Context: an optimization exercise on an open-source flow, tuned for small area, a short achievable clock period and few clock cycles. The choices shown serve that exercise and are no tape-out recipe. Where RTL was checked, it was by simulation tests only, not by an equivalence proof against the original. Not every run is shown, and edits may drop behaviour that the tests do not exercise. The RTL of run 2 was laid out without a check of its function. Power figures rest on the tool's default switching activity, not on a simulated workload.

$ cat flow/config.mk
export PLATFORM = sky130hd
export DESIGN_NAME = Core
export DESIGN_NICKNAME = Core
export VERILOG_FILES = /design/flow/design.v
export SDC_FILE = /design/flow/constraint.sdc
export NUM_CORES = 4
export LEC_CHECK = 0
export CAP_MARGIN = 20
export CORE_MARGIN = 2
export CORE_UTILIZATION = 45
export PLACE_DENSITY = 0.6
export SLEW_MARGIN = 20
$ cat flow/constraint.sdc
create_clock -name core_clock -period 12.0 [get_ports {clk}]
set_input_delay 2.4000 -clock core_clock [delete_from_list [all_inputs] [get_ports {clk}]]
set_output_delay 2.4000 -clock core_clock [all_outputs]
set_load 0.01 [all_outputs]
$ cat flow/design.v
module ALU(Data1In,Data2In,OperatorIn,LessOut,ZeroOut,ResultOut);
  input[31:0] Data1In;         
  input[31:0] Data2In;         
  input[2:0] OperatorIn;       
  output LessOut;              
  output ZeroOut;              
  output reg[31:0] ResultOut;  
  always @(*) begin
    case (OperatorIn)
      3'b001: ResultOut<=Data1In+Data2In;  
      3'b010: ResultOut<=Data1In-Data2In;  
      3'b011: ResultOut<=Data1In&Data2In;  
      3'b100: ResultOut<=Data1In|Data2In;  
      3'b101: ResultOut<=Data1In^Data2In;  
      3'b110: if (Data2In>31) ResultOut<=32'h00000000;
              else if (Data2In>0) ResultOut<=Data1In<<Data2In;  
              else ResultOut<=Data1In;
      3'b111: if (Data2In>31) ResultOut<=32'h00000000;
              else if (Data2In>0) ResultOut<=Data1In>>Data2In;  
              else ResultOut<=Data1In;
     default: ResultOut<=32'h00000000;  
    endcase
  end  
  assign LessOut=(Data1In<Data2In)?1:0;
  assign ZeroOut=(ResultOut==0)?1:0;
endmodule
module ALUMUX(DataIn,Imm32In,SelectorIn,DataOut);
  input[31:0] DataIn;  
  input[31:0] Imm32In;     
  input SelectorIn;        
  output[31:0] DataOut;    
  assign DataOut=SelectorIn?DataIn:Imm32In;
endmodule
module AddrMUX(LessIn,ZeroIn,RegRelAddrIn,
               PCRelAddrIn,SeqAddrIn,SelectorIn,AddrOut);
  input LessIn;               
  input ZeroIn;               
  input[31:0] RegRelAddrIn;   
  input[31:0] PCRelAddrIn;    
  input[31:0] SeqAddrIn;      
  input[2:0] SelectorIn;      
  output reg[31:0] AddrOut;   
  always @(*) begin
    if (SelectorIn==0) AddrOut<=SeqAddrIn;
    else if (SelectorIn==1) begin              
      if (LessIn==1) AddrOut<=PCRelAddrIn; 
      else AddrOut<=SeqAddrIn;
    end
    else if (SelectorIn==2) begin              
      if (ZeroIn==1) AddrOut<=PCRelAddrIn; 
      else AddrOut<=SeqAddrIn;
    end
    else if (SelectorIn==3) AddrOut<=PCRelAddrIn;     
    else if (SelectorIn==4) AddrOut<=RegRelAddrIn;     
    else AddrOut<=0;   
  end
endmodule
module Controller(opcodeIn,ctrSignalsOut);
  input[4:0] opcodeIn;  
  output reg[11:0] ctrSignalsOut; 
  always @(*) begin
    case (opcodeIn)
      5'b00001: ctrSignalsOut<=12'b100000000011;  
      5'b00010: ctrSignalsOut<=12'b100000000010;  
      5'b00011: ctrSignalsOut<=12'b100000000101;  
      5'b00100: ctrSignalsOut<=12'b100000000111;  
      5'b00101: ctrSignalsOut<=12'b100000000110;  
      5'b00110: ctrSignalsOut<=12'b100000001001;  
      5'b00111: ctrSignalsOut<=12'b100000001000;  
      5'b01000: ctrSignalsOut<=12'b100000001011;  
      5'b01001: ctrSignalsOut<=12'b100000001010;  
      5'b01010: ctrSignalsOut<=12'b100000001101;  
      5'b01011: ctrSignalsOut<=12'b100000001100;  
      5'b01100: ctrSignalsOut<=12'b100000001111;  
      5'b01101: ctrSignalsOut<=12'b100000001110;  
      5'b01110: ctrSignalsOut<=12'b101000000000;  
      5'b01111: ctrSignalsOut<=12'b110100000010;  
      5'b10000: ctrSignalsOut<=12'b000010000010;  
      5'b10001: ctrSignalsOut<=12'b000000010101;  
      5'b10010: ctrSignalsOut<=12'b000000100101;  
      5'b10011: ctrSignalsOut<=12'b111000110000;  
      5'b10100: ctrSignalsOut<=12'b111001000010;  
       default: ctrSignalsOut<=12'b000000000000;  
    endcase
  end
endmodule
module DMem(clkIn,resetIn,AddrIn,DataIn,ReadIn,WriteIn,DataOut);
  input clkIn;           
  input resetIn;
  input[31:0] AddrIn;    
  input[31:0] DataIn;    
  input ReadIn;          
  input WriteIn;         
  output[31:0] DataOut;  
  reg[31:0] RAM[31:0];   
  integer k;
  assign DataOut=ReadIn?RAM[AddrIn[4:0]]:0;
  always @(posedge clkIn) begin
    if (~resetIn) begin
      for (k=0;k<32;k=k+1) RAM[k]<=0;
    end
    else if (WriteIn) RAM[AddrIn[4:0]]<=DataIn;
  end
endmodule
module DataMUX(ResultIn,Imm32In,DataIn,AddrIn,SelectorIn,DataOut);
  input[31:0] ResultIn;      
  input[31:0] Imm32In;       
  input[31:0] DataIn;        
  input[31:0] AddrIn;        
  input[1:0] SelectorIn;     
  output reg[31:0] DataOut;  
  always @(*) begin
    if (SelectorIn==0) DataOut<=ResultIn;
    else if (SelectorIn==1) DataOut<=Imm32In;
    else if (SelectorIn==2) DataOut<=DataIn;
    else DataOut<=AddrIn;
  end
endmodule
`timescale 1ns / 1ps
module EXMEMReg(clkIn,resetn,flushIn,rdIn,AddrIn,retAddrIn,ImmIn,Data2In,LessIn,ZeroIn,ResultIn,Ctrl_signalIn,rdOut,AddrOut,retAddrOut,ImmOut,Data2Out,LessOut,ZeroOut,ResultOut,ctrSignalsOut);
input clkIn;
input resetn;
input flushIn;
input[4:0] rdIn;
input[31:0] AddrIn;
input[31:0] retAddrIn;
input[31:0] ImmIn;
input[31:0] Data2In;
input LessIn;
input ZeroIn;
input[31:0] ResultIn;
input[11:0] Ctrl_signalIn;
output reg [4:0] rdOut;
output reg [31:0] AddrOut;
output reg [31:0] retAddrOut;
output reg [31:0] ImmOut;
output reg [31:0] Data2Out;
output reg LessOut;
output reg ZeroOut;
output reg [31:0] ResultOut;
output reg [11:0] ctrSignalsOut;
always @(posedge clkIn) begin
   if(~resetn)begin
      rdOut<=5'b0;
      AddrOut<=32'b0;
      retAddrOut<=32'b0;
      ImmOut<=32'b0;
      Data2Out<=32'b0;
      LessOut<=0;
      ZeroOut<=0;
      ResultOut<=32'b0;
      ctrSignalsOut<=12'b0;
   end
   else if(flushIn)begin
      rdOut<=5'b0;
      AddrOut<=32'b0;
      retAddrOut<=32'b0;
      ImmOut<=32'b0;
      Data2Out<=32'b0;
      LessOut<=0;
      ZeroOut<=0;
      ResultOut<=32'b0;
      ctrSignalsOut<=12'b0;
   end 
   else begin
      rdOut<=rdIn;
      AddrOut<=AddrIn;
      retAddrOut<=retAddrIn;
      ImmOut<=ImmIn;
      Data2Out<=Data2In;
      LessOut<=LessIn;
      ZeroOut<=ZeroIn;
      ResultOut<=ResultIn;
      ctrSignalsOut<=Ctrl_signalIn;
   end
end
endmodule
module FWD(
  input[4:0]      IDEXrs1In,     
  input[4:0]      IDEXrs2In,     
  input           EXMAwriteIn,   
  input[4:0]      EXMArdIn,      
  input[1:0]      EXMADataSelectorIn,      
  input           MAWBwriteIn,   
  input[4:0]      MAWBrdIn,      
  output reg[2:0] forward1Out,      
  output reg[2:0] forward2Out       
);
  always @(*) begin
    if ((EXMAwriteIn)&&(EXMArdIn==IDEXrs1In)) begin
      if      (EXMADataSelectorIn==0) forward1Out<=1;
      else if (EXMADataSelectorIn==1) forward1Out<=2;
      else if (EXMADataSelectorIn==3) forward1Out<=3;
      else                            forward1Out<=5;
    end
    else if ((MAWBwriteIn)&&(MAWBrdIn==IDEXrs1In)) forward1Out<=4;
    else forward1Out<=0;
  end
  always @(*) begin
    if ((EXMAwriteIn)&&(EXMArdIn==IDEXrs2In)) begin
      if      (EXMADataSelectorIn==0) forward2Out<=1;
      else if (EXMADataSelectorIn==1) forward2Out<=2;
      else if (EXMADataSelectorIn==3) forward2Out<=3;
      else                            forward2Out<=5;  
    end
    else if ((MAWBwriteIn)&&(MAWBrdIn==IDEXrs2In)) forward2Out<=4;
    else forward2Out<=0;
  end
endmodule
module FWDMUX(
  input[31:0]      IDEXdata1In,
  input[31:0]      IDEXdata2In,
  input[31:0]      EXMAresultIn,   
  input[31:0]      EXMAimm32In,
  input[31:0]      EXMAaddrIn,
  input[31:0]      MAWBdataIn,
  input[2:0]       forward1In,
  input[2:0]       forward2In,
  output reg[31:0] data1Out,
  output reg[31:0] data2Out
);
  always @(IDEXdata1In,EXMAresultIn,EXMAimm32In,EXMAaddrIn,MAWBdataIn,forward1In) begin
    if      (forward1In==0) data1Out<=IDEXdata1In;
    else if (forward1In==1) data1Out<=EXMAresultIn;
    else if (forward1In==2) data1Out<=EXMAimm32In;
    else if (forward1In==3) data1Out<=EXMAaddrIn;
    else if (forward1In==4) data1Out<=MAWBdataIn;
    else                    data1Out<=0;
  end                         
  always @(IDEXdata2In,EXMAresultIn,EXMAimm32In,EXMAaddrIn,MAWBdataIn,forward2In) begin
    if      (forward2In==0) data2Out<=IDEXdata2In;
    else if (forward2In==1) data2Out<=EXMAresultIn;
    else if (forward2In==2) data2Out<=EXMAimm32In;
    else if (forward2In==3) data2Out<=EXMAaddrIn;
    else if (forward2In==4) data2Out<=MAWBdataIn;
    else                    data2Out<=0;
  end
endmodule
module Flush(
  input lessIn,          
  input zeroIn,          
  input[2:0] AddrSelectorIn,   
  output reg flushOut    
);
  always @(*) begin
    if (AddrSelectorIn==1) begin   
      if (lessIn==1) flushOut<=1; 
      else flushOut<=0; 
    end
    else if (AddrSelectorIn==2) begin   
      if (zeroIn==1) flushOut<=1;
      else flushOut<=0;
    end
    else if (AddrSelectorIn==3) flushOut<=1;   
    else if (AddrSelectorIn==4) flushOut<=1;   
    else flushOut<=0;
  end
endmodule
`timescale 1ns / 1ps
module IDEXReg(clkIn,resetn,flushIn,stallIn,rs1In,rs2In,rdIn,AddrIn,ImmIn,
Data1In,Data2In,rdOut,rs1Out,rs2Out,AddrOut,ImmOut,Data1Out,Data2Out,ctrSignalsIn,ctrSignalsOut);
input clkIn;
input resetn;
input flushIn;       
input stallIn;
input[4:0] rs1In;
input[4:0] rs2In;        
input[4:0] rdIn;
input[31:0] AddrIn;
input[31:0] ImmIn;
input[31:0] Data1In;
input[31:0] Data2In;
input[11:0] ctrSignalsIn;
output reg [4:0] rdOut;
output reg [4:0] rs1Out;
output reg [4:0] rs2Out;
output reg [31:0] AddrOut;
output reg [31:0] ImmOut;
output reg [31:0] Data1Out;
output reg [31:0] Data2Out;
output reg [11:0] ctrSignalsOut;
always @(posedge clkIn) begin
   if(~resetn)begin
      rdOut<=5'b0;
      AddrOut<=32'b0;
      ImmOut<=32'b0;
      Data1Out<=32'b0;
      Data2Out<=32'b0;
      ctrSignalsOut<=12'b0;
      rs1Out<=5'b0;
      rs2Out<=5'b0;
   end
   else if(flushIn)begin
      rdOut<=5'b0;
      AddrOut<=32'b0;
      ImmOut<=32'b0;
      Data1Out<=32'b0;
      Data2Out<=32'b0;
      ctrSignalsOut<=12'b0;
      rs1Out<=5'b0;
      rs2Out<=5'b0;
   end
   else if(stallIn==0)begin
      rdOut<=rdIn;
      AddrOut<=AddrIn;
      ImmOut<=ImmIn;
      Data1Out<=Data1In;
      Data2Out<=Data2In;
      ctrSignalsOut<=ctrSignalsIn;
      rs1Out<=rs1In;
      rs2Out<=rs2In;
   end
   else begin
      rdOut<=5'b0;
      AddrOut<=32'b0;
      ImmOut<=32'b0;
      Data1Out<=32'b0;
      Data2Out<=32'b0;
      ctrSignalsOut<=12'b0;
      rs1Out<=5'b0;
      rs2Out<=5'b0;
   end
end
endmodule
`timescale 1ns / 1ps
module IFIDReg(clkIn,resetn,AddrIn,InsIn,flushIn,stallIn,AddrOut,InsOut);
input clkIn;
input resetn;
input [31:0]AddrIn;
input [31:0]InsIn;
input flushIn;
input stallIn;
output reg [31:0] AddrOut;
output reg [31:0] InsOut;
always @(posedge clkIn) begin
   if(~resetn)begin
      InsOut<=32'b0;
      AddrOut<=32'b0;
   end
   else if(flushIn) begin
       AddrOut<=32'b0;
       InsOut<=32'b0;
   end
   else if(stallIn==0)begin
      InsOut<=InsIn;
      AddrOut<=AddrIn;
   end
end
endmodule
module ImmGen(InsIn,Imm32Out);
  input[31:0] InsIn;          
  output reg[31:0] Imm32Out;  
  wire[4:0] opcode;
  assign opcode=InsIn[4:0];
  wire[4:0] imm5;
  assign imm5=InsIn[11:7];
  wire[5:0] imm6;
  assign imm6=InsIn[25:20];
  wire[6:0] imm7;
  assign imm7=InsIn[31:25];
  wire[11:0] imm12;
  assign imm12=InsIn[31:20];
  wire[19:0] imm20;
  assign imm20=InsIn[31:12];
  always @(InsIn) begin
    case (opcode)
      5'b00010: if (imm12[11]) Imm32Out<={20'hfffff,imm12[11:0]};
                else Imm32Out<={20'h00000,imm12[11:0]};
      5'b00101: Imm32Out<={20'h00000,imm12[11:0]};
      5'b00111: Imm32Out<={20'h00000,imm12[11:0]};
      5'b01001: Imm32Out<={20'h00000,imm12[11:0]};
      5'b01011: Imm32Out<={26'h0000000,imm6[5:0]};
      5'b01101: Imm32Out<={26'h0000000,imm6[5:0]};
      5'b01110: Imm32Out<={imm20,12'h000};
      5'b01111: if (imm12[11]) Imm32Out<={20'hfffff,imm12[11:0]};
                else Imm32Out<={20'h00000,imm12[11:0]};
      5'b10000: if (imm7[6]) Imm32Out<={20'hfffff,imm7[6:0],imm5[4:0]};
                else Imm32Out<={20'h00000,imm7[6:0],imm5[4:0]};
      5'b10001: if (imm7[6]) Imm32Out<={20'hfffff,imm7[6:0],imm5[4:0]};
                else Imm32Out<={20'h00000,imm7[6:0],imm5[4:0]};
      5'b10010: if (imm7[6]) Imm32Out<={20'hfffff,imm7[6:0],imm5[4:0]};
                else Imm32Out<={20'h00000,imm7[6:0],imm5[4:0]};
      5'b10011: if (imm20[19]) Imm32Out<={12'hfff,imm20[19:0]};
                else Imm32Out<={12'h000,imm20[19:0]};
      5'b10100: if (imm12[11]) Imm32Out<={20'hfffff,imm12[11:0]};
                else Imm32Out<={20'h00000,imm12[11:0]};
       default: Imm32Out<=32'h00000000;
    endcase
  end
endmodule
`timescale 1ns / 1ps
module MEMWBReg(clkIn,resetn,rdIn,retAddrIn,ImmIn,Data2In,ResultIn,Ctrl_signalIn,rdOut,retAddrOut,ImmOut,Data2Out,ResultOut,ctrSignalsOut);
input clkIn;
input resetn;
input[4:0] rdIn;
input[31:0] retAddrIn;
input[31:0] ImmIn;
input[31:0] Data2In;
input[31:0] ResultIn;
input[11:0] Ctrl_signalIn;
output reg [4:0] rdOut;
output reg [31:0] retAddrOut;
output reg [31:0] ImmOut;
output reg [31:0] Data2Out;
output reg [31:0] ResultOut;
output reg [11:0] ctrSignalsOut;
always @(posedge clkIn) begin
   if(~resetn)begin
      rdOut<=5'b0;
      retAddrOut<=32'b0;
      ImmOut<=32'b0;
      Data2Out<=32'b0;
      ResultOut<=32'b0;
      ctrSignalsOut<=12'b0;
   end
   else begin
      rdOut<=rdIn;
      retAddrOut<=retAddrIn;
      ImmOut<=ImmIn;
      Data2Out<=Data2In;
      ResultOut<=ResultIn;
      ctrSignalsOut<=Ctrl_signalIn;
   end
end
endmodule
module PC(clkIn,resetIn,AddrIn,flushIn,stallIn,AddrOut);
  input clkIn;
  input resetIn;
  input[31:0] AddrIn;
  input flushIn;
  input stallIn;
  output reg[31:0] AddrOut;
  always @(posedge clkIn) begin
    if (~resetIn) AddrOut<=0;
    else if (flushIn) AddrOut<=AddrIn;
    else if (stallIn==0) AddrOut<=AddrIn;
  end
endmodule
module PCRelAddrAdder(OffsetIn,AddrIn,AddrOut);
  input[31:0] OffsetIn;  
  input[31:0] AddrIn;    
  output[31:0] AddrOut;  
  assign AddrOut=AddrIn+OffsetIn;
endmodule
 module Reg(clkIn,resetIn,rs1In,rs2In,rdIn,DataIn,WriteIn,Data1Out,Data2Out,portOut);
  input clkIn;           
  input resetIn;
  input[4:0] rs1In;       
  input[4:0] rs2In;       
  input[4:0] rdIn;        
  input[31:0] DataIn;     
  input WriteIn;          
  output[31:0] Data1Out;  
  output[31:0] Data2Out;  
  output[15:0] portOut;   
  reg[31:0] regs[31:0];   
  integer k;
  assign Data1Out=regs[rs1In];
  assign Data2Out=regs[rs2In];
  assign portOut=regs[31][15:0];  
  always @(posedge clkIn) begin
    if (~resetIn) begin
      for (k=0;k<32;k=k+1) regs[k]<=0;
    end
    else if (WriteIn) regs[rdIn]<=DataIn;
  end
endmodule
module SeqAddrAdder(AddrIn,AddrOut);
  input[31:0] AddrIn;    
  output[31:0] AddrOut;  
  assign AddrOut=AddrIn+1;
endmodule
module Stall(
  input[4:0] IFIDrs1In,     
  input[4:0] IFIDrs2In,     
  input      IDEXIn,    
  input[4:0] IDEXrdIn,      
  input      MEMWBRegWriteIn,
  input[4:0] MEMWBrdIn,  
  output reg stallOut   
);
  always @(*) begin
    if ((IDEXIn)&&(IDEXrdIn==IFIDrs1In||IDEXrdIn==IFIDrs2In)) stallOut<=1;
    else if ((MEMWBRegWriteIn)&&(MEMWBrdIn==IFIDrs1In||MEMWBrdIn==IFIDrs2In)) stallOut<=1;
    else stallOut<=0;
  end
endmodule
`timescale 1ns / 1ps
module retAddrAdder(AddrIn,AddrOut);
  input[31:0] AddrIn;
  output[31:0] AddrOut;
  assign AddrOut=AddrIn+1;
endmodule
module Core(clk,rstn,imem_addr,imem_data,wb_en,wb_rd,wb_data,st_en,st_addr,st_data);
  input clk;
  input rstn;
  output [31:0] imem_addr;
  input  [31:0] imem_data;
  output wb_en;
  output [4:0] wb_rd;
  output [31:0] wb_data;
  output st_en;
  output [4:0] st_addr;
  output [31:0] st_data;
  wire clkIn;
  assign clkIn=clk;
  wire flush;
  wire stall;
  wire[31:0] AddrMUX_AddrOut;
  wire[31:0] PC_AddrOut;
  PC myPC(clkIn,rstn,AddrMUX_AddrOut,flush,stall,PC_AddrOut);
  wire[31:0] IMem_InsOut;
  assign imem_addr=PC_AddrOut;
  assign IMem_InsOut=imem_data;
  wire [31:0] IFID_AddrOut;
  wire [31:0] IFID_InsOut;
  IFIDReg IFIDRegister(clkIn,rstn,PC_AddrOut,IMem_InsOut,flush,stall,IFID_AddrOut,IFID_InsOut);
  wire[31:0] SeqAddrAdder_AddrOut;
  SeqAddrAdder mySeqAddrAdder(PC_AddrOut,SeqAddrAdder_AddrOut);
  wire[11:0] Controller_ctrSignalsOut;
  Controller myController (IFID_InsOut[4:0],Controller_ctrSignalsOut);
  wire [11:0] MEMWB_ctrSignalsOut;
  wire [4:0] MEMWB_rdOut;
  wire [31:0] DataMUX_DataOut;
  wire [31:0] Reg_Data1Out;
  wire [31:0] Reg_Data2Out;
  wire [15:0] portOut;
  Reg myReg(clkIn,rstn,IFID_InsOut[19:15],IFID_InsOut[24:20],MEMWB_rdOut,DataMUX_DataOut,MEMWB_ctrSignalsOut[11],Reg_Data1Out,Reg_Data2Out,portOut);
  wire[31:0] ImmGen_Imm32Out;
  ImmGen myImmGen(IFID_InsOut,ImmGen_Imm32Out);
  wire[4:0] IDEX_rdOut;
  wire[11:0] IDEX_ctrSignalsOut;
  wire [4:0] EXMEM_rdOut;
  wire[11:0] EXMEM_ctrSignalsOut;
  Stall myStall(IFID_InsOut[19:15],IFID_InsOut[24:20],IDEX_ctrSignalsOut[8],IDEX_rdOut,MEMWB_ctrSignalsOut[11],MEMWB_rdOut,stall);
  wire[31:0] IDEX_AddrOut;
  wire[31:0] IDEX_Imm32Out;
  wire[31:0] IDEX_Data1Out;
  wire[31:0] IDEX_Data2Out;
  wire[4:0] IDEX_rs1Out;
  wire[4:0] IDEX_rs2Out;
  IDEXReg IDEXRegister(clkIn,rstn,flush,stall,IFID_InsOut[19:15],IFID_InsOut[24:20],IFID_InsOut[11:7],IFID_AddrOut,ImmGen_Imm32Out,Reg_Data1Out,
  Reg_Data2Out,IDEX_rdOut,IDEX_rs1Out,IDEX_rs2Out,IDEX_AddrOut,IDEX_Imm32Out,IDEX_Data1Out,IDEX_Data2Out,Controller_ctrSignalsOut,IDEX_ctrSignalsOut);
  wire [31:0] EXMEM_ResultOut;
  wire [31:0] EXMEM_Imm32Out;
  wire [31:0] EXMEM_AddrOut;
  wire [31:0] EXMEM_retAddrOut;
  wire[31:0] FWDMUX_Data1Out;
  wire[31:0] FWDMUX_Data2Out;
  wire [2:0]forward1;
  wire [2:0]forward2;
  FWDMUX myFWDMUX(IDEX_Data1Out,IDEX_Data2Out,EXMEM_ResultOut,EXMEM_Imm32Out,EXMEM_retAddrOut,
  DataMUX_DataOut,forward1,forward2,FWDMUX_Data1Out,FWDMUX_Data2Out);
  FWD myFWD(IDEX_rs1Out,IDEX_rs2Out,EXMEM_ctrSignalsOut[11],EXMEM_rdOut
  ,EXMEM_ctrSignalsOut[10:9],MEMWB_ctrSignalsOut[11],MEMWB_rdOut,forward1,forward2);
  wire[31:0] ALUMUX_DataOut;
  ALUMUX myALUMUX(FWDMUX_Data2Out,IDEX_Imm32Out,IDEX_ctrSignalsOut[0],ALUMUX_DataOut);
  wire ALU_LessOut;
  wire ALU_ZeroOut;
  wire[31:0] ALU_ResultOut;
  ALU myALU(FWDMUX_Data1Out,ALUMUX_DataOut,IDEX_ctrSignalsOut[3:1],ALU_LessOut,ALU_ZeroOut,ALU_ResultOut);
  wire[31:0] PCRelAddrAdder_AddrOut;
  PCRelAddrAdder myPCRelAddrAdder(IDEX_Imm32Out,IDEX_AddrOut,PCRelAddrAdder_AddrOut);
  wire[31:0] retAddrAdder_retAddrOut;
  retAddrAdder myretAddrAdder(IDEX_AddrOut,retAddrAdder_retAddrOut);
  wire EXMEM_LessOut;
  wire EXMEM_ZeroOut;
  wire [31:0] EXMEM_Data2Out;
  EXMEMReg EXMEMRegister(clkIn,rstn,flush,IDEX_rdOut,PCRelAddrAdder_AddrOut,retAddrAdder_retAddrOut,IDEX_Imm32Out,FWDMUX_Data2Out,ALU_LessOut,ALU_ZeroOut,ALU_ResultOut,IDEX_ctrSignalsOut,
  EXMEM_rdOut,EXMEM_AddrOut,EXMEM_retAddrOut,EXMEM_Imm32Out,EXMEM_Data2Out,EXMEM_LessOut,EXMEM_ZeroOut,EXMEM_ResultOut,EXMEM_ctrSignalsOut);
  AddrMUX myAddrMUX(EXMEM_LessOut,EXMEM_ZeroOut,EXMEM_ResultOut,EXMEM_AddrOut,SeqAddrAdder_AddrOut,EXMEM_ctrSignalsOut[6:4],AddrMUX_AddrOut);
  Flush myFlush(EXMEM_LessOut,EXMEM_ZeroOut,EXMEM_ctrSignalsOut[6:4],flush);
  wire[31:0] DMem_DataOut;
  DMem myDMem(clkIn,rstn,EXMEM_ResultOut,EXMEM_Data2Out,EXMEM_ctrSignalsOut[8],EXMEM_ctrSignalsOut[7],DMem_DataOut);
  wire [31:0] MEMWB_ResultOut;
  wire [31:0] MEMWB_Data2Out;
  wire [31:0] MEMWB_Imm32Out;
  wire [31:0] MEMWB_retAddrOut;
  MEMWBReg MEMWBRegister(clkIn,rstn,EXMEM_rdOut,EXMEM_retAddrOut,EXMEM_Imm32Out,DMem_DataOut,EXMEM_ResultOut,EXMEM_ctrSignalsOut
  ,MEMWB_rdOut,MEMWB_retAddrOut,MEMWB_Imm32Out,MEMWB_Data2Out,MEMWB_ResultOut,MEMWB_ctrSignalsOut);
  DataMUX myDataMUX(MEMWB_ResultOut,MEMWB_Imm32Out,MEMWB_Data2Out,MEMWB_retAddrOut,MEMWB_ctrSignalsOut[10:9],DataMUX_DataOut);
  assign wb_en=MEMWB_ctrSignalsOut[11];
  assign wb_rd=MEMWB_rdOut;
  assign wb_data=DataMUX_DataOut;
  assign st_en=EXMEM_ctrSignalsOut[7];
  assign st_addr=EXMEM_ResultOut[4:0];
  assign st_data=EXMEM_Data2Out;
endmodule
$ cat flow/run.sh
#!/bin/bash
# synth_recipe.tcl (not shown) runs the flow's synth.tcl, then flattens the netlist and writes it again
# the make line also repeats each setting of config.mk as NAME=value (left out here)
make -C /OpenROAD-flow-scripts/flow DESIGN_CONFIG=/design/flow/config.mk WORK_HOME=/design/flow/orfs CLKGATE_MAP_FILE= SYNTH_SCRIPT=/design/flow/synth_recipe.tcl finish
run_1/port_nets.png
Scale: 1 px per µm.
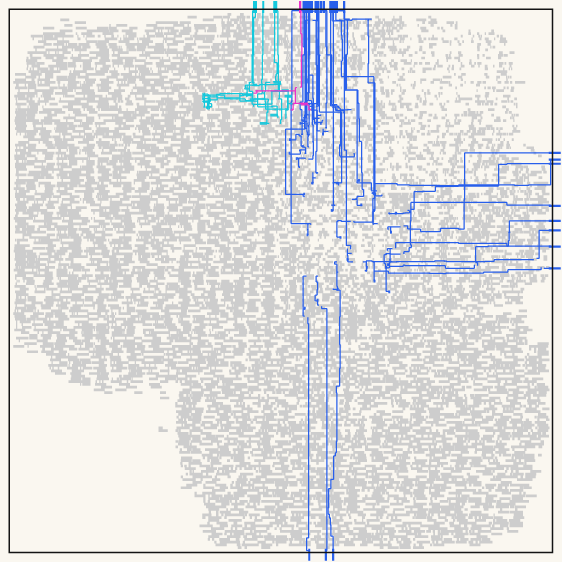
`wb_en` -> magenta  # bits 1, direction output, end cells 1, buffers 1, wire 175 µm
`wb_rd` -> cyan  # bits 5, direction output, end cells 5, buffers 5, wire 1100 µm
`wb_data` -> blue  # bits 32, direction output, end cells 32, buffers 32, wire 6780 µm

run_1/final_worst_path.png
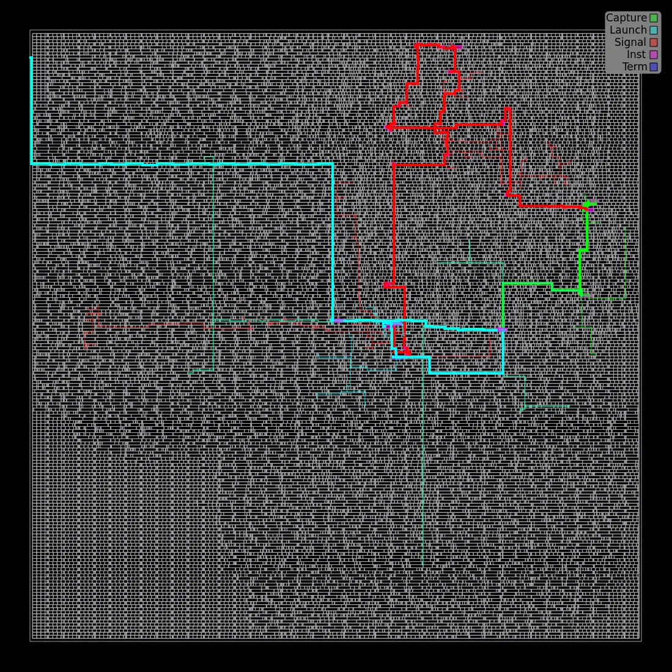
final sum of negative setup slack: 0 ps
final core area utilization: 0.504
worst-case setup margin in the final layout: 3050 ps

run_1/density.png
27 x 27 tiles, from black (low) to pale yellow (high), 0 to 100% covered.
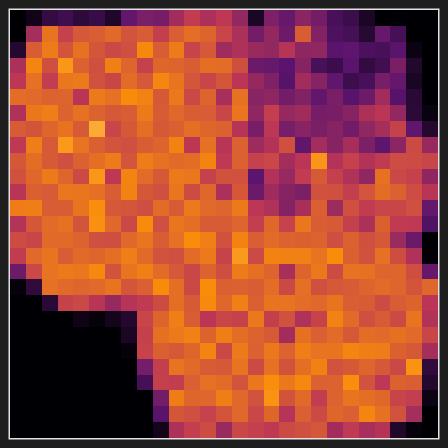
tiles over 75% full = 1.6%
fullest tile = 82%
mean over tiles = 48%
emptiest ninth of the die = south-west

run_1/met4.png
Scale: 1 px per µm. Cells faint in the background.
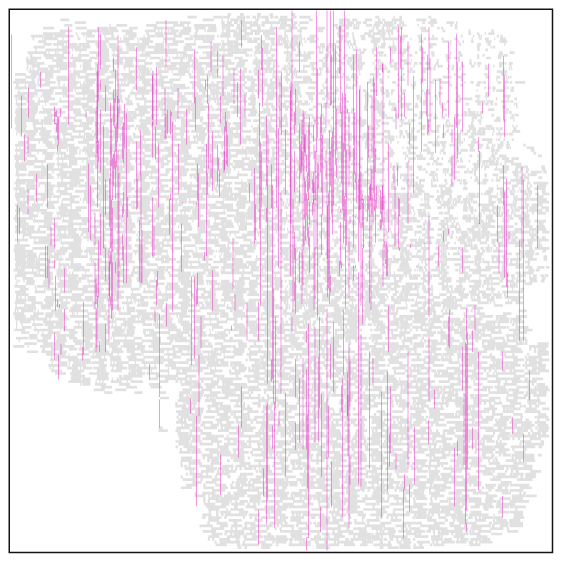
main direction = vertical
wire length on this layer = 25.0 mm

==> results.rst, run 1 <==
.. list-table::
   :header-rows: 1

   * - Metric
     - Value
   * - Run status
     - timing/DRC/antenna clean
   * - Final cell area excluding filler cells
     - between 100000 and 150000 µm²
   * - Share of final-layout standard cells stronger than drive strength 1
     - 0.192
   * - Worst skew pair latency
     - approximately 920 ps
   * - Post-Syn Area
     - ~130000 µm²
   * - Setup crit start kind
     - flip-flop
   * - Total of endpoints with negative setup slack in the final report
     - 0
   * - RSZ-0062 raised after global routing
     - false
   * - Worst-margin pin slew
     - about 1300 ps
   * - Remaining DRCs
     - 0
   * - Number of top-level design ports
     - roughly 140
   * - Leakage power total
     - between 50 and 60 nW
   * - Number of nets in the synthesized netlist
     - 10.2k
   * - Synth Register Bits
     - between 2k and 3k
   * - Worst-case hold path end point
     - MEMWBRegister.ImmOut[6]$_SDFF_PN0_
   * - Avg WL per Cell
     - 34.4 µm
   * - Post-CTS Setup Bufs
     - 0
   * - Worst path depth
     - 23
   * - Async SR Flop Fraction
     - 0
   * - Reg-to-reg critical path startpoint
     - MEMWBRegister.ctrSignalsOut[9]$_SDFF_PN0_
   * - Library cell used as clock root buffer
     - sky130_fd_sc_hd__clkbuf_16
   * - Maximum clock rate
     - ~110 MHz
   * - Combinational share of power
     - 0.133
   * - Number of cells on the worst reg-to-reg path
     - 23
   * - Capture instance of the worst register-to-register path
     - EXMEMRegister.ZeroOut$_SDFF_PP0_
   * - Most common cell after layout, fill and taps aside
     - sky130_fd_sc_hd__edfxtp_1
   * - TritonCTS clock tree
     - built
   * - Max Clock Skew
     - roughly 65 ps
   * - Top pwr grp
     - sequential cells
   * - Overall power
     - 0.0222 W
   * - Critical path capture point type
     - flip-flop
   * - Vertical extent of the die
     - between 500 and 600 µm
   * - Horiz. Die Dim
     - 542 µm
   * - Sequential share of the synthesized area
     - 0.559
   * - Setup Crit Path Kind
     - flip-flop to flip-flop
   * - Max rail drop VDD
     - 0.120 mV
   * - Critical Path Max Stage Delay
     - ~740 ps
   * - Total Routed Length
     - between 400000 and 500000 µm
   * - Number of inserted filler cells in the final layout
     - approximately 25k
   * - Final count of pins violating max slew
     - 0
   * - Slowest CP cell
     - sky130_fd_sc_hd__mux2_2
   * - Worst min-delay path startpoint
     - EXMEMRegister.ImmOut[6]$_SDFF_PP0_
   * - Highest-count cells in the layout ignoring fill and taps
     - 2048 x sky130_fd_sc_hd__edfxtp_1, 1459 x sky130_fd_sc_hd__nor2_1, 1175 x sky130_fd_sc_hd__and2_1
   * - Worst Path Required
     - between 10000 and 15000 ps
   * - Count of buffer and inverter cells on the critical path
     - 1
   * - Arrival time reported for the critical path endpoint
     - roughly 9800 ps
   * - Total placed instance area
     - about 140000 µm²
   * - CTS max path bufs
     - 4
   * - Vias in the first global route
     - a little under 90k
   * - Largest net degree at the start of global routing
     - between 100 and 150
   * - Highest net fanout along the worst path
     - 65
   * - Count of antenna-violating nets left after detailed routing
     - 0
   * - Worst setup timing slack at the placement stage
     - 3450 ps
   * - Power attributed to combinational cells
     - about 0.0030 W
   * - Cell type group with the largest total delay on the critical path
     - compound AO/OA/AOI/OAI gates
   * - Number of synthesized flops with an enable pin
     - roughly 2.0k
   * - Number of antenna violations at the first check in global routing
     - 34
   * - Clock group total power
     - about 0.009 W
   * - H-Tree Depth
     - 5
   * - GRT Util Overall
     - 0.319
   * - Synthesis-to-layout area growth
     - 11.6%
   * - Detail Placement HPWL
     - approximately 310000 µm
   * - Warnings from Yosys
     - 16
   * - Average via count per standard cell
     - between 6 and 7
   * - Number of I/O port buffers
     - 139
   * - Fraction of power consumed by the clock network
     - 0.403
   * - Number of nets in the finished design
     - approximately 10k
   * - Clock edge transition at the registers on the reported setup and hold paths
     - 60 ps
   * - First-pass iteration count of the detailed router
     - 9
   * - Cells on Worst Hold Path
     - 1
Testbench counts for the RTL of run 1, summed over its fixed seeds: cycles 48,142.
run 1: through the flow:
stage,util,hold slack [ps],cells
floorplan,-,430,10000
global placement,0.471,446,13300
detailed placement,0.471,449,13300
CTS,0.503,463,13800
global route,0.504,489,13800
finish,0.504,467,13800
run 1: cell families (layout without fill, tap and decap cells):
kind of cell,Yosys count,count (layout),share of synthesized area
AOI/OAI and AO/OA,1172,1172,0.0631
DFF,2608,2608,0.559
and+or+nand+nor,3607,3607,0.137
muxes,1295,1295,0.186
other,0,16,0
xor gates and xnor gates,94,94,0.00633
adders and majority gates,139,139,0.0135
buffers and inverters,1112,1109,0.0345
run 1: cells in the mapped netlist, types with 88 or more instances:
library cell,count,area share
sky130_fd_sc_hd__a21oi_1,209,0.0080
sky130_fd_sc_hd__a22oi_1,165,0.0095
sky130_fd_sc_hd__and2_1,1178,0.057
sky130_fd_sc_hd__and3_1,159,0.0076
sky130_fd_sc_hd__buf_1,103,0.0030
sky130_fd_sc_hd__clkbuf_1,769,0.022
sky130_fd_sc_hd__dfxtp_1,560,0.086
sky130_fd_sc_hd__edfxtp_1,2048,0.47
sky130_fd_sc_hd__ha_1,136,0.013
sky130_fd_sc_hd__inv_1,130,0.0038
sky130_fd_sc_hd__mux2i_1,345,0.027
sky130_fd_sc_hd__mux4_2,897,0.16
sky130_fd_sc_hd__nand2_1,349,0.010
sky130_fd_sc_hd__nand3_1,105,0.0040
sky130_fd_sc_hd__nor2_1,1498,0.043
sky130_fd_sc_hd__nor3_1,88,0.0034
sky130_fd_sc_hd__o21ai_0,223,0.0086
run 1: area by class of cell:
| class | instances | area, µm² | area share |
|---|---|---|---|
| clock inverters | 154 | 1420 | 0.00979 |
| clock buffers | 373 | 7990 | 0.0550 |
| multi-input cells | 6307 | 53800 | 0.371 |
| flip-flops and latches | 2608 | 72800 | 0.501 |
| repair buffers | 439 | 3840 | 0.0264 |
| well taps | 3781 | 4730 | 0.0326 |
| diodes | 16 | 40.0 | 0.000276 |
| inverters | 143 | 543 | 0.00374 |
run 1: metal layers:
layer | vias to the layer above | wire length, µm | share of wire | global-route usage
li1 | 37000 | - | - | -
met1 | 46200 | 182000 | 0.38 | 0.431
met2 | 5443 | 218000 | 0.46 | 0.498
met3 | 1056 | 49400 | 0.10 | 0.0644
met4 | 16 | 25000 | 0.053 | 0.147
met5 | - | 103 | 0.00022 | 0
==> run 2: a larger rewrite; changed files in full <==
removed: flow/run.sh
==> flow/design.v <==
module Core(clk,rstn,imem_addr,imem_data,wb_en,wb_rd,wb_data,st_en,st_addr,st_data);
  input clk;
  input rstn;
  output [31:0] imem_addr;
  input  [31:0] imem_data;
  output wb_en;
  output [4:0] wb_rd;
  output [31:0] wb_data;
  output st_en;
  output [4:0] st_addr;
  output [31:0] st_data;
  reg [31:0] pc;
  reg [31:0] id_ins;    
  reg [4:0]  ex_rd;     
  reg        ex_wr, ex_ld, ex_st, ex_blt, ex_beq, ex_jal, ex_jalr;
  reg        ex_add, ex_sub, ex_and, ex_or, ex_xor, ex_sll, ex_srl, ex_lui;
  reg [31:0] ex_a;      
  reg [31:0] ex_b;      
  reg [31:0] ex_c;      
  reg [4:0]  m_rd;      
  reg        m_wr, m_ld, m_st, m_tk;
  reg [31:0] m_val;     
  reg [31:0] m_aux;     
  reg [4:0]  w_rd;      
  reg        w_wr;
  reg [31:0] w_val;
  reg [31:0] regs [0:31];
  reg [31:0] mem  [0:31];
  wire [4:0] id_rs1 = id_ins[19:15];
  wire [4:0] id_rs2 = id_ins[24:20];
  wire stall = (ex_ld & ((ex_rd == id_rs1) | (ex_rd == id_rs2))) |
               (w_wr  & ((w_rd  == id_rs1) | (w_rd  == id_rs2)));
  wire flush = m_tk;
  assign imem_addr = pc;
  wire [4:0] op = id_ins[4:0];
  wire d_add  = (op == 5'd1);
  wire d_addi = (op == 5'd2);
  wire d_sub  = (op == 5'd3);
  wire d_and  = (op == 5'd4);
  wire d_andi = (op == 5'd5);
  wire d_or   = (op == 5'd6);
  wire d_ori  = (op == 5'd7);
  wire d_xor  = (op == 5'd8);
  wire d_xori = (op == 5'd9);
  wire d_sll  = (op == 5'd10);
  wire d_slli = (op == 5'd11);
  wire d_srl  = (op == 5'd12);
  wire d_srli = (op == 5'd13);
  wire d_lui  = (op == 5'd14);
  wire d_lw   = (op == 5'd15);
  wire d_sw   = (op == 5'd16);
  wire d_blt  = (op == 5'd17);
  wire d_beq  = (op == 5'd18);
  wire d_jal  = (op == 5'd19);
  wire d_jalr = (op == 5'd20);
  wire d_wr = (op != 5'd0) & ((op <= 5'd15) | d_jal | d_jalr);
  wire [31:0] imm_is = {{20{id_ins[31]}}, id_ins[31:20]};
  wire [31:0] imm_iz = {20'b0, id_ins[31:20]};
  wire [31:0] imm_sh = {26'b0, id_ins[25:20]};
  wire [31:0] imm_ss = {{20{id_ins[31]}}, id_ins[31:25], id_ins[11:7]};
  wire [31:0] imm_u  = {id_ins[31:12], 12'b0};
  wire [31:0] imm_j  = {{12{id_ins[31]}}, id_ins[31:12]};
  wire d_bimm = d_addi | d_andi | d_ori | d_xori | d_slli | d_srli | d_lui | d_lw | d_sw | d_jalr;
  wire [31:0] d_imm = (d_andi | d_ori | d_xori) ? imm_iz :
                      (d_slli | d_srli) ? imm_sh :
                      d_lui ? imm_u :
                      d_sw ? imm_ss : imm_is;
  wire [31:0] immd  = (d_jal ? imm_j : imm_ss) - 32'd1;
  wire [31:0] pcrel = pc + immd;
  wire [31:0] rd1 = regs[id_rs1];
  wire [31:0] rd2 = regs[id_rs2];
  wire [31:0] result;
  wire [31:0] wnext;
  wire fa_m = ex_wr & (ex_rd == id_rs1);
  wire fa_w = m_wr & (m_rd == id_rs1);
  wire fb_m = ex_wr & (ex_rd == id_rs2);
  wire fb_w = m_wr & (m_rd == id_rs2);
  wire [31:0] fwd1 = fa_m ? result : fa_w ? wnext : rd1;
  wire [31:0] fwd2 = fb_m ? result : fb_w ? wnext : rd2;
  wire        subm = ex_sub | ex_blt;
  wire [32:0] sum  = {1'b0, ex_a} + {1'b0, subm ? ~ex_b : ex_b} + {32'b0, subm};
  wire [31:0] xv   = ex_a ^ ex_b;
  wire        lt   = ~sum[32];
  wire        eq   = (xv == 32'b0);
  function [31:0] rev32(input [31:0] v);
    integer i;
    for (i = 0; i < 32; i = i + 1) rev32[i] = v[31 - i];
  endfunction
  wire        shz  = (ex_b[31:5] != 27'b0);
  wire [31:0] shin = ex_sll ? rev32(ex_a) : ex_a;
  wire [31:0] shr  = shin >> ex_b[4:0];
  assign result =
      ({32{ex_add | ex_sub}} & sum[31:0]) |
      ({32{ex_and}} & (ex_a & ex_b)) |
      ({32{ex_or }} & (ex_a | ex_b)) |
      ({32{ex_xor}} & xv) |
      ({32{ex_sll & ~shz}} & rev32(shr)) |
      ({32{ex_srl & ~shz}} & shr) |
      ({32{ex_lui}} & ex_b) |
      ({32{ex_jal}} & ex_a) |
      ({32{ex_jalr}} & ex_c);
  wire taken = ex_jal | ex_jalr | (ex_blt & lt) | (ex_beq & eq);
  wire [31:0] ldata = mem[m_val[4:0]];
  assign wnext = m_ld ? ldata : m_val;
  always @(posedge clk) begin
    if (~rstn) pc <= 32'b0;
    else if (flush) pc <= m_aux;
    else if (~stall) pc <= pc + 32'd1;
  end
  always @(posedge clk) begin
    if (~rstn | flush) id_ins <= 32'b0;
    else if (~stall) id_ins <= imem_data;
  end
  always @(posedge clk) begin
    if (~rstn | flush | stall) begin
      ex_rd <= 5'b0;
      {ex_wr, ex_ld, ex_st, ex_blt, ex_beq, ex_jal, ex_jalr} <= 7'b0;
      {ex_add, ex_sub, ex_and, ex_or, ex_xor, ex_sll, ex_srl, ex_lui} <= 8'b0;
    end else begin
      ex_rd <= id_ins[11:7];
      ex_wr <= d_wr;
      ex_ld <= d_lw;
      ex_st <= d_sw;
      ex_blt <= d_blt;
      ex_beq <= d_beq;
      ex_jal <= d_jal;
      ex_jalr <= d_jalr;
      ex_add <= d_add | d_addi | d_lw | d_sw;
      ex_sub <= d_sub;
      ex_and <= d_and | d_andi;
      ex_or  <= d_or | d_ori;
      ex_xor <= d_xor | d_xori;
      ex_sll <= d_sll | d_slli;
      ex_srl <= d_srl | d_srli;
      ex_lui <= d_lui;
    end
  end
  always @(posedge clk) begin
    if (~rstn) begin
      ex_a <= 32'b0;
      ex_b <= 32'b0;
      ex_c <= 32'b0;
    end else begin
      ex_a <= d_jal ? pc : fwd1;
      ex_b <= d_bimm ? d_imm : fwd2;
      ex_c <= d_sw ? fwd2 : d_jalr ? pc : pcrel;
    end
  end
  always @(posedge clk) begin
    if (~rstn | flush) begin
      m_rd <= 5'b0;
      {m_wr, m_ld, m_st, m_tk} <= 4'b0;
    end else begin
      m_rd <= ex_rd;
      m_wr <= ex_wr;
      m_ld <= ex_ld;
      m_st <= ex_st;
      m_tk <= taken;
    end
  end
  always @(posedge clk) begin
    if (~rstn) begin
      m_val <= 32'b0;
      m_aux <= 32'b0;
    end else begin
      m_val <= result;
      m_aux <= ex_jalr ? sum[31:0] : ex_c;
    end
  end
  always @(posedge clk) begin
    if (~rstn) begin
      w_rd <= 5'b0;
      w_wr <= 1'b0;
      w_val <= 32'b0;
    end else begin
      w_rd <= m_rd;
      w_wr <= m_wr;
      w_val <= wnext;
    end
  end
  wire [31:0] rf_wd = rstn ? w_val : 32'b0;
  wire [31:0] dm_wd = rstn ? m_aux : 32'b0;
  integer k;
  always @(posedge clk) begin
    for (k = 0; k < 32; k = k + 1) begin
      if (~rstn | (w_wr & (w_rd == k))) regs[k] <= rf_wd;
      if (~rstn | (m_st & (m_val[4:0] == k))) mem[k] <= dm_wd;
    end
  end
  assign wb_en   = w_wr;
  assign wb_rd   = w_rd;
  assign wb_data = w_val;
  assign st_en   = m_st;
  assign st_addr = m_val[4:0];
  assign st_data = m_aux;
endmodule
==> flow/flow/run.sh <==
#!/bin/bash
# Layout flow: the standard flow, with the resizer asked to keep 8 ns of
# setup slack at the design's 12 ns clock. Tool output goes to standard.log.
bash standard.sh SETUP_SLACK_MARGIN=8 finish > standard.log 2>&1
==> flow/standard.sh <==
#!/bin/bash
# synth_recipe.tcl (not shown) runs the flow's synth.tcl, then flattens the netlist and writes it again
# the make line also repeats each setting of config.mk as NAME=value (left out here)
make -C /OpenROAD-flow-scripts/flow DESIGN_CONFIG=/design/flow/config.mk WORK_HOME=/design/flow/orfs CLKGATE_MAP_FILE= SYNTH_SCRIPT=/design/flow/synth_recipe.tcl "${@:-finish}"
run_2/final_worst_path.png
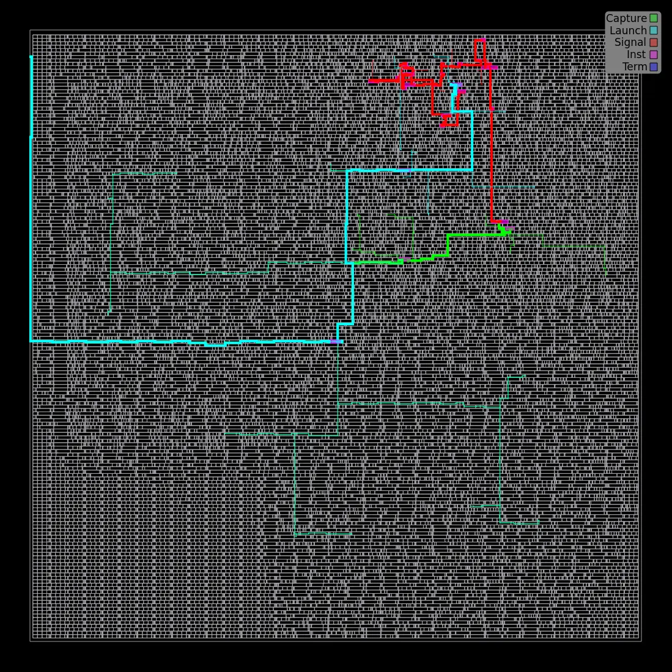
final cell count without fillers: 11.8k
minimum clock period after layout: 4450 ps
final core area utilization: 0.533
worst-case setup margin in the final layout: 7550 ps

==> run 2 against run 1 <==
Net effect:
- worst hold slack got worse by 3.0 ps
- global-route usage grew 9.2 points
- power decreased by 11%
- critical path depth did not move
- fmax rose by 100%
- register-to-register slack better by 4500 ps
- non-clock buffer count grew 219
- clock skew increased by 15 ps
- clock power shrank 17%
- first-iteration DRC count grew 48%
- via count is 3.0% lower
- final area is 16% lower
- largest cell class unchanged
==> results.rst, run 2 <==
.. list-table::
   :header-rows: 1

   * - Metric
     - Value
   * - Library cell used as clock root buffer
     - sky130_fd_sc_hd__clkbuf_16
   * - Total of endpoints with negative setup slack in the final report
     - 0
   * - Share of final-layout standard cells stronger than drive strength 1
     - 0.181
   * - Total congestion overflow
     - 0
   * - Final cell area excluding filler cells
     - approximately 120000 µm²
   * - Net switching component of the power
     - ~0.0055 W
   * - Clock group total power
     - 0.00742 W
   * - Horiz. Die Dim
     - about 490 µm
   * - Class of the tightest hold or removal check
     - flip-flop to flip-flop
   * - Leakage power total
     - about 45 nW
   * - Global-route met2 utilization
     - 0.583
   * - Total Routed Length
     - 502000 µm
   * - Most common cell after layout, fill and taps aside
     - sky130_fd_sc_hd__edfxtp_1
   * - Main area contributors after synthesis
     - sky130_fd_sc_hd__edfxtp_1 59%, sky130_fd_sc_hd__a22oi_1 7.9%, sky130_fd_sc_hd__dfxtp_1 5.5%
   * - Sequential share of the synthesized area
     - 0.645
   * - Detail Placement HPWL
     - just under 300000 µm
   * - Final worst hold slack
     - 464 ps
   * - Critical path destination
     - ex_c[29]$_SDFF_PN0_
   * - Number of synthesized flops with an enable pin
     - just over 2k
   * - Critical path capture point type
     - flip-flop
   * - Grt peak-use layer
     - met2
   * - Part of the total power dissipated in sequential elements
     - 0.490
   * - H-Tree Depth
     - 4
   * - Average via count per standard cell
     - between 7 and 8
   * - First-pass GRT wire length
     - 669000 µm
   * - Worst setup path startpoint
     - id_ins[2]$_SDFFE_PP0N_
   * - Vias in the first global route
     - ~80k
   * - Final sum of negative setup slack
     - 0 ps
   * - Switching part of the total
     - 0.281
   * - Async SR Flop Fraction
     - 0
   * - RSZ-0062 raised after global routing
     - true
   * - First-pass iteration count of the detailed router
     - 8
   * - Maximum clock rate
     - approximately 220 MHz
   * - Register-to-register path setup slack
     - around 7500 ps
   * - Worst-case hold path end point
     - m_st$_SDFF_PP0_
   * - GRT Util Overall
     - 0.411
   * - Max Clock Skew
     - approximately 80 ps
   * - Remaining DRCs
     - 0
   * - Synthesis-to-layout area growth
     - 17.6%
   * - Most repeated cell in the gate-level netlist after synthesis
     - sky130_fd_sc_hd__edfxtp_1
   * - Worst min-delay path startpoint
     - ex_st$_SDFF_PP0_
   * - Die area
     - 236000 µm²
   * - Placer Congestion
     - around 1.0
   * - Count of routing violations after the opening detailed-route iteration
     - between 15k and 20k
   * - Number of antenna violations at the first check in global routing
     - 30
   * - Largest registers in the final layout
     - mem: 1024 flops, regs: 1024 flops
   * - Met3 demand-to-capacity share in global routing
     - 0.141
   * - Number of different library cells in the post-synthesis netlist
     - 83
   * - Detail Route met2 WL
     - just over 200000 µm
   * - Cells on Worst Hold Path
     - 1
   * - Internal Dissipation
     - approximately 0.014 W
   * - Post-synth top area share
     - 0.590
   * - Number of nets in the synthesized netlist
     - approximately 8.4k
   * - Number of nets in the finished design
     - roughly 8.7k
   * - Number of inserted filler cells in the final layout
     - roughly 19k
   * - Highest-count cells in the layout ignoring fill and taps
     - 2048 x sky130_fd_sc_hd__edfxtp_1, 1094 x sky130_fd_sc_hd__a22oi_1, 591 x sky130_fd_sc_hd__nand2_1
   * - Capture instance of the worst register-to-register path
     - ex_c[29]$_SDFF_PN0_
   * - Number of cells on the worst reg-to-reg path
     - 23
   * - Hold Fails Final Rpt
     - 0
   * - Vertical extent of the die
     - between 400 and 500 µm
   * - Power attributed to combinational cells
     - 0.00261 W
   * - Clock edge transition at the registers on the reported setup and hold paths
     - roughly 60 ps
   * - Avg WL per Cell
     - 42.7 µm
   * - Arrival time reported for the critical path endpoint
     - around 5200 ps
   * - Placeable core area
     - 230000 µm²
   * - Highest net fanout along the worst path
     - 3
   * - Largest net degree at the start of global routing
     - 70
   * - Mean cell area of the mapped netlist
     - 12.6 µm²
   * - Worst skew pair latency
     - between 900 and 1000 ps
   * - Max rail drop VDD
     - about 0.13 mV
   * - Most area-hungry cell type in the Yosys netlist
     - sky130_fd_sc_hd__edfxtp_1
   * - Final period utilization
     - 0.371
   * - Predominant post-synthesis flop cell
     - sky130_fd_sc_hd__edfxtp_1
   * - Worst rel slew slack
     - 0.132
   * - Total power density per cell area
     - 160 nW/µm²
   * - Final count of pins violating max slew
     - 0
   * - Worst setup timing slack at the placement stage
     - between 6000 and 7000 ps
   * - Detailed-routed wire length on met3
     - 78200 µm
   * - CTS max path bufs
     - 3
   * - Number of top-level design ports
     - 142
   * - Post-CTS Hold Fix Bufs
     - 0
   * - Effective utilization at floorplan
     - 0.453
   * - Fraction of power consumed by the clock network
     - 0.378
   * - Total clock buffers created by CTS
     - around 240
   * - Warnings from Yosys
     - 3
   * - Total vias in the final route
     - just under 90k
   * - Fraction of met1 tracks used by global routing
     - 0.531
   * - FP Rows
     - approximately 180
   * - Sequential logic power
     - 0.00963 W
   * - Total placed instance area
     - around 110000 µm²
   * - Run status
     - timing/DRC/antenna clean
   * - Count of antenna-violating nets left after detailed routing
     - 0
   * - Total number of clock tree sinks
     - 2337
   * - Post-Syn Area
     - 104000 µm²
   * - Top pwr grp
     - sequential cells
   * - Post-synthesis instance total
     - roughly 8.2k
   * - Reg-to-reg critical path startpoint
     - id_ins[2]$_SDFFE_PP0N_
   * - TritonCTS clock tree
     - built
   * - Synth Register Bits
     - between 2k and 2.5k
   * - Number of I/O port buffers
     - around 140
   * - Worst-margin pin slew
     - around 1300 ps
   * - Worst Path Required
     - 12760 ps
   * - Top metal layer carrying routed signals
     - met5
   * - Max Cap Violations
     - 0
   * - Wl on met1
     - between 150000 and 200000 µm
   * - Setup Crit Path Kind
     - flip-flop to flip-flop
   * - Most frequent cells after synthesis
     - 2048 x sky130_fd_sc_hd__edfxtp_1, 1098 x sky130_fd_sc_hd__a22oi_1, 631 x sky130_fd_sc_hd__nand2_1
   * - Combinational share of power
     - 0.133
   * - Setup crit start kind
     - flip-flop
run_2/cell_classes.png
Scale: 1 px per µm. Fill, decap, tap and diode cells in gray.
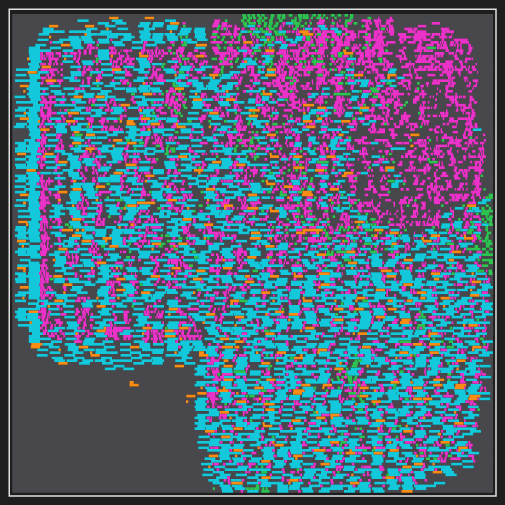
clock drivers and dummy loads -> orange  # cells 438, share of their area 6.5%
other buffers and delay cells -> green  # cells 658, share of their area 5.1%
all other logic -> magenta  # cells 5284, share of their area 32%
flip-flops -> cyan  # cells 2337, share of their area 57%

run 2: cell type report:
type / count / area (µm²) / area share
flip-flops and latches: 2337 / 67600 / 0.551
multi-input cells: 5172 / 37000 / 0.302
clock buffers: 294 / 6260 / 0.0511
repair buffers: 658 / 6020 / 0.0491
well taps: 3026 / 3790 / 0.0309
clock inverters: 144 / 1450 / 0.0118
inverters: 111 / 424 / 0.00346
diodes: 18 / 45.0 / 0.000367
repair inverters: 1 / 5.00 / 0.0000408
run 2: repair_timing:
item                       in CTS  in global routing
setup endpoints to repair    1843                438
pin swaps                      92                 94
gates resized for setup       796                244
gates cloned                    7                  5
hold endpoints to repair        0                  0
buffers inserted              140                 51
run 2: cells by family after synthesis:
group,after synthesis,synth area share
AOI/OAI and AO/OA,2266,0.156
xor gates and xnor gates,148,0.0124
adders and majority gates,133,0.0161
buffers and inverters,738,0.0288
DFF,2337,0.645
muxes,156,0.0206
and+or+nand+nor,2465,0.121
run 2: worst max-delay path, cell delays in order (launching register included):
cell and delay [ps]:
sky130_fd_sc_hd__dfxtp_4 360, sky130_fd_sc_hd__nor2_4 150, sky130_fd_sc_hd__nand4_4 130, sky130_fd_sc_hd__or4_4 510
sky130_fd_sc_hd__a221o_1 390, sky130_fd_sc_hd__nor2_4 160, sky130_fd_sc_hd__buf_6 120, sky130_fd_sc_hd__buf_6 90
sky130_fd_sc_hd__buf_6 90, sky130_fd_sc_hd__nand3_2 70, sky130_fd_sc_hd__o21ai_2 90, sky130_fd_sc_hd__a21oi_2 80
sky130_fd_sc_hd__ha_4 160, sky130_fd_sc_hd__a21o_1 190, sky130_fd_sc_hd__a21o_1 180, sky130_fd_sc_hd__a21o_1 180
sky130_fd_sc_hd__a221o_1 380, sky130_fd_sc_hd__buf_4 170, sky130_fd_sc_hd__buf_6 110, sky130_fd_sc_hd__o21ai_4 120
sky130_fd_sc_hd__nand4_1 90, sky130_fd_sc_hd__nor3b_4 170, sky130_fd_sc_hd__o21ai_2 260, sky130_fd_sc_hd__nor3_2 60
run 2: through the flow:
step / power [W] / cells
after floorplan: 0.0108 / 8243
after global placement: 0.0120 / 11100
after detailed placement: 0.0120 / 11100
after CTS: 0.0194 / 11700
after global routing: 0.0200 / 11700
final: 0.0197 / 11800
==> run 3: a larger rewrite; changed files in full <==
removed: flow/flow/run.sh
removed: flow/standard.sh
==> flow/design.v <==
module Core(clk,rstn,imem_addr,imem_data,wb_en,wb_rd,wb_data,st_en,st_addr,st_data);
  input clk;
  input rstn;
  output [31:0] imem_addr;
  input  [31:0] imem_data;
  output wb_en;
  output [4:0] wb_rd;
  output [31:0] wb_data;
  output st_en;
  output [4:0] st_addr;
  output [31:0] st_data;
  reg [31:0] pc;
  reg [31:0] id_ins;    
  reg [31:0] id_pc;
  reg [4:0]  ex_rd;     
  reg        ex_wr, ex_ld, ex_st, ex_blt, ex_beq, ex_jal, ex_jalr;
  reg        ex_add, ex_sub, ex_and, ex_or, ex_xor, ex_sll, ex_srl, ex_lui;
  reg        ex_bimm;   
  reg        ex_fa_m, ex_fa_w, ex_fb_m, ex_fb_w;
  reg [31:0] ex_d1, ex_d2, ex_x;
  reg [4:0]  m_rd;      
  reg        m_wr, m_ld, m_st, m_tk;
  reg [31:0] m_val, m_aux;
  reg [4:0]  w_rd;      
  reg        w_wr;
  reg [31:0] w_val;
  reg [31:0] regs [0:31];
  reg [31:0] mem  [0:31];
  wire [4:0] id_rs1 = id_ins[19:15];
  wire [4:0] id_rs2 = id_ins[24:20];
  wire stall = (ex_ld & ((ex_rd == id_rs1) | (ex_rd == id_rs2))) |
               (w_wr  & ((w_rd  == id_rs1) | (w_rd  == id_rs2)));
  wire flush = m_tk;
  assign imem_addr = pc;
  wire [4:0] op = id_ins[4:0];
  wire d_add  = (op == 5'd1);
  wire d_addi = (op == 5'd2);
  wire d_sub  = (op == 5'd3);
  wire d_and  = (op == 5'd4);
  wire d_andi = (op == 5'd5);
  wire d_or   = (op == 5'd6);
  wire d_ori  = (op == 5'd7);
  wire d_xor  = (op == 5'd8);
  wire d_xori = (op == 5'd9);
  wire d_sll  = (op == 5'd10);
  wire d_slli = (op == 5'd11);
  wire d_srl  = (op == 5'd12);
  wire d_srli = (op == 5'd13);
  wire d_lui  = (op == 5'd14);
  wire d_lw   = (op == 5'd15);
  wire d_sw   = (op == 5'd16);
  wire d_blt  = (op == 5'd17);
  wire d_beq  = (op == 5'd18);
  wire d_jal  = (op == 5'd19);
  wire d_jalr = (op == 5'd20);
  wire d_wr = (op != 5'd0) & ((op <= 5'd15) | d_jal | d_jalr);
  wire [31:0] imm_is = {{20{id_ins[31]}}, id_ins[31:20]};
  wire [31:0] imm_iz = {20'b0, id_ins[31:20]};
  wire [31:0] imm_sh = {26'b0, id_ins[25:20]};
  wire [31:0] imm_ss = {{20{id_ins[31]}}, id_ins[31:25], id_ins[11:7]};
  wire [31:0] imm_u  = {id_ins[31:12], 12'b0};
  wire [31:0] imm_j  = {{12{id_ins[31]}}, id_ins[31:12]};
  wire [31:0] pcrel = id_pc + (d_jal ? imm_j : imm_ss);
  wire [31:0] link  = id_pc + 32'd1;
  wire [31:0] d_x = (d_blt | d_beq | d_jal) ? pcrel :
                    (d_andi | d_ori | d_xori) ? imm_iz :
                    (d_slli | d_srli) ? imm_sh :
                    d_lui ? imm_u :
                    d_sw ? imm_ss : imm_is;
  wire [31:0] rd1 = regs[id_rs1];
  wire [31:0] rd2 = regs[id_rs2];
  wire fa_m = ex_wr & (ex_rd == id_rs1);
  wire fa_w = m_wr & (m_rd == id_rs1);
  wire fb_m = ex_wr & (ex_rd == id_rs2) & ~(d_jal | d_jalr);
  wire fb_w = m_wr & (m_rd == id_rs2) & ~(d_jal | d_jalr);
  wire [31:0] a  = ex_fa_m ? m_val : ex_fa_w ? w_val : ex_d1;
  wire [31:0] bf = ex_fb_m ? m_val : ex_fb_w ? w_val : ex_d2;
  wire [31:0] b  = ex_bimm ? ex_x : bf;
  wire        subm = ex_sub | ex_blt;
  wire [32:0] sum  = {1'b0, a} + {1'b0, subm ? ~b : b} + {32'b0, subm};
  wire [31:0] xv   = a ^ b;
  wire        lt   = ~sum[32];
  wire        eq   = (xv == 32'b0);
  wire        shz  = (b[31:5] != 27'b0);
  wire [31:0] shl  = shz ? 32'b0 : (a << b[4:0]);
  wire [31:0] shr  = shz ? 32'b0 : (a >> b[4:0]);
  wire [31:0] result =
      ({32{ex_add | ex_sub}} & sum[31:0]) |
      ({32{ex_and}} & (a & b)) |
      ({32{ex_or }} & (a | b)) |
      ({32{ex_xor}} & xv) |
      ({32{ex_sll}} & shl) |
      ({32{ex_srl}} & shr) |
      ({32{ex_lui}} & ex_x) |
      ({32{ex_jal | ex_jalr}} & bf);
  wire        taken  = ex_jal | ex_jalr | (ex_blt & lt) | (ex_beq & eq);
  wire [31:0] target = ex_jalr ? sum[31:0] : ex_x;
  wire [31:0] aux    = ex_st ? bf : target;
  wire [31:0] ldata = mem[m_val[4:0]];
  always @(posedge clk) begin
    if (~rstn) pc <= 32'b0;
    else if (flush) pc <= m_aux;
    else if (~stall) pc <= pc + 32'd1;
  end
  always @(posedge clk) begin
    if (~rstn | flush) begin
      id_ins <= 32'b0;
      id_pc  <= 32'b0;
    end else if (~stall) begin
      id_ins <= imem_data;
      id_pc  <= pc;
    end
  end
  always @(posedge clk) begin
    if (~rstn | flush | stall) begin
      ex_rd <= 5'b0;
      {ex_wr, ex_ld, ex_st, ex_blt, ex_beq, ex_jal, ex_jalr} <= 7'b0;
      {ex_add, ex_sub, ex_and, ex_or, ex_xor, ex_sll, ex_srl, ex_lui} <= 8'b0;
      ex_bimm <= 1'b0;
      {ex_fa_m, ex_fa_w, ex_fb_m, ex_fb_w} <= 4'b0;
      ex_d1 <= 32'b0;
      ex_d2 <= 32'b0;
      ex_x  <= 32'b0;
    end else begin
      ex_rd <= id_ins[11:7];
      ex_wr <= d_wr;
      ex_ld <= d_lw;
      ex_st <= d_sw;
      ex_blt <= d_blt;
      ex_beq <= d_beq;
      ex_jal <= d_jal;
      ex_jalr <= d_jalr;
      ex_add <= d_add | d_addi | d_lw | d_sw;
      ex_sub <= d_sub;
      ex_and <= d_and | d_andi;
      ex_or  <= d_or | d_ori;
      ex_xor <= d_xor | d_xori;
      ex_sll <= d_sll | d_slli;
      ex_srl <= d_srl | d_srli;
      ex_lui <= d_lui;
      ex_bimm <= d_addi | d_andi | d_ori | d_xori | d_slli | d_srli | d_lw | d_sw | d_jalr;
      ex_fa_m <= fa_m;
      ex_fa_w <= fa_w & ~fa_m;
      ex_fb_m <= fb_m;
      ex_fb_w <= fb_w & ~fb_m;
      ex_d1 <= rd1;
      ex_d2 <= (d_jal | d_jalr) ? link : rd2;
      ex_x  <= d_x;
    end
  end
  always @(posedge clk) begin
    if (~rstn | flush) begin
      m_rd <= 5'b0;
      {m_wr, m_ld, m_st, m_tk} <= 4'b0;
      m_val <= 32'b0;
      m_aux <= 32'b0;
    end else begin
      m_rd <= ex_rd;
      m_wr <= ex_wr;
      m_ld <= ex_ld;
      m_st <= ex_st;
      m_tk <= taken;
      m_val <= result;
      m_aux <= aux;
    end
  end
  always @(posedge clk) begin
    if (~rstn) begin
      w_rd <= 5'b0;
      w_wr <= 1'b0;
      w_val <= 32'b0;
    end else begin
      w_rd <= m_rd;
      w_wr <= m_wr;
      w_val <= m_ld ? ldata : m_val;
    end
  end
  wire [31:0] rf_wd = rstn ? w_val : 32'b0;
  wire [31:0] dm_wd = rstn ? m_aux : 32'b0;
  integer k;
  always @(posedge clk) begin
    for (k = 0; k < 32; k = k + 1) begin
      if (~rstn | (w_wr & (w_rd == k))) regs[k] <= rf_wd;
      if (~rstn | (m_st & (m_val[4:0] == k))) mem[k] <= dm_wd;
    end
  end
  assign wb_en   = w_wr;
  assign wb_rd   = w_rd;
  assign wb_data = w_val;
  assign st_en   = m_st;
  assign st_addr = m_val[4:0];
  assign st_data = m_aux;
endmodule
==> flow/run.sh <==
#!/bin/bash
# synth_recipe.tcl (not shown) runs the flow's synth.tcl, then flattens the netlist and writes it again
# the make line also repeats each setting of config.mk as NAME=value (left out here)
make -C /OpenROAD-flow-scripts/flow DESIGN_CONFIG=/design/flow/config.mk WORK_HOME=/design/flow/orfs CLKGATE_MAP_FILE= SYNTH_SCRIPT=/design/flow/synth_recipe.tcl finish
run_3/cell_classes.png
Scale: 1 px per µm. Fill, decap, tap and diode cells in gray.
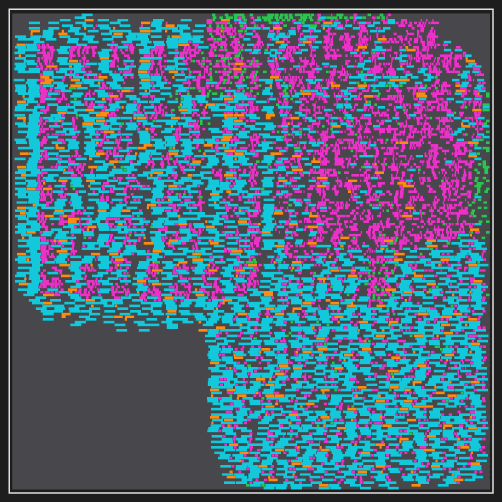
clock drivers and dummy loads -> orange  # cells 447, share of their area 7.0%
other buffers and delay cells -> green  # cells 384, share of their area 2.9%
all other logic -> magenta  # cells 4661, share of their area 30%
flip-flops -> cyan  # cells 2374, share of their area 60%
final core area utilization: 0.515
Seq/total area: 0.581
final cell area excluding filler cells: 117000 µm²

==> run 3 against run 2 <==
Net effect:
- non-clock buffer count down 274
- worst hold slack improved by 18 ps
- final area decreased by 4.5%
- clock skew rose by 28 ps
- wire length decreased by 7.1%
- largest cell class unchanged
- fmax shrank 30%
==> results.rst, run 3 <==
.. list-table::
   :header-rows: 1

   * - Metric
     - Value
   * - RSZ-0062 raised after global routing
     - false
   * - Max Clock Skew
     - about 110 ps
   * - Number of synthesized flops with an enable pin
     - 2048
   * - Cells resized by post-CTS repair
     - 0
   * - Share of final-layout standard cells stronger than drive strength 1
     - 0.113
   * - FP Rows
     - ~180
   * - Remaining DRCs
     - 0
   * - Avg WL per Cell
     - ~43 µm
   * - Run status
     - timing/DRC/antenna clean
   * - Post-CTS Hold Fix Bufs
     - 0
   * - Highest net fanout along the worst path
     - just under 60
   * - Clock edge transition at the registers on the reported setup and hold paths
     - ~70 ps
   * - Max Cap Violations
     - 0
   * - Critical Path Max Stage Delay
     - approximately 700 ps
   * - Mean cell area of the mapped netlist
     - 13.6 µm²
   * - Maximum clock rate
     - between 150 and 200 MHz
   * - Vias in the first global route
     - about 75k
   * - Most frequent cells after synthesis
     - 2048 x sky130_fd_sc_hd__edfxtp_1, 543 x sky130_fd_sc_hd__a221oi_1, 500 x sky130_fd_sc_hd__a22o_1
   * - Detail Placement HPWL
     - about 260000 µm
   * - Count of buffer and inverter cells on the critical path
     - 4
   * - Critical path capture point type
     - flip-flop
   * - Number of top-level design ports
     - 142
   * - Predominant post-synthesis flop cell
     - sky130_fd_sc_hd__edfxtp_1
   * - Worst rel slew slack
     - 0.0886
   * - Number of antenna violations at the first check in global routing
     - 28
   * - Largest registers in the final layout
     - mem: 1024 flops, regs: 1024 flops
   * - First-pass iteration count of the detailed router
     - 12
   * - Number of cells after detailed placement
     - roughly 10k
   * - TritonCTS clock tree
     - built
   * - Synth Register Bits
     - 2374
   * - Worst skew pair latency
     - roughly 950 ps
   * - Setup Crit Path Kind
     - flip-flop to flip-flop
   * - Setup crit start kind
     - flip-flop
   * - Final count of pins violating max slew
     - 0
   * - Most common cell after layout, fill and taps aside
     - sky130_fd_sc_hd__edfxtp_1
   * - Die area
     - ~230000 µm²
   * - Post-synthesis instance total
     - around 7.6k
   * - Final sum of negative setup slack
     - 0 ps
   * - Effective utilization at floorplan
     - 0.453
   * - Register area
     - between 60000 and 70000 µm²
   * - Post-synth top area share
     - 0.598
   * - Most repeated cell in the gate-level netlist after synthesis
     - sky130_fd_sc_hd__edfxtp_1
   * - Count of routing violations after the opening detailed-route iteration
     - between 15k and 20k
   * - Number of nets in the synthesized netlist
     - around 7.7k
   * - Multi-input gate area
     - about 34000 µm²
   * - Post-CTS Setup Bufs
     - 0
   * - Async SR Flop Fraction
     - 0
   * - Number of nets in the finished design
     - ~8k
   * - Warnings from Yosys
     - 3
   * - Average via count per standard cell
     - between 7 and 8
   * - Most common cell type on the critical path
     - sky130_fd_sc_hd__buf_4
   * - Horiz. Die Dim
     - about 480 µm
   * - Total number of clock tree sinks
     - 2374
   * - Total power density per cell area
     - roughly 160 nW/µm²
   * - Sequential share of the synthesized area
     - 0.661
   * - H-Tree Depth
     - 4
   * - Placer Congestion
     - approximately 1.0
   * - Total of endpoints with negative setup slack in the final report
     - 0
   * - Leakage power total
     - around 41 nW
   * - Ordered cell list for the critical path
     - buf_4 > mux2i_1 > o21ai_0 > a21boi_4 > buf_4 > inv_2 > buf_4 > xnor2_1 > ha_1 > nand2_1 > a2111oi_0 > mux2i_1 > o21ai_1 > a2111oi_1 > o31ai_1 > a21boi_1 > or3_1 > o211ai_1
   * - Number of I/O port buffers
     - 139
   * - Highest-count cells in the layout ignoring fill and taps
     - 2048 x sky130_fd_sc_hd__edfxtp_1, 543 x sky130_fd_sc_hd__a221oi_1, 500 x sky130_fd_sc_hd__a22o_1
   * - Total vias in the final route
     - around 82k
   * - Post-Syn Area
     - between 100000 and 150000 µm²
   * - Number of different library cells in the post-synthesis netlist
     - between 80 and 90
   * - Final cell count without fillers
     - between 10k and 15k
   * - Arrival time reported for the critical path endpoint
     - 7240 ps
   * - Total Routed Length
     - ~470000 µm
   * - Class of the tightest hold or removal check
     - flip-flop to flip-flop
Testbench counts for the RTL of run 3, summed over its fixed seeds: cycles 48,142.
run_3/final_worst_path.png
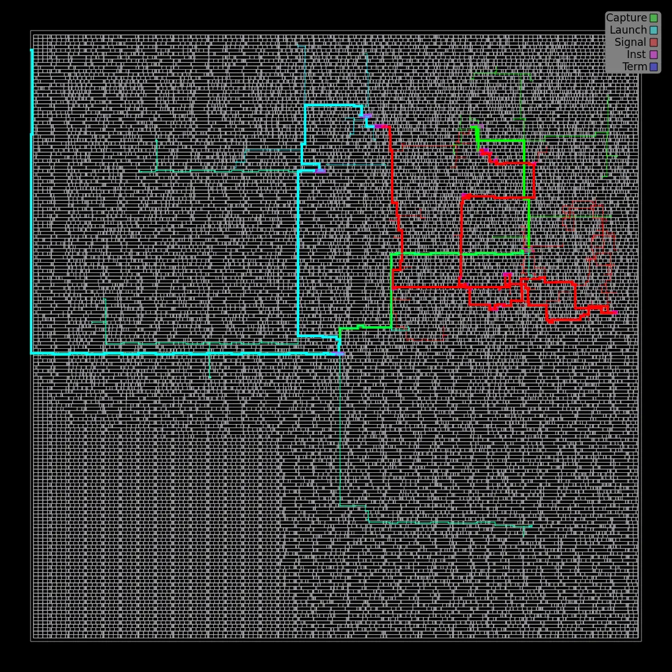
minimum clock period after layout: 6380 ps
worst-case setup margin in the final layout: 5620 ps

## run 3: changes by cell type after synthesis, sizes merged, moves of 274 or more
cell    before  now
a22o        48  500
a221oi      64  543
nand2      631  347
and3       294   20
a22oi     1098  454
nand3      455  160
## run 3: worst paths after layout
path / endpoint / from / depth (start not counted) / slack (ps)
worst max-delay path: m_aux[31]$_SDFF_PP0_ / ex_fb_w$_SDFF_PP0_ / 18 / 5620
worst min-delay path: w_val[10]$_SDFF_PN0_ / m_val[10]$_SDFF_PP0_ / 2 / 480
worst max register to register: m_aux[31]$_SDFF_PP0_ / ex_fb_w$_SDFF_PP0_ / 18 / 5620
worst min register to register: w_val[10]$_SDFF_PN0_ / m_val[10]$_SDFF_PP0_ / 2 / 480
## run 3: final cells by class
| type | instances | area share |
|---|---|---|
| repair buffers | 384 | 0.0279 |
| multi-input cells | 4550 | 0.287 |
| well taps | 3009 | 0.0322 |
| inverters | 111 | 0.00356 |
| flip-flops and latches | 2374 | 0.581 |
| diodes | 31 | 0.000663 |
| clock buffers | 314 | 0.0546 |
| clock inverters | 133 | 0.0130 |
## run 3: logic make-up after synthesis
kind of cell | after synthesis | share of synthesized area
AO/OA/AOI/OAI | 2342 | 0.175
multiplexers | 345 | 0.0347
XOR/XNOR | 171 | 0.0146
AND/OR/NAND/NOR | 1559 | 0.0732
flip-flops | 2374 | 0.661
buffers and inverters | 650 | 0.0252
adder cells (fa/ha/maj) | 133 | 0.0163
## run 3: metrics by stage
| stage | total power (W) | setup slack, ps | area [µm²] | utilization | hold slack, ps |
|---|---|---|---|---|---|
| 5_1_grt | 0.0196 | 5590 | 117000 | 0.515 | 505 |
| 6_report | 0.0193 | 5620 | 117000 | 0.515 | 482 |
| 3_3_place_gp | 0.0117 | 5960 | 109000 | 0.479 | 483 |
| 3_5_place_dp | 0.0117 | 5940 | 109000 | 0.479 | 458 |
| 2_1_floorplan | 0.0108 | 7230 | 103000 | - | 426 |
| 4_1_cts | 0.0191 | 5960 | 117000 | 0.514 | 479 |
## run 3: metal layers
layer,global-route usage,share of wire
met5,0.00347,0.00093
met4,0.236,0.078
met3,0.153,0.16
met2,0.548,0.41
met1,0.505,0.35
## run 3: where the power goes
group	switching [W]	internal [W]	total (W)
logic	0.00153	0.000559	0.00208
clock network	0.00335	0.00422	0.00757
registers	0.000269	0.00937	0.00964
total	0.00515	0.0141	0.0193
## Run 4: files that changed since run 3, shown whole
removed: flow/run.sh
==> flow/design.v <==
module Core(clk,rstn,imem_addr,imem_data,wb_en,wb_rd,wb_data,st_en,st_addr,st_data);
  input clk;
  input rstn;
  output [31:0] imem_addr;
  input  [31:0] imem_data;
  output wb_en;
  output [4:0] wb_rd;
  output [31:0] wb_data;
  output st_en;
  output [4:0] st_addr;
  output [31:0] st_data;
  reg [31:0] pc;
  reg [31:0] id_ins;    
  reg        id_jal, id_jalr, id_sw, id_bimm;   
  reg [4:0]  ex_rd;     
  reg        ex_wr, ex_ld, ex_st, ex_blt, ex_beq, ex_jal, ex_jalr;
  reg        ex_add, ex_sub, ex_and, ex_or, ex_xor, ex_sll, ex_srl, ex_lui;
  reg [31:0] ex_a;      
  reg [31:0] ex_b;      
  reg [31:0] ex_c;      
  reg [4:0]  m_rd;      
  reg        m_wr, m_ld, m_st, m_tk;
  reg [31:0] m_val;     
  reg [31:0] m_aux;     
  reg [4:0]  w_rd;      
  reg        w_wr;
  reg [31:0] w_val;
  reg [31:0] regs [0:31];
  reg [31:0] mem  [0:31];
  wire [4:0] id_rs1 = id_ins[19:15];
  wire [4:0] id_rs2 = id_ins[24:20];
  wire stall = (ex_ld & ((ex_rd == id_rs1) | (ex_rd == id_rs2))) |
               (w_wr  & ((w_rd  == id_rs1) | (w_rd  == id_rs2)));
  wire flush = m_tk;
  assign imem_addr = pc;
  wire [4:0] op = id_ins[4:0];
  wire d_add  = (op == 5'd1);
  wire d_addi = (op == 5'd2);
  wire d_sub  = (op == 5'd3);
  wire d_and  = (op == 5'd4);
  wire d_andi = (op == 5'd5);
  wire d_or   = (op == 5'd6);
  wire d_ori  = (op == 5'd7);
  wire d_xor  = (op == 5'd8);
  wire d_xori = (op == 5'd9);
  wire d_sll  = (op == 5'd10);
  wire d_slli = (op == 5'd11);
  wire d_srl  = (op == 5'd12);
  wire d_srli = (op == 5'd13);
  wire d_lui  = (op == 5'd14);
  wire d_lw   = (op == 5'd15);
  wire d_sw   = id_sw;
  wire d_blt  = (op == 5'd17);
  wire d_beq  = (op == 5'd18);
  wire d_jal  = id_jal;
  wire d_jalr = id_jalr;
  wire d_wr = (op != 5'd0) & ((op <= 5'd15) | d_jal | d_jalr);
  wire [31:0] imm_is = {{20{id_ins[31]}}, id_ins[31:20]};
  wire [31:0] imm_iz = {20'b0, id_ins[31:20]};
  wire [31:0] imm_sh = {26'b0, id_ins[25:20]};
  wire [31:0] imm_ss = {{20{id_ins[31]}}, id_ins[31:25], id_ins[11:7]};
  wire [31:0] imm_u  = {id_ins[31:12], 12'b0};
  wire [31:0] imm_j  = {{12{id_ins[31]}}, id_ins[31:12]};
  wire d_bimm = id_bimm;
  wire [31:0] d_imm = (d_andi | d_ori | d_xori) ? imm_iz :
                      (d_slli | d_srli) ? imm_sh :
                      d_lui ? imm_u :
                      d_sw ? imm_ss : imm_is;
  wire [31:0] pcm1  = pc - 32'd1;
  wire [31:0] pcrel = pcm1 + (d_jal ? imm_j : imm_ss);
  wire [1023:0] rf_q;
  wire [1023:0] dm_q;
  genvar gw;
  generate
    for (gw = 0; gw < 32; gw = gw + 1) begin : words
      assign rf_q[gw*32 +: 32] = regs[gw];
      assign dm_q[gw*32 +: 32] = mem[gw];
    end
  endgenerate
  wire [31:0] rd1, rd2;
  RdMux32 rp1 (.a(id_rs1), .q(rf_q), .o(rd1));
  RdMux32 rp2 (.a(id_rs2), .q(rf_q), .o(rd2));
  wire [31:0] result;
  wire [31:0] wnext;
  wire fa_m = ex_wr & (ex_rd == id_rs1);
  wire fa_w = m_wr & (m_rd == id_rs1);
  wire fb_m = ex_wr & (ex_rd == id_rs2);
  wire fb_w = m_wr & (m_rd == id_rs2);
  wire [31:0] fwd1 = fa_m ? result : fa_w ? wnext : rd1;
  wire [31:0] fwd2 = fb_m ? result : fb_w ? wnext : rd2;
  wire        subm = ex_sub | ex_blt;
  wire [32:0] sum  = {1'b0, ex_a} + {1'b0, subm ? ~ex_b : ex_b} + {32'b0, subm};
  wire [31:0] xv   = ex_a ^ ex_b;
  wire        lt   = ~sum[32];
  wire        eq   = (xv == 32'b0);
  function [31:0] rev32(input [31:0] v);
    integer i;
    for (i = 0; i < 32; i = i + 1) rev32[i] = v[31 - i];
  endfunction
  wire        shz  = (ex_b[31:5] != 27'b0);
  wire [31:0] shin = ex_sll ? rev32(ex_a) : ex_a;
  wire [31:0] shr  = shin >> ex_b[4:0];
  assign result =
      ({32{ex_add | ex_sub}} & sum[31:0]) |
      ({32{ex_and}} & (ex_a & ex_b)) |
      ({32{ex_or }} & (ex_a | ex_b)) |
      ({32{ex_xor}} & xv) |
      ({32{ex_sll & ~shz}} & rev32(shr)) |
      ({32{ex_srl & ~shz}} & shr) |
      ({32{ex_lui}} & ex_b) |
      ({32{ex_jal}} & ex_a) |
      ({32{ex_jalr}} & ex_c);
  wire taken = ex_jal | ex_jalr | (ex_blt & lt) | (ex_beq & eq);
  wire [31:0] ldata;
  RdMux32 rp3 (.a(m_val[4:0]), .q(dm_q), .o(ldata));
  assign wnext = m_ld ? ldata : m_val;
  always @(posedge clk) begin
    if (~rstn) pc <= 32'b0;
    else if (flush) pc <= m_aux;
    else if (~stall) pc <= pc + 32'd1;
  end
  wire [4:0] fop = imem_data[4:0];
  wire f_jal  = (fop == 5'd19);
  wire f_jalr = (fop == 5'd20);
  wire f_sw   = (fop == 5'd16);
  wire f_bimm = (fop == 5'd2) | (fop == 5'd5) | (fop == 5'd7) | (fop == 5'd9) | (fop == 5'd11) |
                (fop == 5'd13) | (fop == 5'd14) | (fop == 5'd15) | (fop == 5'd16) | (fop == 5'd20);
  always @(posedge clk) begin
    if (~rstn | flush) begin
      id_ins <= 32'b0;
      {id_jal, id_jalr, id_sw, id_bimm} <= 4'b0;
    end else if (~stall) begin
      id_ins <= imem_data;
      {id_jal, id_jalr, id_sw, id_bimm} <= {f_jal, f_jalr, f_sw, f_bimm};
    end
  end
  always @(posedge clk) begin
    if (~rstn | flush | stall) begin
      ex_rd <= 5'b0;
      {ex_wr, ex_ld, ex_st, ex_blt, ex_beq, ex_jal, ex_jalr} <= 7'b0;
      {ex_add, ex_sub, ex_and, ex_or, ex_xor, ex_sll, ex_srl, ex_lui} <= 8'b0;
    end else begin
      ex_rd <= id_ins[11:7];
      ex_wr <= d_wr;
      ex_ld <= d_lw;
      ex_st <= d_sw;
      ex_blt <= d_blt;
      ex_beq <= d_beq;
      ex_jal <= d_jal;
      ex_jalr <= d_jalr;
      ex_add <= d_add | d_addi | d_lw | d_sw;
      ex_sub <= d_sub;
      ex_and <= d_and | d_andi;
      ex_or  <= d_or | d_ori;
      ex_xor <= d_xor | d_xori;
      ex_sll <= d_sll | d_slli;
      ex_srl <= d_srl | d_srli;
      ex_lui <= d_lui;
    end
  end
  always @(posedge clk) begin
    if (~rstn) begin
      ex_a <= 32'b0;
      ex_b <= 32'b0;
      ex_c <= 32'b0;
    end else begin
      ex_a <= d_jal ? pc : fwd1;
      ex_b <= d_bimm ? d_imm : fwd2;
      ex_c <= d_sw ? fwd2 : d_jalr ? pc : pcrel;
    end
  end
  always @(posedge clk) begin
    if (~rstn | flush) begin
      m_rd <= 5'b0;
      {m_wr, m_ld, m_st, m_tk} <= 4'b0;
    end else begin
      m_rd <= ex_rd;
      m_wr <= ex_wr;
      m_ld <= ex_ld;
      m_st <= ex_st;
      m_tk <= taken;
    end
  end
  always @(posedge clk) begin
    if (~rstn) begin
      m_val <= 32'b0;
      m_aux <= 32'b0;
    end else begin
      m_val <= result;
      m_aux <= ex_jalr ? sum[31:0] : ex_c;
    end
  end
  always @(posedge clk) begin
    if (~rstn) begin
      w_rd <= 5'b0;
      w_wr <= 1'b0;
      w_val <= 32'b0;
    end else begin
      w_rd <= m_rd;
      w_wr <= m_wr;
      w_val <= wnext;
    end
  end
  wire [31:0] rf_wd = rstn ? w_val : 32'b0;
  wire [31:0] dm_wd = rstn ? m_aux : 32'b0;
  integer k;
  always @(posedge clk) begin
    for (k = 0; k < 32; k = k + 1) begin
      if (~rstn | (w_wr & (w_rd == k))) regs[k] <= rf_wd;
      if (~rstn | (m_st & (m_val[4:0] == k))) mem[k] <= dm_wd;
    end
  end
  assign wb_en   = w_wr;
  assign wb_rd   = w_rd;
  assign wb_data = w_val;
  assign st_en   = m_st;
  assign st_addr = m_val[4:0];
  assign st_data = m_aux;
endmodule
module RdMux32(a, q, o);
  input  [4:0]    a;
  input  [1023:0] q;
  output [31:0]   o;
  assign o = q[a*32 +: 32];
endmodule
==> flow/flow/run.sh <==
#!/bin/bash
# Layout flow. It is the standard flow (standard.sh) with these changes:
#  - synthesis reads design.v with the behavioural RdMux32 (read ports of the
#    register file and data memory) replaced by a gate-level one built from
#    a222oi/nand/or cells (flow/gen_rdmux.py); every register is unchanged;
#  - the resizer is asked to keep 8 ns of setup slack at the 12 ns clock;
#  - CTS uses sink clusters of up to 30 flip-flops (80 um) and no dummy loads.
# Each tool's output goes to a log file in this folder.
set -euo pipefail
python3 flow/gen_rdmux.py rdmux_cells.v > gen_rdmux.log 2>&1
python3 flow/swap_module.py design.v rdmux_cells.v design_custom.v > swap_module.log 2>&1
bash standard.sh VERILOG_FILES="$PWD/design_custom.v" SETUP_SLACK_MARGIN=8 \
  CTS_ARGS="-sink_clustering_enable -repair_clock_nets -sink_clustering_size 30 -sink_clustering_max_diameter 80 -dont_use_dummy_load" \
  finish > standard.log 2>&1
==> flow/flow/gen_rdmux.py <==
#!/usr/bin/env python3
# Writes flow/rdmux_cells.v: a gate-level RdMux32 (32-word x 32-bit read
# port) built from sky130_fd_sc_hd a222oi/a22oi, nand4/nand3 and or3 cells,
# which the custom flow synthesizes in place of the behavioural RdMux32.
import sys
L = []
w = L.append
w("// Generated by gen/gen_rdmux.py: gate-level RdMux32 for the layout flow.")
w("module RdMux32(a, q, o);")
w("  input  [4:0]    a;")
w("  input  [1023:0] q;")
w("  output [31:0]   o;")
w("  wire [31:0] s;")
w("  genvar i;")
w("  generate for (i = 0; i < 32; i = i + 1) begin : dec")
w("    assign s[i] = (a == i);")
w("  end endgenerate")
for b in range(32):
    w(f"  wire [10:0] p{b};")
    w(f"  wire [2:0] n{b};")
    for g in range(10):
        k = 3 * g
        w(f"  sky130_fd_sc_hd__a222oi_1 g{b}_{g} (.A1(s[{k}]), .A2(q[{k*32+b}]), .B1(s[{k+1}]), .B2(q[{(k+1)*32+b}]), .C1(s[{k+2}]), .C2(q[{(k+2)*32+b}]), .Y(p{b}[{g}]));")
    w(f"  sky130_fd_sc_hd__a22oi_1 g{b}_10 (.A1(s[30]), .A2(q[{30*32+b}]), .B1(s[31]), .B2(q[{31*32+b}]), .Y(p{b}[10]));")
    w(f"  sky130_fd_sc_hd__nand4_1 h{b}_0 (.A(p{b}[0]), .B(p{b}[1]), .C(p{b}[2]), .D(p{b}[3]), .Y(n{b}[0]));")
    w(f"  sky130_fd_sc_hd__nand4_1 h{b}_1 (.A(p{b}[4]), .B(p{b}[5]), .C(p{b}[6]), .D(p{b}[7]), .Y(n{b}[1]));")
    w(f"  sky130_fd_sc_hd__nand3_1 h{b}_2 (.A(p{b}[8]), .B(p{b}[9]), .C(p{b}[10]), .Y(n{b}[2]));")
    w(f"  sky130_fd_sc_hd__or3_1 o{b} (.A(n{b}[0]), .B(n{b}[1]), .C(n{b}[2]), .X(o[{b}]));")
w("endmodule")
open(sys.argv[1] if len(sys.argv) > 1 else "rdmux_cells.v", "w").write("\n".join(L) + "\n")
==> flow/flow/swap_module.py <==
#!/usr/bin/env python3
# swap_module.py IN.v REPLACEMENT.v OUT.v: copy IN.v to OUT.v with every
# module that REPLACEMENT.v defines replaced by REPLACEMENT.v's definition.
import re, sys
src = open(sys.argv[1]).read()
rep = open(sys.argv[2]).read()
names = re.findall(r'^\s*module\s+(\w+)', rep, re.M)
for n in names:
    pat = re.compile(r'^\s*module\s+' + n + r'\b.*?^\s*endmodule\b', re.M | re.S)
    src, k = pat.subn('', src)
    if k != 1:
        sys.exit('module %s found %d times' % (n, k))
open(sys.argv[3], 'w').write(src + '\n' + rep)
==> flow/standard.sh <==
#!/bin/bash
# synth_recipe.tcl (not shown) runs the flow's synth.tcl, then flattens the netlist and writes it again
# the make line also repeats each setting of config.mk as NAME=value (left out here)
make -C /OpenROAD-flow-scripts/flow DESIGN_CONFIG=/design/flow/config.mk WORK_HOME=/design/flow/orfs CLKGATE_MAP_FILE= SYNTH_SCRIPT=/design/flow/synth_recipe.tcl "${@:-finish}"
==> flow/config.mk <==
export PLATFORM = sky130hd
export DESIGN_NAME = Core
export DESIGN_NICKNAME = Core
export VERILOG_FILES = /design/flow/design.v
export SDC_FILE = /design/flow/constraint.sdc
export NUM_CORES = 4
export LEC_CHECK = 0
export CAP_MARGIN = 20
export CORE_MARGIN = 2
export CORE_UTILIZATION = 55
export PLACE_DENSITY = 0.65
export SLEW_MARGIN = 20
run_4/port_nets.png
Scale: 1.5 px per µm.
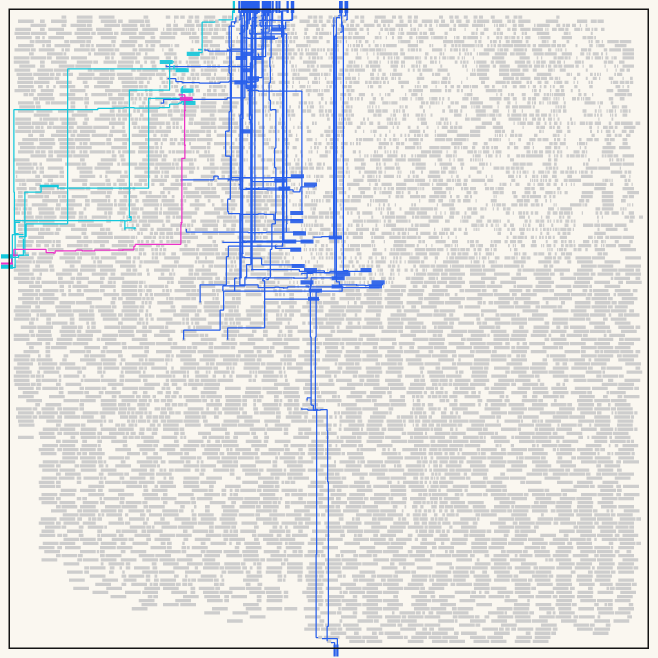
`wb_data` -> blue  # bits 32, direction output, end cells 32, buffers 32, wire 5720 µm
`wb_en` -> magenta  # bits 1, direction output, end cells 1, buffers 1, wire 246 µm
`wb_rd` -> cyan  # bits 5, direction output, end cells 5, buffers 5, wire 1040 µm

==> run 4 against run 3 <==
Net effect:
- still clean
- combinational power hardly changed
- sequential share of layout area is 4.3 points higher
- fmax is 49% higher
==> results.rst, run 4 <==
.. list-table::
   :header-rows: 1

   * - Metric
     - Value
   * - Post-Syn Area
     - between 90000 and 100000 µm²
   * - Final period utilization
     - 0.356
   * - Number of top-level design ports
     - 142
   * - Number of synthesized flops with an enable pin
     - 2048
   * - Async SR Flop Fraction
     - 0
   * - Most common cell after layout, fill and taps aside
     - sky130_fd_sc_hd__edfxtp_1
   * - Post-synth top area share
     - 0.631
   * - Worst path depth
     - 11
   * - Overall power
     - 0.0158 W
   * - Sequential share of the synthesized area
     - 0.691
   * - Count of routing violations after the opening detailed-route iteration
     - 15.9k
   * - Total power density per cell area
     - 146 nW/µm²
   * - Largest registers in the final layout
     - mem: 1024 flops, regs: 1024 flops
   * - TritonCTS clock tree
     - built
   * - Most repeated cell in the gate-level netlist after synthesis
     - sky130_fd_sc_hd__edfxtp_1
   * - Synth Register Bits
     - 2341
   * - Final worst hold slack
     - between 400 and 500 ps
   * - Count of buffer and inverter cells on the critical path
     - 2
   * - Placeable core area
     - 176000 µm²
   * - Number of different library cells in the post-synthesis netlist
     - 87
   * - Ordered cell list for the critical path
     - buf_6 > nand2b_2 > nor2_4 > buf_4 > a222oi_1 > nand4_1 > or3_1 > nor2_1 > a21oi_1 > a32oi_2 > o21ai_0
   * - Final sum of negative setup slack
     - 0 ps
   * - Number of nets in the synthesized netlist
     - 6719
   * - Number of I/O port buffers
     - between 100 and 150
   * - Worst setup path startpoint
     - id_ins[16]$_SDFFE_PP0N_
   * - Mean cell area of the mapped netlist
     - between 10 and 15 µm²
   * - Post-synthesis instance total
     - 6524
   * - Hold Fails Final Rpt
     - 0
   * - Total clock buffers created by CTS
     - between 100 and 150
   * - Highest net fanout along the worst path
     - 24
   * - Total Routed Length
     - 364000 µm
   * - Effective utilization at floorplan
     - 0.554
   * - Critical path capture point type
     - flip-flop
   * - Worst setup timing slack at the placement stage
     - slightly below 6000 ps
   * - Library cell used as clock root buffer
     - sky130_fd_sc_hd__clkbuf_16
   * - Cells on Worst Hold Path
     - 1
   * - H-Tree Depth
     - 3
   * - Worst skew pair latency
     - 840 ps
   * - Worst Path Required
     - approximately 13000 ps
   * - Max Clock Skew
     - 100 ps
   * - Number of cells on the worst reg-to-reg path
     - 11
   * - Arrival time reported for the critical path endpoint
     - around 5000 ps
   * - Vias in the first global route
     - 65.3k
   * - Maximum clock rate
     - about 230 MHz
   * - Vertical extent of the die
     - about 430 µm
   * - Die area
     - ~180000 µm²
   * - First-pass iteration count of the detailed router
     - 14
   * - Cell type group with the largest total delay on the critical path
     - simple AND/OR/NAND/NOR gates
   * - Minimum clock period after layout
     - between 4000 and 5000 ps
   * - Warnings from Yosys
     - 3
   * - Detail Placement HPWL
     - 231000 µm
   * - Run status
     - timing/DRC/antenna clean
   * - First-pass GRT wire length
     - approximately 500000 µm
   * - Total congestion overflow
     - 0
   * - RSZ-0062 raised after global routing
     - true
   * - Total vias in the final route
     - approximately 71k
   * - CTS max path bufs
     - 3
   * - FP Rows
     - 154
   * - Post-CTS Hold Fix Bufs
     - 0
   * - Most frequent cells after synthesis
     - 2048 x sky130_fd_sc_hd__edfxtp_1, 962 x sky130_fd_sc_hd__a222oi_1, 390 x sky130_fd_sc_hd__nor2_1
   * - Synthesis-to-layout area growth
     - 11.2%
   * - Worst-margin pin slew
     - ~1100 ps
   * - Avg WL per Cell
     - ~40 µm
   * - Leakage power total
     - 37.6 nW
   * - Setup Crit Path Kind
     - flip-flop to flip-flop
   * - Setup crit start kind
     - flip-flop
   * - Slowest CP cell
     - sky130_fd_sc_hd__nand4_1
   * - Count of antenna-violating nets left after detailed routing
     - 0
   * - Worst rel slew slack
     - 0.231
   * - GRT Util Overall
     - 0.392
   * - Max rail drop VDD
     - approximately 0.13 mV
   * - Horiz. Die Dim
     - about 430 µm
   * - Final core area utilization
     - 0.615
   * - Critical Path Max Stage Delay
     - just under 800 ps
Testbench counts for the RTL of run 4, summed over its fixed seeds: cycles 48,142.
run_4/met4.png
Scale: 1 px per µm. Cells faint in the background.
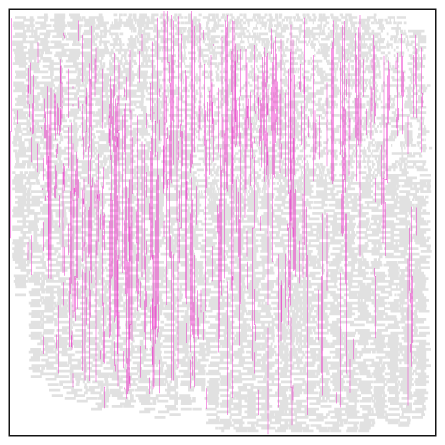
longest straight run = 241 µm
nets with wire on the layer = 340
wire length on this layer = 30.1 mm

## run 4: cell types whose count changed after synthesis, sizes merged, moves of 51 or more
cell    change
a222oi    +962
a221oi    -497
a22o      -492
a22oi     -327
clkbuf    -243
mux2i     -148
nand2     -141
or3        +94
buf        -72
a21oi      -71
inv        +68
o21ai      +66
xor2       -51
## run 4: power breakdown
group          total, W  leakage (nW)  switching, W  internal, W
Combinational   0.00209          12.6       0.00149     0.000603
Sequential      0.00969          23.6      0.000339      0.00935
Clock           0.00401          1.34       0.00240      0.00161
## run 4: kinds of logic after synthesis
family | synth area share
mux | 0.0261
compound gates | 0.162
buf+inv | 0.0163
fa+ha+maj | 0.0208
xor+xnor | 0.0119
flops | 0.691
simple gates | 0.0722
## run 4: stage by stage
step | cells | cell area [µm²]
final | 9207 | 108000
after global routing | 9186 | 108000
after CTS | 9167 | 108000
after detailed placement | 9023 | 104000
after global placement | 9020 | 104000
after floorplan | 6524 | 97500
## run 4: path summary, 6_finish.rpt
| kind | end | slack [ps] |
|---|---|---|
| setup / recovery | ex_a[22]$_SDFF_PN0_ | 7730 |
| hold / removal | w_wr$_SDFF_PN0_ | 480 |
| setup reg to reg | ex_a[22]$_SDFF_PN0_ | 7730 |
| hold reg to reg | w_wr$_SDFF_PN0_ | 480 |
## run 4: layout make-up
| cell class | count | area, µm² |
|---|---|---|
| repair buffers | 434 | 3880 |
| multi-input cells | 3778 | 30400 |
| well taps | 2340 | 2930 |
| fillers | 13200 | 67800 |
| flip-flops and latches | 2341 | 67700 |
| inverters | 181 | 691 |
| diodes | 24 | 60.1 |
| clock buffers | 109 | 2730 |
## run 4: per-layer routing
metal	vias up	wire, µm	GRT usage	part of all wire
met5	-	99	0	0.00027
met4	14	30100	0.259	0.083
met3	983	48300	0.0904	0.13
met2	5759	158000	0.579	0.43
met1	35500	127000	0.522	0.35
li1	28600	-	-	-
## run 4: repair_timing
item	4_1_cts	5_1_grt
pin swaps	16	30
setup buffers	33	10
gates resized for setup	460	99
setup endpoints to repair	2064	329
cloned	2	1
## Run 5: what changed since run 4
==> flow/flow/run.sh (replaced) <==
#!/bin/bash
# Layout flow. It is the standard flow (standard.sh) with these changes:
#  - synthesis reads design.v with the behavioural RdMux32 (read ports of the
#    register file and data memory) replaced by a gate-level one built from
#    a222oi/nand/or cells (flow/gen_rdmux.py); every register is unchanged;
#  - the resizer is asked to keep 8.2 ns of setup slack at the 12 ns clock;
#  - CTS uses sink clusters of up to 28 flip-flops (70 um) and no dummy loads.
# Each tool's output goes to a log file in this folder.
set -euo pipefail
python3 flow/gen_rdmux.py rdmux_cells.v > gen_rdmux.log 2>&1
python3 flow/swap_module.py design.v rdmux_cells.v design_custom.v > swap_module.log 2>&1
bash standard.sh VERILOG_FILES="$PWD/design_custom.v" SETUP_SLACK_MARGIN=8.2 \
  CTS_ARGS="-sink_clustering_enable -repair_clock_nets -sink_clustering_size 28 -sink_clustering_max_diameter 70 -dont_use_dummy_load" \
  finish > standard.log 2>&1
--- a/flow/flow/gen_rdmux.py
+++ b/flow/flow/gen_rdmux.py
@@ -25,6 +25,6 @@
     w(f"  sky130_fd_sc_hd__nand4_1 h{b}_0 (.A(p{b}[0]), .B(p{b}[1]), .C(p{b}[2]), .D(p{b}[3]), .Y(n{b}[0]));")
     w(f"  sky130_fd_sc_hd__nand4_1 h{b}_1 (.A(p{b}[4]), .B(p{b}[5]), .C(p{b}[6]), .D(p{b}[7]), .Y(n{b}[1]));")
     w(f"  sky130_fd_sc_hd__nand3_1 h{b}_2 (.A(p{b}[8]), .B(p{b}[9]), .C(p{b}[10]), .Y(n{b}[2]));")
-    w(f"  sky130_fd_sc_hd__or3_1 o{b} (.A(n{b}[0]), .B(n{b}[1]), .C(n{b}[2]), .X(o[{b}]));")
+    w(f"  sky130_fd_sc_hd__or3_2 o{b} (.A(n{b}[0]), .B(n{b}[1]), .C(n{b}[2]), .X(o[{b}]));")
 w("endmodule")
 open(sys.argv[1] if len(sys.argv) > 1 else "rdmux_cells.v", "w").write("\n".join(L) + "\n")
run_5/cell_classes.png
Scale: 1 px per µm. Fill, decap, tap and diode cells in gray.
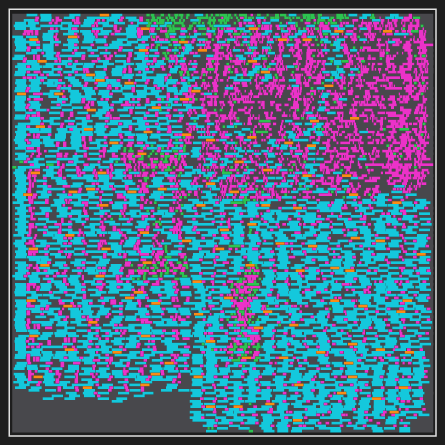
cells driving clock nets -> orange  # cells 120, share of their area 2.8%
flip-flops -> cyan  # cells 2341, share of their area 64%
other buffers and delay cells -> green  # cells 491, share of their area 3.9%
all other logic -> magenta  # cells 3959, share of their area 30%
FP Rows: 154
final core area utilization: 0.622
final cell area excluding filler cells: 110000 µm²
placeable core area: 176000 µm²

==> run 5 against run 4 <==
Net effect:
- wire length grew 1.9%
- clock-buffer cell count grew 11
- sequential power is essentially flat
- clock power grew 5.0%
- first-iteration DRC count grew 0.52%
- power grew 1.8%
- final area grew 1.2%
- fmax grew 4.6%
- flip-flop and latch count is the same
- clock skew grew 38 ps
- sequential share of layout area shrank 0.66 points
- non-clock buffer count grew 57
- critical endpoint is now ex_b[9]$_SDFF_PN0_
==> results.rst, run 5 <==
.. list-table::
   :header-rows: 1

   * - Metric
     - Value
   * - Run status
     - timing/DRC/antenna clean
   * - Worst setup timing slack at the placement stage
     - roughly 6500 ps
   * - Final period utilization
     - 0.340
   * - Final worst hold slack
     - between 400 and 500 ps
   * - First-pass iteration count of the detailed router
     - 14
   * - Predominant post-synthesis flop cell
     - sky130_fd_sc_hd__edfxtp_1
   * - Final cell count without fillers
     - slightly above 9k
   * - Sequential share of the synthesized area
     - 0.690
   * - Detail Placement HPWL
     - 228000 µm
   * - Worst skew pair latency
     - ~890 ps
   * - Worst path depth
     - 12
   * - Part of the total power dissipated in sequential elements
     - 0.602
   * - Setup crit start kind
     - flip-flop
   * - Number of I/O port buffers
     - 139
   * - Total placed instance area
     - between 100000 and 150000 µm²
   * - Number of cells on the worst reg-to-reg path
     - 12
   * - Maximum clock rate
     - roughly 240 MHz
   * - Post-synthesis instance total
     - 6524
   * - Class of the tightest hold or removal check
     - flip-flop to flip-flop
   * - Total clock buffers created by CTS
     - 120
   * - Worst Path Required
     - between 10000 and 15000 ps
   * - Ordered cell list for the critical path
     - buf_6 > nand3b_1 > buf_4 > nor2_2 > buf_4 > a222oi_1 > nand4_1 > or3_2 > nor2_1 > a21oi_1 > a21oi_1 > o21ai_0
   * - Worst rel slew slack
     - 0.245
   * - Fraction of power consumed by the clock network
     - 0.262
   * - Max Clock Skew
     - around 140 ps
   * - Avg WL per Cell
     - roughly 40 µm
   * - Hold Fails Final Rpt
     - 0
   * - Number of synthesized flops with an enable pin
     - 2048
   * - Post-synth top area share
     - 0.630
   * - Worst-margin pin slew
     - 1130 ps
   * - Number of nets in the finished design
     - ~7k
   * - Final count of pins violating max slew
     - 0
   * - Capture instance of the worst register-to-register path
     - ex_b[9]$_SDFF_PN0_
   * - Overall power
     - ~0.016 W
   * - Vias in the first global route
     - 66.3k
   * - Clock group total power
     - around 0.0042 W
   * - Cells on Worst Hold Path
     - 2
   * - Remaining DRCs
     - 0
   * - CTS max path bufs
     - 3
   * - Reg-to-reg critical path startpoint
     - id_ins[23]$_SDFFE_PP0N_
   * - Cell type group with the largest total delay on the critical path
     - simple AND/OR/NAND/NOR gates
   * - Largest net degree at the start of global routing
     - 76
   * - Leakage power total
     - between 30 and 40 nW
   * - Post-Syn Area
     - between 90000 and 100000 µm²
   * - Highest-count cells in the layout ignoring fill and taps
     - 2048 x sky130_fd_sc_hd__edfxtp_1, 962 x sky130_fd_sc_hd__a222oi_1, 319 x sky130_fd_sc_hd__buf_4
   * - Number of top-level design ports
     - about 140
   * - Arrival time reported for the critical path endpoint
     - about 4700 ps
   * - Library cell used as clock root buffer
     - sky130_fd_sc_hd__clkbuf_16
   * - Number of antenna violations at the first check in global routing
     - 20
   * - Highest net fanout along the worst path
     - 32
   * - Slowest CP cell
     - sky130_fd_sc_hd__or3_2
   * - Number of different library cells in the post-synthesis netlist
     - about 90
   * - Largest registers in the final layout
     - mem: 1024 flops, regs: 1024 flops
   * - Clock edge transition at the registers on the reported setup and hold paths
     - 100 ps
   * - Internal Dissipation
     - between 0.01 and 0.015 W
   * - Warnings from Yosys
     - 3
   * - RSZ-0062 raised after global routing
     - true
   * - Number of cells after detailed placement
     - 8994
   * - Placer Congestion
     - ~1.0
   * - Combinational share of power
     - 0.136
   * - Async SR Flop Fraction
     - 0
   * - Mean cell area of the mapped netlist
     - 15.0 µm²
   * - Average via count per standard cell
     - approximately 7.7
   * - Total Routed Length
     - around 370000 µm
   * - Most common cell after layout, fill and taps aside
     - sky130_fd_sc_hd__edfxtp_1
   * - Most area-hungry cell type in the Yosys netlist
     - sky130_fd_sc_hd__edfxtp_1
   * - Sequential logic power
     - 0.00968 W
   * - Worst-case hold path end point
     - m_aux[28]$_SDFF_PN0_
   * - Setup Crit Path Kind
     - flip-flop to flip-flop
   * - Most frequent cells after synthesis
     - 2048 x sky130_fd_sc_hd__edfxtp_1, 962 x sky130_fd_sc_hd__a222oi_1, 390 x sky130_fd_sc_hd__nor2_1
   * - Switching part of the total
     - 0.269
   * - Vertical extent of the die
     - between 400 and 500 µm
   * - Top pwr grp
     - sequential cells
   * - Final sum of negative setup slack
     - 0 ps
   * - Synthesis-to-layout area growth
     - 12.3%
   * - Critical Path Max Stage Delay
     - 730 ps
   * - Main area contributors after synthesis
     - sky130_fd_sc_hd__edfxtp_1 63%, sky130_fd_sc_hd__a222oi_1 9.9%, sky130_fd_sc_hd__dfxtp_1 6.0%
   * - Minimum clock period after layout
     - ~4000 ps
   * - Critical path capture point type
     - flip-flop
   * - Die area
     - 181000 µm²
   * - Total of endpoints with negative setup slack in the final report
     - 0
   * - Most repeated cell in the gate-level netlist after synthesis
     - sky130_fd_sc_hd__edfxtp_1
   * - Worst min-delay path startpoint
     - ex_c[28]$_SDFF_PN0_
   * - Power attributed to combinational cells
     - 0.00219 W
   * - Worst-case setup margin in the final layout
     - around 7900 ps
   * - Share of final-layout standard cells stronger than drive strength 1
     - 0.179
   * - Total vias in the final route
     - ~71k
   * - Max rail drop VDD
     - roughly 0.17 mV
   * - Max Cap Violations
     - 0
   * - Count of buffer and inverter cells on the critical path
     - 3
   * - TritonCTS clock tree
     - built
   * - Count of antenna-violating nets left after detailed routing
     - 0
   * - Number of nets in the synthesized netlist
     - ~6.7k
   * - Horiz. Die Dim
     - ~430 µm
   * - Count of routing violations after the opening detailed-route iteration
     - 16.0k
   * - Total number of clock tree sinks
     - 2341
   * - Total congestion overflow
     - 0
   * - Register-to-register path setup slack
     - approximately 8000 ps
   * - Total power density per cell area
     - between 100 and 150 nW/µm²
   * - GRT Util Overall
     - 0.399
   * - Net switching component of the power
     - ~0.0043 W
   * - First-pass GRT wire length
     - between 500000 and 600000 µm
   * - H-Tree Depth
     - 3
run_5/density.png
Scale: 1 px per µm. 21 x 21 tiles, from black (low) to pale yellow (high), 0 to 100% covered.
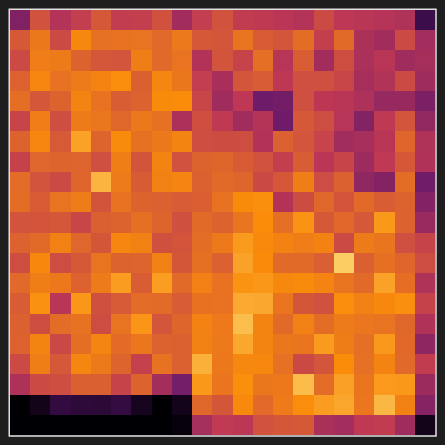
tiles over 75% full = 8.6%
mean over tiles = 59%
nearly empty tiles = 2.5%
fullest tile = 89%
effective utilization at floorplan: 0.554

-- run 5: cell count changes in the layout (fill, tap and decap cells not counted), sizes merged --
cell | before | now
clkdlybuf4s15 | 7 | 41
diode | 24 | 11
dlygate4sd2 | 91 | 1
clkbuf | 112 | 122
buf | 301 | 412
bufbuf | 2 | 5
-- run 5: cells by family (layout without fill, tap and decap cells) --
family	count (synthesis)	count (layout)	share of synthesized area
muxes	200	200	0.0261
xor gates and xnor gates	133	133	0.0119
AOI/OAI and AO/OA	1886	1886	0.161
adders and majority gates	161	161	0.0208
DFF	2341	2341	0.690
buffers and inverters	405	792	0.0163
other	0	11	0
and+or+nand+nor	1398	1398	0.0734
-- run 5: worst reg2reg max path, delay by kind of cell (launching register included) --
family,cells,cell delay [ps]
compound gates,4,1190
simple gates,5,1500
buf+inv,3,780
flops,1,470
-- run 5: worst max path at each step --
stage               slack [ps]                     from                      to
global route              8090      id_jal$_SDFFE_PP0N_     ex_c[28]$_SDFF_PN0_
global placement          6540                     rstn  regs[25][21]$_DFFE_PP_
finish                    7920  id_ins[23]$_SDFFE_PP0N_      ex_b[9]$_SDFF_PN0_
detailed placement        6500                     rstn  regs[25][18]$_DFFE_PP_
CTS                       8020  id_ins[22]$_SDFFE_PP0N_     ex_c[28]$_SDFF_PN0_
floorplan                 8080                     rstn    mem[16][0]$_DFFE_PP_
-- run 5: layer usage --
layer,vias up,share of wire,global-route usage
met2,5805,0.44,0.602
met3,1084,0.13,0.0911
met5,-,0.0012,0.00635
met1,35600,0.34,0.513
li1,28800,-,-
met4,16,0.087,0.280
-- run 5: area by class of cell --
| class | count | area, µm² |
|---|---|---|
| Antenna cell | 11 | 27.5 |
| Clock buffer | 120 | 3000 |
| Fill cell | 13300 | 66700 |
| Inverter | 181 | 694 |
| Multi-Input combinational cell | 3778 | 31000 |
| Sequential cell | 2341 | 67800 |
| Tap cell | 2340 | 2930 |
| Timing Repair Buffer | 491 | 4210 |
-- run 5: timing repair --
action / 4_1_cts / 5_1_grt
pin swaps: 38 / 54
setup buffers: 109 / 22
hold buffers: 0 / 0
cloned: 6 / 0
resized for setup: 759 / 131
endpoints found under the setup margin: 1505 / 103
## Run 6: what changed since run 5
--- a/flow/design.v
+++ b/flow/design.v
@@ -12,6 +12,8 @@
   reg [31:0] pc;
   reg [31:0] id_ins;    
   reg        id_jal, id_jalr, id_sw, id_bimm;   
+  reg [3:0]  id_r1a, id_r2a;   
+  reg [7:0]  id_r1b, id_r2b;   
   reg [4:0]  ex_rd;     
   reg        ex_wr, ex_ld, ex_st, ex_blt, ex_beq, ex_jal, ex_jalr;
   reg        ex_add, ex_sub, ex_and, ex_or, ex_xor, ex_sll, ex_srl, ex_lui;
@@ -78,8 +80,8 @@
     end
   endgenerate
   wire [31:0] rd1, rd2;
-  RdMux32 rp1 (.a(id_rs1), .q(rf_q), .o(rd1));
-  RdMux32 rp2 (.a(id_rs2), .q(rf_q), .o(rd2));
+  RdMux32P rp1 (.ah(id_r1a), .bh(id_r1b), .q(rf_q), .o(rd1));
+  RdMux32P rp2 (.ah(id_r2a), .bh(id_r2b), .q(rf_q), .o(rd2));
   wire [31:0] result;
   wire [31:0] wnext;
   wire fa_m = ex_wr & (ex_rd == id_rs1);
@@ -125,13 +127,19 @@
   wire f_sw   = (fop == 5'd16);
   wire f_bimm = (fop == 5'd2) | (fop == 5'd5) | (fop == 5'd7) | (fop == 5'd9) | (fop == 5'd11) |
                 (fop == 5'd13) | (fop == 5'd14) | (fop == 5'd15) | (fop == 5'd16) | (fop == 5'd20);
+  wire [3:0] f_r1a = 4'b1 << imem_data[16:15];
+  wire [7:0] f_r1b = 8'b1 << imem_data[19:17];
+  wire [3:0] f_r2a = 4'b1 << imem_data[21:20];
+  wire [7:0] f_r2b = 8'b1 << imem_data[24:22];
   always @(posedge clk) begin
     if (~rstn | flush) begin
       id_ins <= 32'b0;
       {id_jal, id_jalr, id_sw, id_bimm} <= 4'b0;
+      {id_r1a, id_r1b, id_r2a, id_r2b} <= 24'b0;
     end else if (~stall) begin
       id_ins <= imem_data;
       {id_jal, id_jalr, id_sw, id_bimm} <= {f_jal, f_jalr, f_sw, f_bimm};
+      {id_r1a, id_r1b, id_r2a, id_r2b} <= {f_r1a, f_r1b, f_r2a, f_r2b};
     end
   end
   always @(posedge clk) begin
@@ -223,3 +231,15 @@
   output [31:0]   o;
   assign o = q[a*32 +: 32];
 endmodule
+module RdMux32P(ah, bh, q, o);
+  input  [3:0]    ah;
+  input  [7:0]    bh;
+  input  [1023:0] q;
+  output reg [31:0] o;
+  integer k;
+  always @(*) begin
+    o = 32'b0;
+    for (k = 0; k < 32; k = k + 1)
+      o = o | ({32{ah[k % 4] & bh[k / 4]}} & q[k*32 +: 32]);
+  end
+endmodule
--- a/flow/flow/run.sh
+++ b/flow/flow/run.sh
@@ -1,6 +1,6 @@
 #!/bin/bash
 # Layout flow. It is the standard flow (standard.sh) with these changes:
-#  - synthesis reads design.v with the behavioural RdMux32 (read ports of the
+#  - synthesis reads design.v with the behavioural RdMux32 and RdMux32P (read ports of the
 #    register file and data memory) replaced by a gate-level one built from
 #    a222oi/nand/or cells (flow/gen_rdmux.py); every register is unchanged;
 #  - the resizer is asked to keep 8.2 ns of setup slack at the 12 ns clock;
--- a/flow/flow/gen_rdmux.py
+++ b/flow/flow/gen_rdmux.py
@@ -1,6 +1,6 @@
 #!/usr/bin/env python3
-# Writes flow/rdmux_cells.v: a gate-level RdMux32 (32-word x 32-bit read
-# port) built from sky130_fd_sc_hd a222oi/a22oi, nand4/nand3 and or3 cells,
+# Writes flow/rdmux_cells.v: gate-level RdMux32 and RdMux32P (32-word x 32-bit read
+# ports) built from sky130_fd_sc_hd a222oi/a22oi, nand4/nand3 and or3 cells,
 # which the custom flow synthesizes in place of the behavioural RdMux32.
 import sys
 L = []
@@ -27,4 +27,27 @@
     w(f"  sky130_fd_sc_hd__nand3_1 h{b}_2 (.A(p{b}[8]), .B(p{b}[9]), .C(p{b}[10]), .Y(n{b}[2]));")
     w(f"  sky130_fd_sc_hd__or3_2 o{b} (.A(n{b}[0]), .B(n{b}[1]), .C(n{b}[2]), .X(o[{b}]));")
 w("endmodule")
+# RdMux32P: same tree, word selects from predecoded one-hot halves
+w("module RdMux32P(ah, bh, q, o);")
+w("  input  [3:0]    ah;")
+w("  input  [7:0]    bh;")
+w("  input  [1023:0] q;")
+w("  output [31:0]   o;")
+w("  wire [31:0] s;")
+w("  genvar i;")
+w("  generate for (i = 0; i < 32; i = i + 1) begin : dec")
+w("    assign s[i] = ah[i % 4] & bh[i / 4];")
+w("  end endgenerate")
+for b in range(32):
+    w(f"  wire [10:0] p{b};")
+    w(f"  wire [2:0] n{b};")
+    for g in range(10):
+        k = 3 * g
+        w(f"  sky130_fd_sc_hd__a222oi_1 g{b}_{g} (.A1(s[{k}]), .A2(q[{k*32+b}]), .B1(s[{k+1}]), .B2(q[{(k+1)*32+b}]), .C1(s[{k+2}]), .C2(q[{(k+2)*32+b}]), .Y(p{b}[{g}]));")
+    w(f"  sky130_fd_sc_hd__a22oi_1 g{b}_10 (.A1(s[30]), .A2(q[{30*32+b}]), .B1(s[31]), .B2(q[{31*32+b}]), .Y(p{b}[10]));")
+    w(f"  sky130_fd_sc_hd__nand4_1 h{b}_0 (.A(p{b}[0]), .B(p{b}[1]), .C(p{b}[2]), .D(p{b}[3]), .Y(n{b}[0]));")
+    w(f"  sky130_fd_sc_hd__nand4_1 h{b}_1 (.A(p{b}[4]), .B(p{b}[5]), .C(p{b}[6]), .D(p{b}[7]), .Y(n{b}[1]));")
+    w(f"  sky130_fd_sc_hd__nand3_1 h{b}_2 (.A(p{b}[8]), .B(p{b}[9]), .C(p{b}[10]), .Y(n{b}[2]));")
+    w(f"  sky130_fd_sc_hd__or3_2 o{b} (.A(n{b}[0]), .B(n{b}[1]), .C(n{b}[2]), .X(o[{b}]));")
+w("endmodule")
 open(sys.argv[1] if len(sys.argv) > 1 else "rdmux_cells.v", "w").write("\n".join(L) + "\n")
run_6/cell_classes.png
Scale: 1 px per µm. Fill, decap, tap and diode cells in gray.
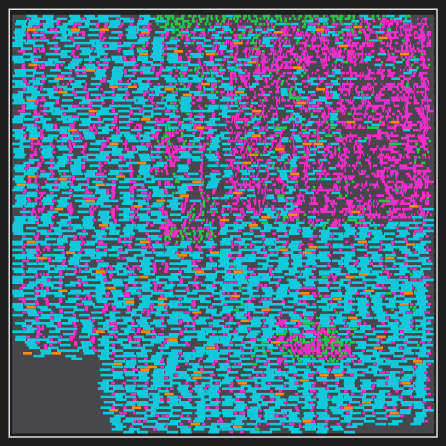
all other logic -> magenta  # cells 4000, share of their area 29%
flip-flops -> cyan  # cells 2365, share of their area 64%
cells driving clock nets -> orange  # cells 130, share of their area 3.0%
other buffers and delay cells -> green  # cells 529, share of their area 4.1%

==> run 6 against run 5 <==
Net effect:
- largest power group unchanged
- final area rose by 0.45%
- worst setup slack improved by 130 ps
- register-to-register slack gained 130 ps
- core utilization grew 0.14 points
- via count increased by 0.86%
==> results.rst, run 6 <==
.. list-table::
   :header-rows: 1

   * - Metric
     - Value
   * - Run status
     - timing/DRC/antenna clean
   * - Remaining DRCs
     - 0
   * - Arrival time reported for the critical path endpoint
     - around 4700 ps
   * - Clock edge transition at the registers on the reported setup and hold paths
     - around 90 ps
   * - Number of inserted filler cells in the final layout
     - 13.2k
   * - Synth Register Bits
     - around 2.4k
   * - Main area contributors after synthesis
     - sky130_fd_sc_hd__edfxtp_1 63%, sky130_fd_sc_hd__a222oi_1 9.8%, sky130_fd_sc_hd__dfxtp_1 6.5%
   * - Number of synthesized flops with an enable pin
     - 2048
   * - First-pass iteration count of the detailed router
     - 13
   * - Critical Path Max Stage Delay
     - about 390 ps
   * - Final count of pins violating max slew
     - 0
   * - Highest-count cells in the layout ignoring fill and taps
     - 2048 x sky130_fd_sc_hd__edfxtp_1, 960 x sky130_fd_sc_hd__a222oi_1, 352 x sky130_fd_sc_hd__buf_4
   * - Most repeated cell in the gate-level netlist after synthesis
     - sky130_fd_sc_hd__edfxtp_1
   * - Setup Crit Path Kind
     - flip-flop to flip-flop
   * - Number of cells after detailed placement
     - slightly above 9k
   * - Final period utilization
     - 0.329
   * - Final sum of negative setup slack
     - 0 ps
   * - Total power density per cell area
     - about 140 nW/µm²
   * - Count of routing violations after the opening detailed-route iteration
     - 16.6k
   * - Post-synthesis instance total
     - 6593
   * - Total congestion overflow
     - 0
   * - Share of final-layout standard cells stronger than drive strength 1
     - 0.174
   * - Worst-margin pin slew
     - between 1000 and 1500 ps
   * - Slowest CP cell
     - sky130_fd_sc_hd__fa_2
   * - Total of endpoints with negative setup slack in the final report
     - 0
   * - Overall power
     - ~0.016 W
   * - Max Cap Violations
     - 0
   * - Setup crit start kind
     - flip-flop
   * - Average via count per standard cell
     - approximately 7.7
   * - RSZ-0062 raised after global routing
     - true
   * - Minimum clock period after layout
     - approximately 4000 ps
   * - First-pass GRT wire length
     - roughly 510000 µm
   * - Max Clock Skew
     - between 100 and 150 ps
   * - Vertical extent of the die
     - approximately 430 µm
   * - Largest registers in the final layout
     - mem: 1024 flops, regs: 1024 flops
   * - Worst rel slew slack
     - 0.195
   * - Placer Congestion
     - roughly 1.0
   * - Number of different library cells in the post-synthesis netlist
     - between 80 and 90
   * - TritonCTS clock tree
     - built
   * - Most area-hungry cell type in the Yosys netlist
     - sky130_fd_sc_hd__edfxtp_1
   * - Max rail drop VDD
     - around 0.16 mV
   * - Total number of clock tree sinks
     - ~2.4k
   * - Number of top-level design ports
     - about 140
   * - Critical path capture point type
     - flip-flop
   * - Post-synth top area share
     - 0.627
   * - Worst skew pair latency
     - ~850 ps
   * - Predominant post-synthesis flop cell
     - sky130_fd_sc_hd__edfxtp_1
   * - Maximum clock rate
     - 253 MHz
   * - Synthesis-to-layout area growth
     - 12.3%
   * - Most frequent cells after synthesis
     - 2048 x sky130_fd_sc_hd__edfxtp_1, 960 x sky130_fd_sc_hd__a222oi_1, 317 x sky130_fd_sc_hd__dfxtp_1
   * - Horiz. Die Dim
     - 426 µm
   * - Class of the tightest hold or removal check
     - flip-flop to flip-flop
   * - Most common cell after layout, fill and taps aside
     - sky130_fd_sc_hd__edfxtp_1
   * - Number of nets in the finished design
     - just over 7k
   * - Final worst hold slack
     - approximately 480 ps
   * - Final cell count without fillers
     - between 9k and 10k
   * - Total clock buffers created by CTS
     - 130
   * - Post-Syn Area
     - around 98000 µm²
   * - Leakage power total
     - roughly 38 nW
   * - Sequential share of the synthesized area
     - 0.692
   * - Worst Path Required
     - approximately 13000 ps
   * - Number of antenna violations at the first check in global routing
     - 28
   * - Highest net fanout along the worst path
     - 6
   * - Warnings from Yosys
     - 3
   * - Total vias in the final route
     - ~70k
   * - Hold Fails Final Rpt
     - 0
   * - Die area
     - roughly 180000 µm²
   * - CTS max path bufs
     - 3
   * - Library cell used as clock root buffer
     - sky130_fd_sc_hd__clkbuf_16
   * - Total Routed Length
     - between 300000 and 400000 µm
   * - Avg WL per Cell
     - around 40 µm
   * - Total placed instance area
     - 104000 µm²
   * - Number of nets in the synthesized netlist
     - 6788
   * - Vias in the first global route
     - around 66k
Testbench counts for the RTL of run 6, summed over its fixed seeds: cycles 48,142.
run_6/density.png
Scale: 1 px per µm. 21 x 21 tiles, from black (low) to pale yellow (high), 0 to 100% covered.
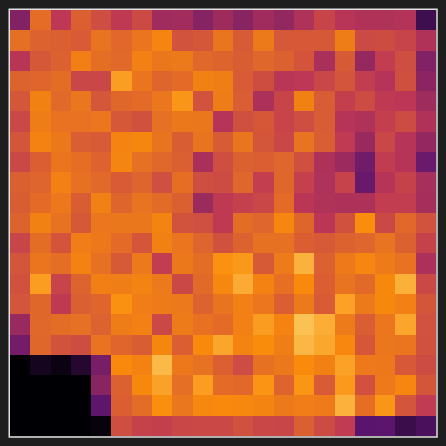
mean over tiles = 59%
nearly empty tiles = 2.9%
tiles over 75% full = 6.6%
fullest tile = 87%
emptiest ninth of the die = south-west
placeable core area: 177000 µm²
effective utilization at floorplan: 0.555
final core area utilization: 0.623

## run 6: cells by family (layout without fill, tap and decap cells)
| kind of cell | count (synthesis) | in the layout | share of synthesized area |
|---|---|---|---|
| other cells | 0 | 18 | 0 |
| mux | 166 | 166 | 0.0221 |
| simple gates | 1399 | 1399 | 0.0734 |
| compound gates | 1946 | 1946 | 0.162 |
| flops | 2365 | 2365 | 0.692 |
| buf+inv | 407 | 838 | 0.0168 |
| xor+xnor | 149 | 149 | 0.0133 |
| fa+ha+maj | 161 | 161 | 0.0207 |
## run 6: per-layer routing
layer  track usage  vias to the layer above  wire [µm]
met3        0.0972                     1035      50100
met4         0.265                        6      31300
met2         0.587                     5814     161000
met1         0.539                    36100     132000
met5             0                        -         37
li1              -                    29000          -
## run 6: area by class of cell
class | count | area [µm²] | share of cell area
Sequential cell | 2365 | 68200 | 0.620
Clock buffer | 130 | 3250 | 0.0295
Timing Repair Buffer | 529 | 4430 | 0.0402
Multi-Input combinational cell | 3821 | 30500 | 0.277
Inverter | 179 | 689 | 0.00626
Antenna cell | 18 | 45.0 | 0.000409
Tap cell | 2340 | 2930 | 0.0266
## run 6: worst register-to-register path: cells and delay by family (launching register included)
kind | cells | cell delay, ps
compound gates | 7 | 1560
xor+xnor | 1 | 180
fa+ha+maj | 3 | 770
buf+inv | 3 | 250
flops | 1 | 380
mux | 1 | 190
simple gates | 2 | 510
## run 6: final timing paths
kind,start,end,slack (ps),cells after the start
max,id_jal$_SDFFE_PP0N_,ex_c[31]$_SDFF_PN0_,8050,17
min,m_wr$_SDFF_PP0_,w_wr$_SDFF_PN0_,480,1
max reg2reg,id_jal$_SDFFE_PP0N_,ex_c[31]$_SDFF_PN0_,8050,17
min reg2reg,m_wr$_SDFF_PP0_,w_wr$_SDFF_PN0_,480,1
## run 6: where the power goes
part | internal, W | switching [W]
registers | 0.00941 | 0.000277
clock network | 0.00193 | 0.00250
logic | 0.000443 | 0.00109
## run 6: repair_timing
action | CTS | global route
endpoints found under the setup margin | 1779 | 101
cloned | 6 | 0
hold endpoints to repair | 0 | 0
buffers inserted | 120 | 34
pin swaps | 56 | 79
resized for setup | 845 | 117
hold buffers | 0 | 0
## run 6: stage by stage
step | util | setup slack, ps
after detailed placement | 0.589 | 6580
after global placement | 0.589 | 6470
after CTS | 0.618 | 8100
after global routing | 0.623 | 7960
after floorplan | - | 8060
final | 0.623 | 8050

==> layout pictures side by side <==
Nets reached from selected ports.
(a)
Scale: 1 px per µm.
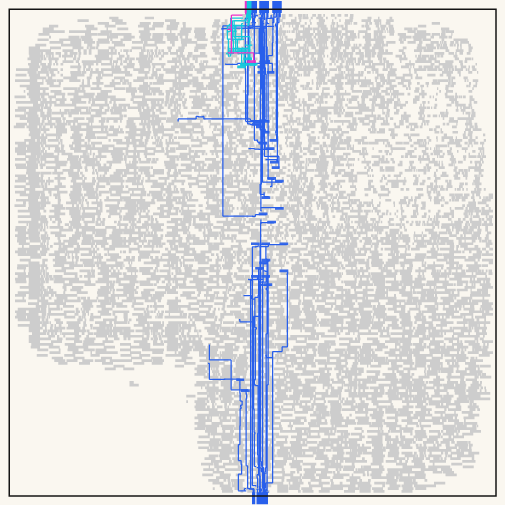
(b)
Scale: 1 px per µm.
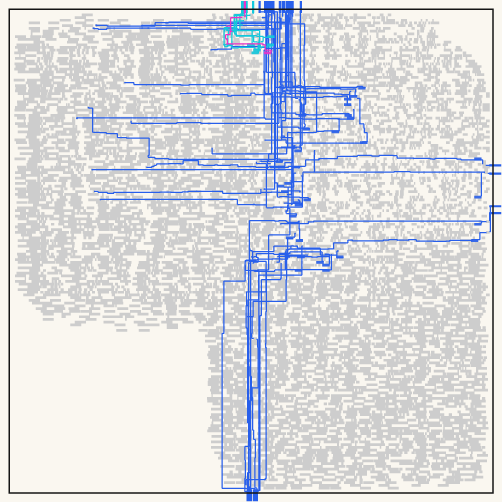
(c)
Scale: 1.5 px per µm.
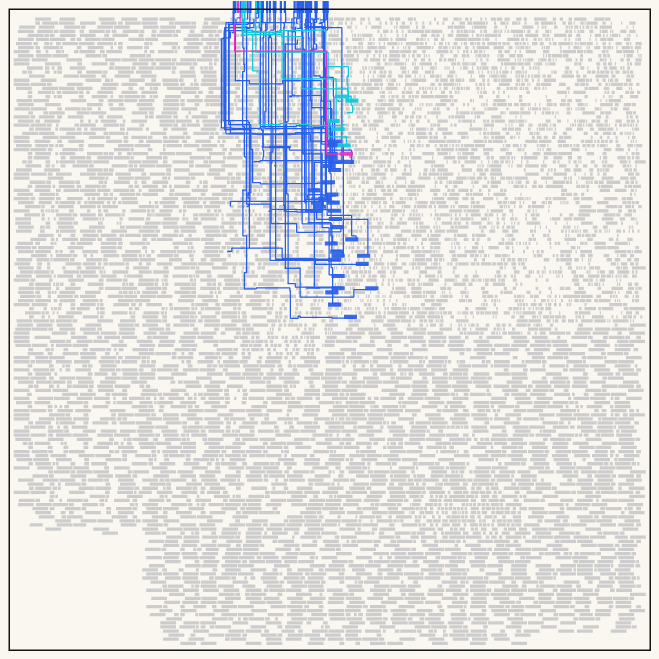
(a): run 2
(c): run 6
(b): run 3

Key to (b):
`wb_data` -> blue  # bits 32, direction output, end cells 32, buffers 32, wire 10500 µm
`wb_en` -> magenta  # bits 1, direction output, end cells 1, buffers 1, wire 112 µm
`wb_rd` -> cyan  # bits 5, direction output, end cells 5, buffers 5, wire 495 µm


==> screenshots <==
Local utilization.
image #1
24 x 24 tiles, from black (low) to pale yellow (high), 0 to 100% covered.
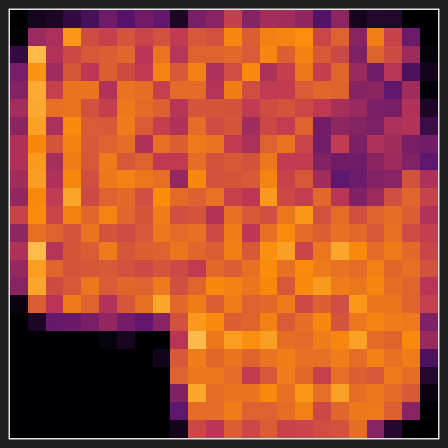
image #2
Scale: 1 px per µm. 21 x 21 tiles, from black (low) to pale yellow (high), 0 to 100% covered.
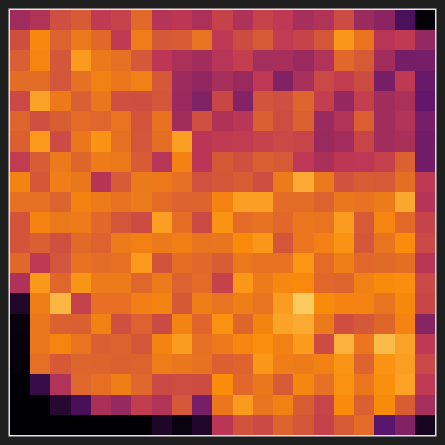
- run 4 = image #2
- run 2 = image #1
- highest utilization: image #2

==> static timing again, ports no longer ideal <==
The results above use ideal ports. As a check the final layouts listed here were re-extracted and re-timed, cells and wires unchanged. Step 1, drivers: a clkbuf_16 drives clk and a buf_2 each remaining input, both assumed. Step 2, shift: input delay + t, output delay - t, t = (earliest + latest rising clock arrival at the registers) / 2. This alone moves slack from input paths to output paths. a / b / c = ideal ports / drivers / drivers and shift; a / b = the first two.
| run | t (ns) | setup WS [ns] | worst setup path at the end | worst register clock-pin slew, ns | pins driven straight from the clock port |
|---|---|---|---|---|---|
| run 1 | 0.996 | 3.053 / 3.053 / 3.053 | register to register | 0.08 / 0.08 | 1 |
| run 2 | 0.996 | 7.547 / 7.547 / 7.027 | input to register | 0.07 / 0.07 | 1 |
| run 3 | 0.996 | 5.617 / 5.617 / 5.617 | register to register | 0.08 / 0.08 | 1 |
| run 4 | 0.881 | 7.729 / 7.729 / 7.212 | input to register | 0.12 / 0.12 | 1 |
| run 5 | 0.900 | 7.918 / 7.918 / 7.310 | input to register | 0.11 / 0.11 | 1 |
| run 6 | 0.888 | 8.053 / 8.053 / 7.298 | input to register | 0.11 / 0.11 | 1 |
After both steps every run listed still meets setup and hold. The setup slack of run 6, which loses most, moves by 0.000 ns with the drivers and by -0.755 ns with both steps.
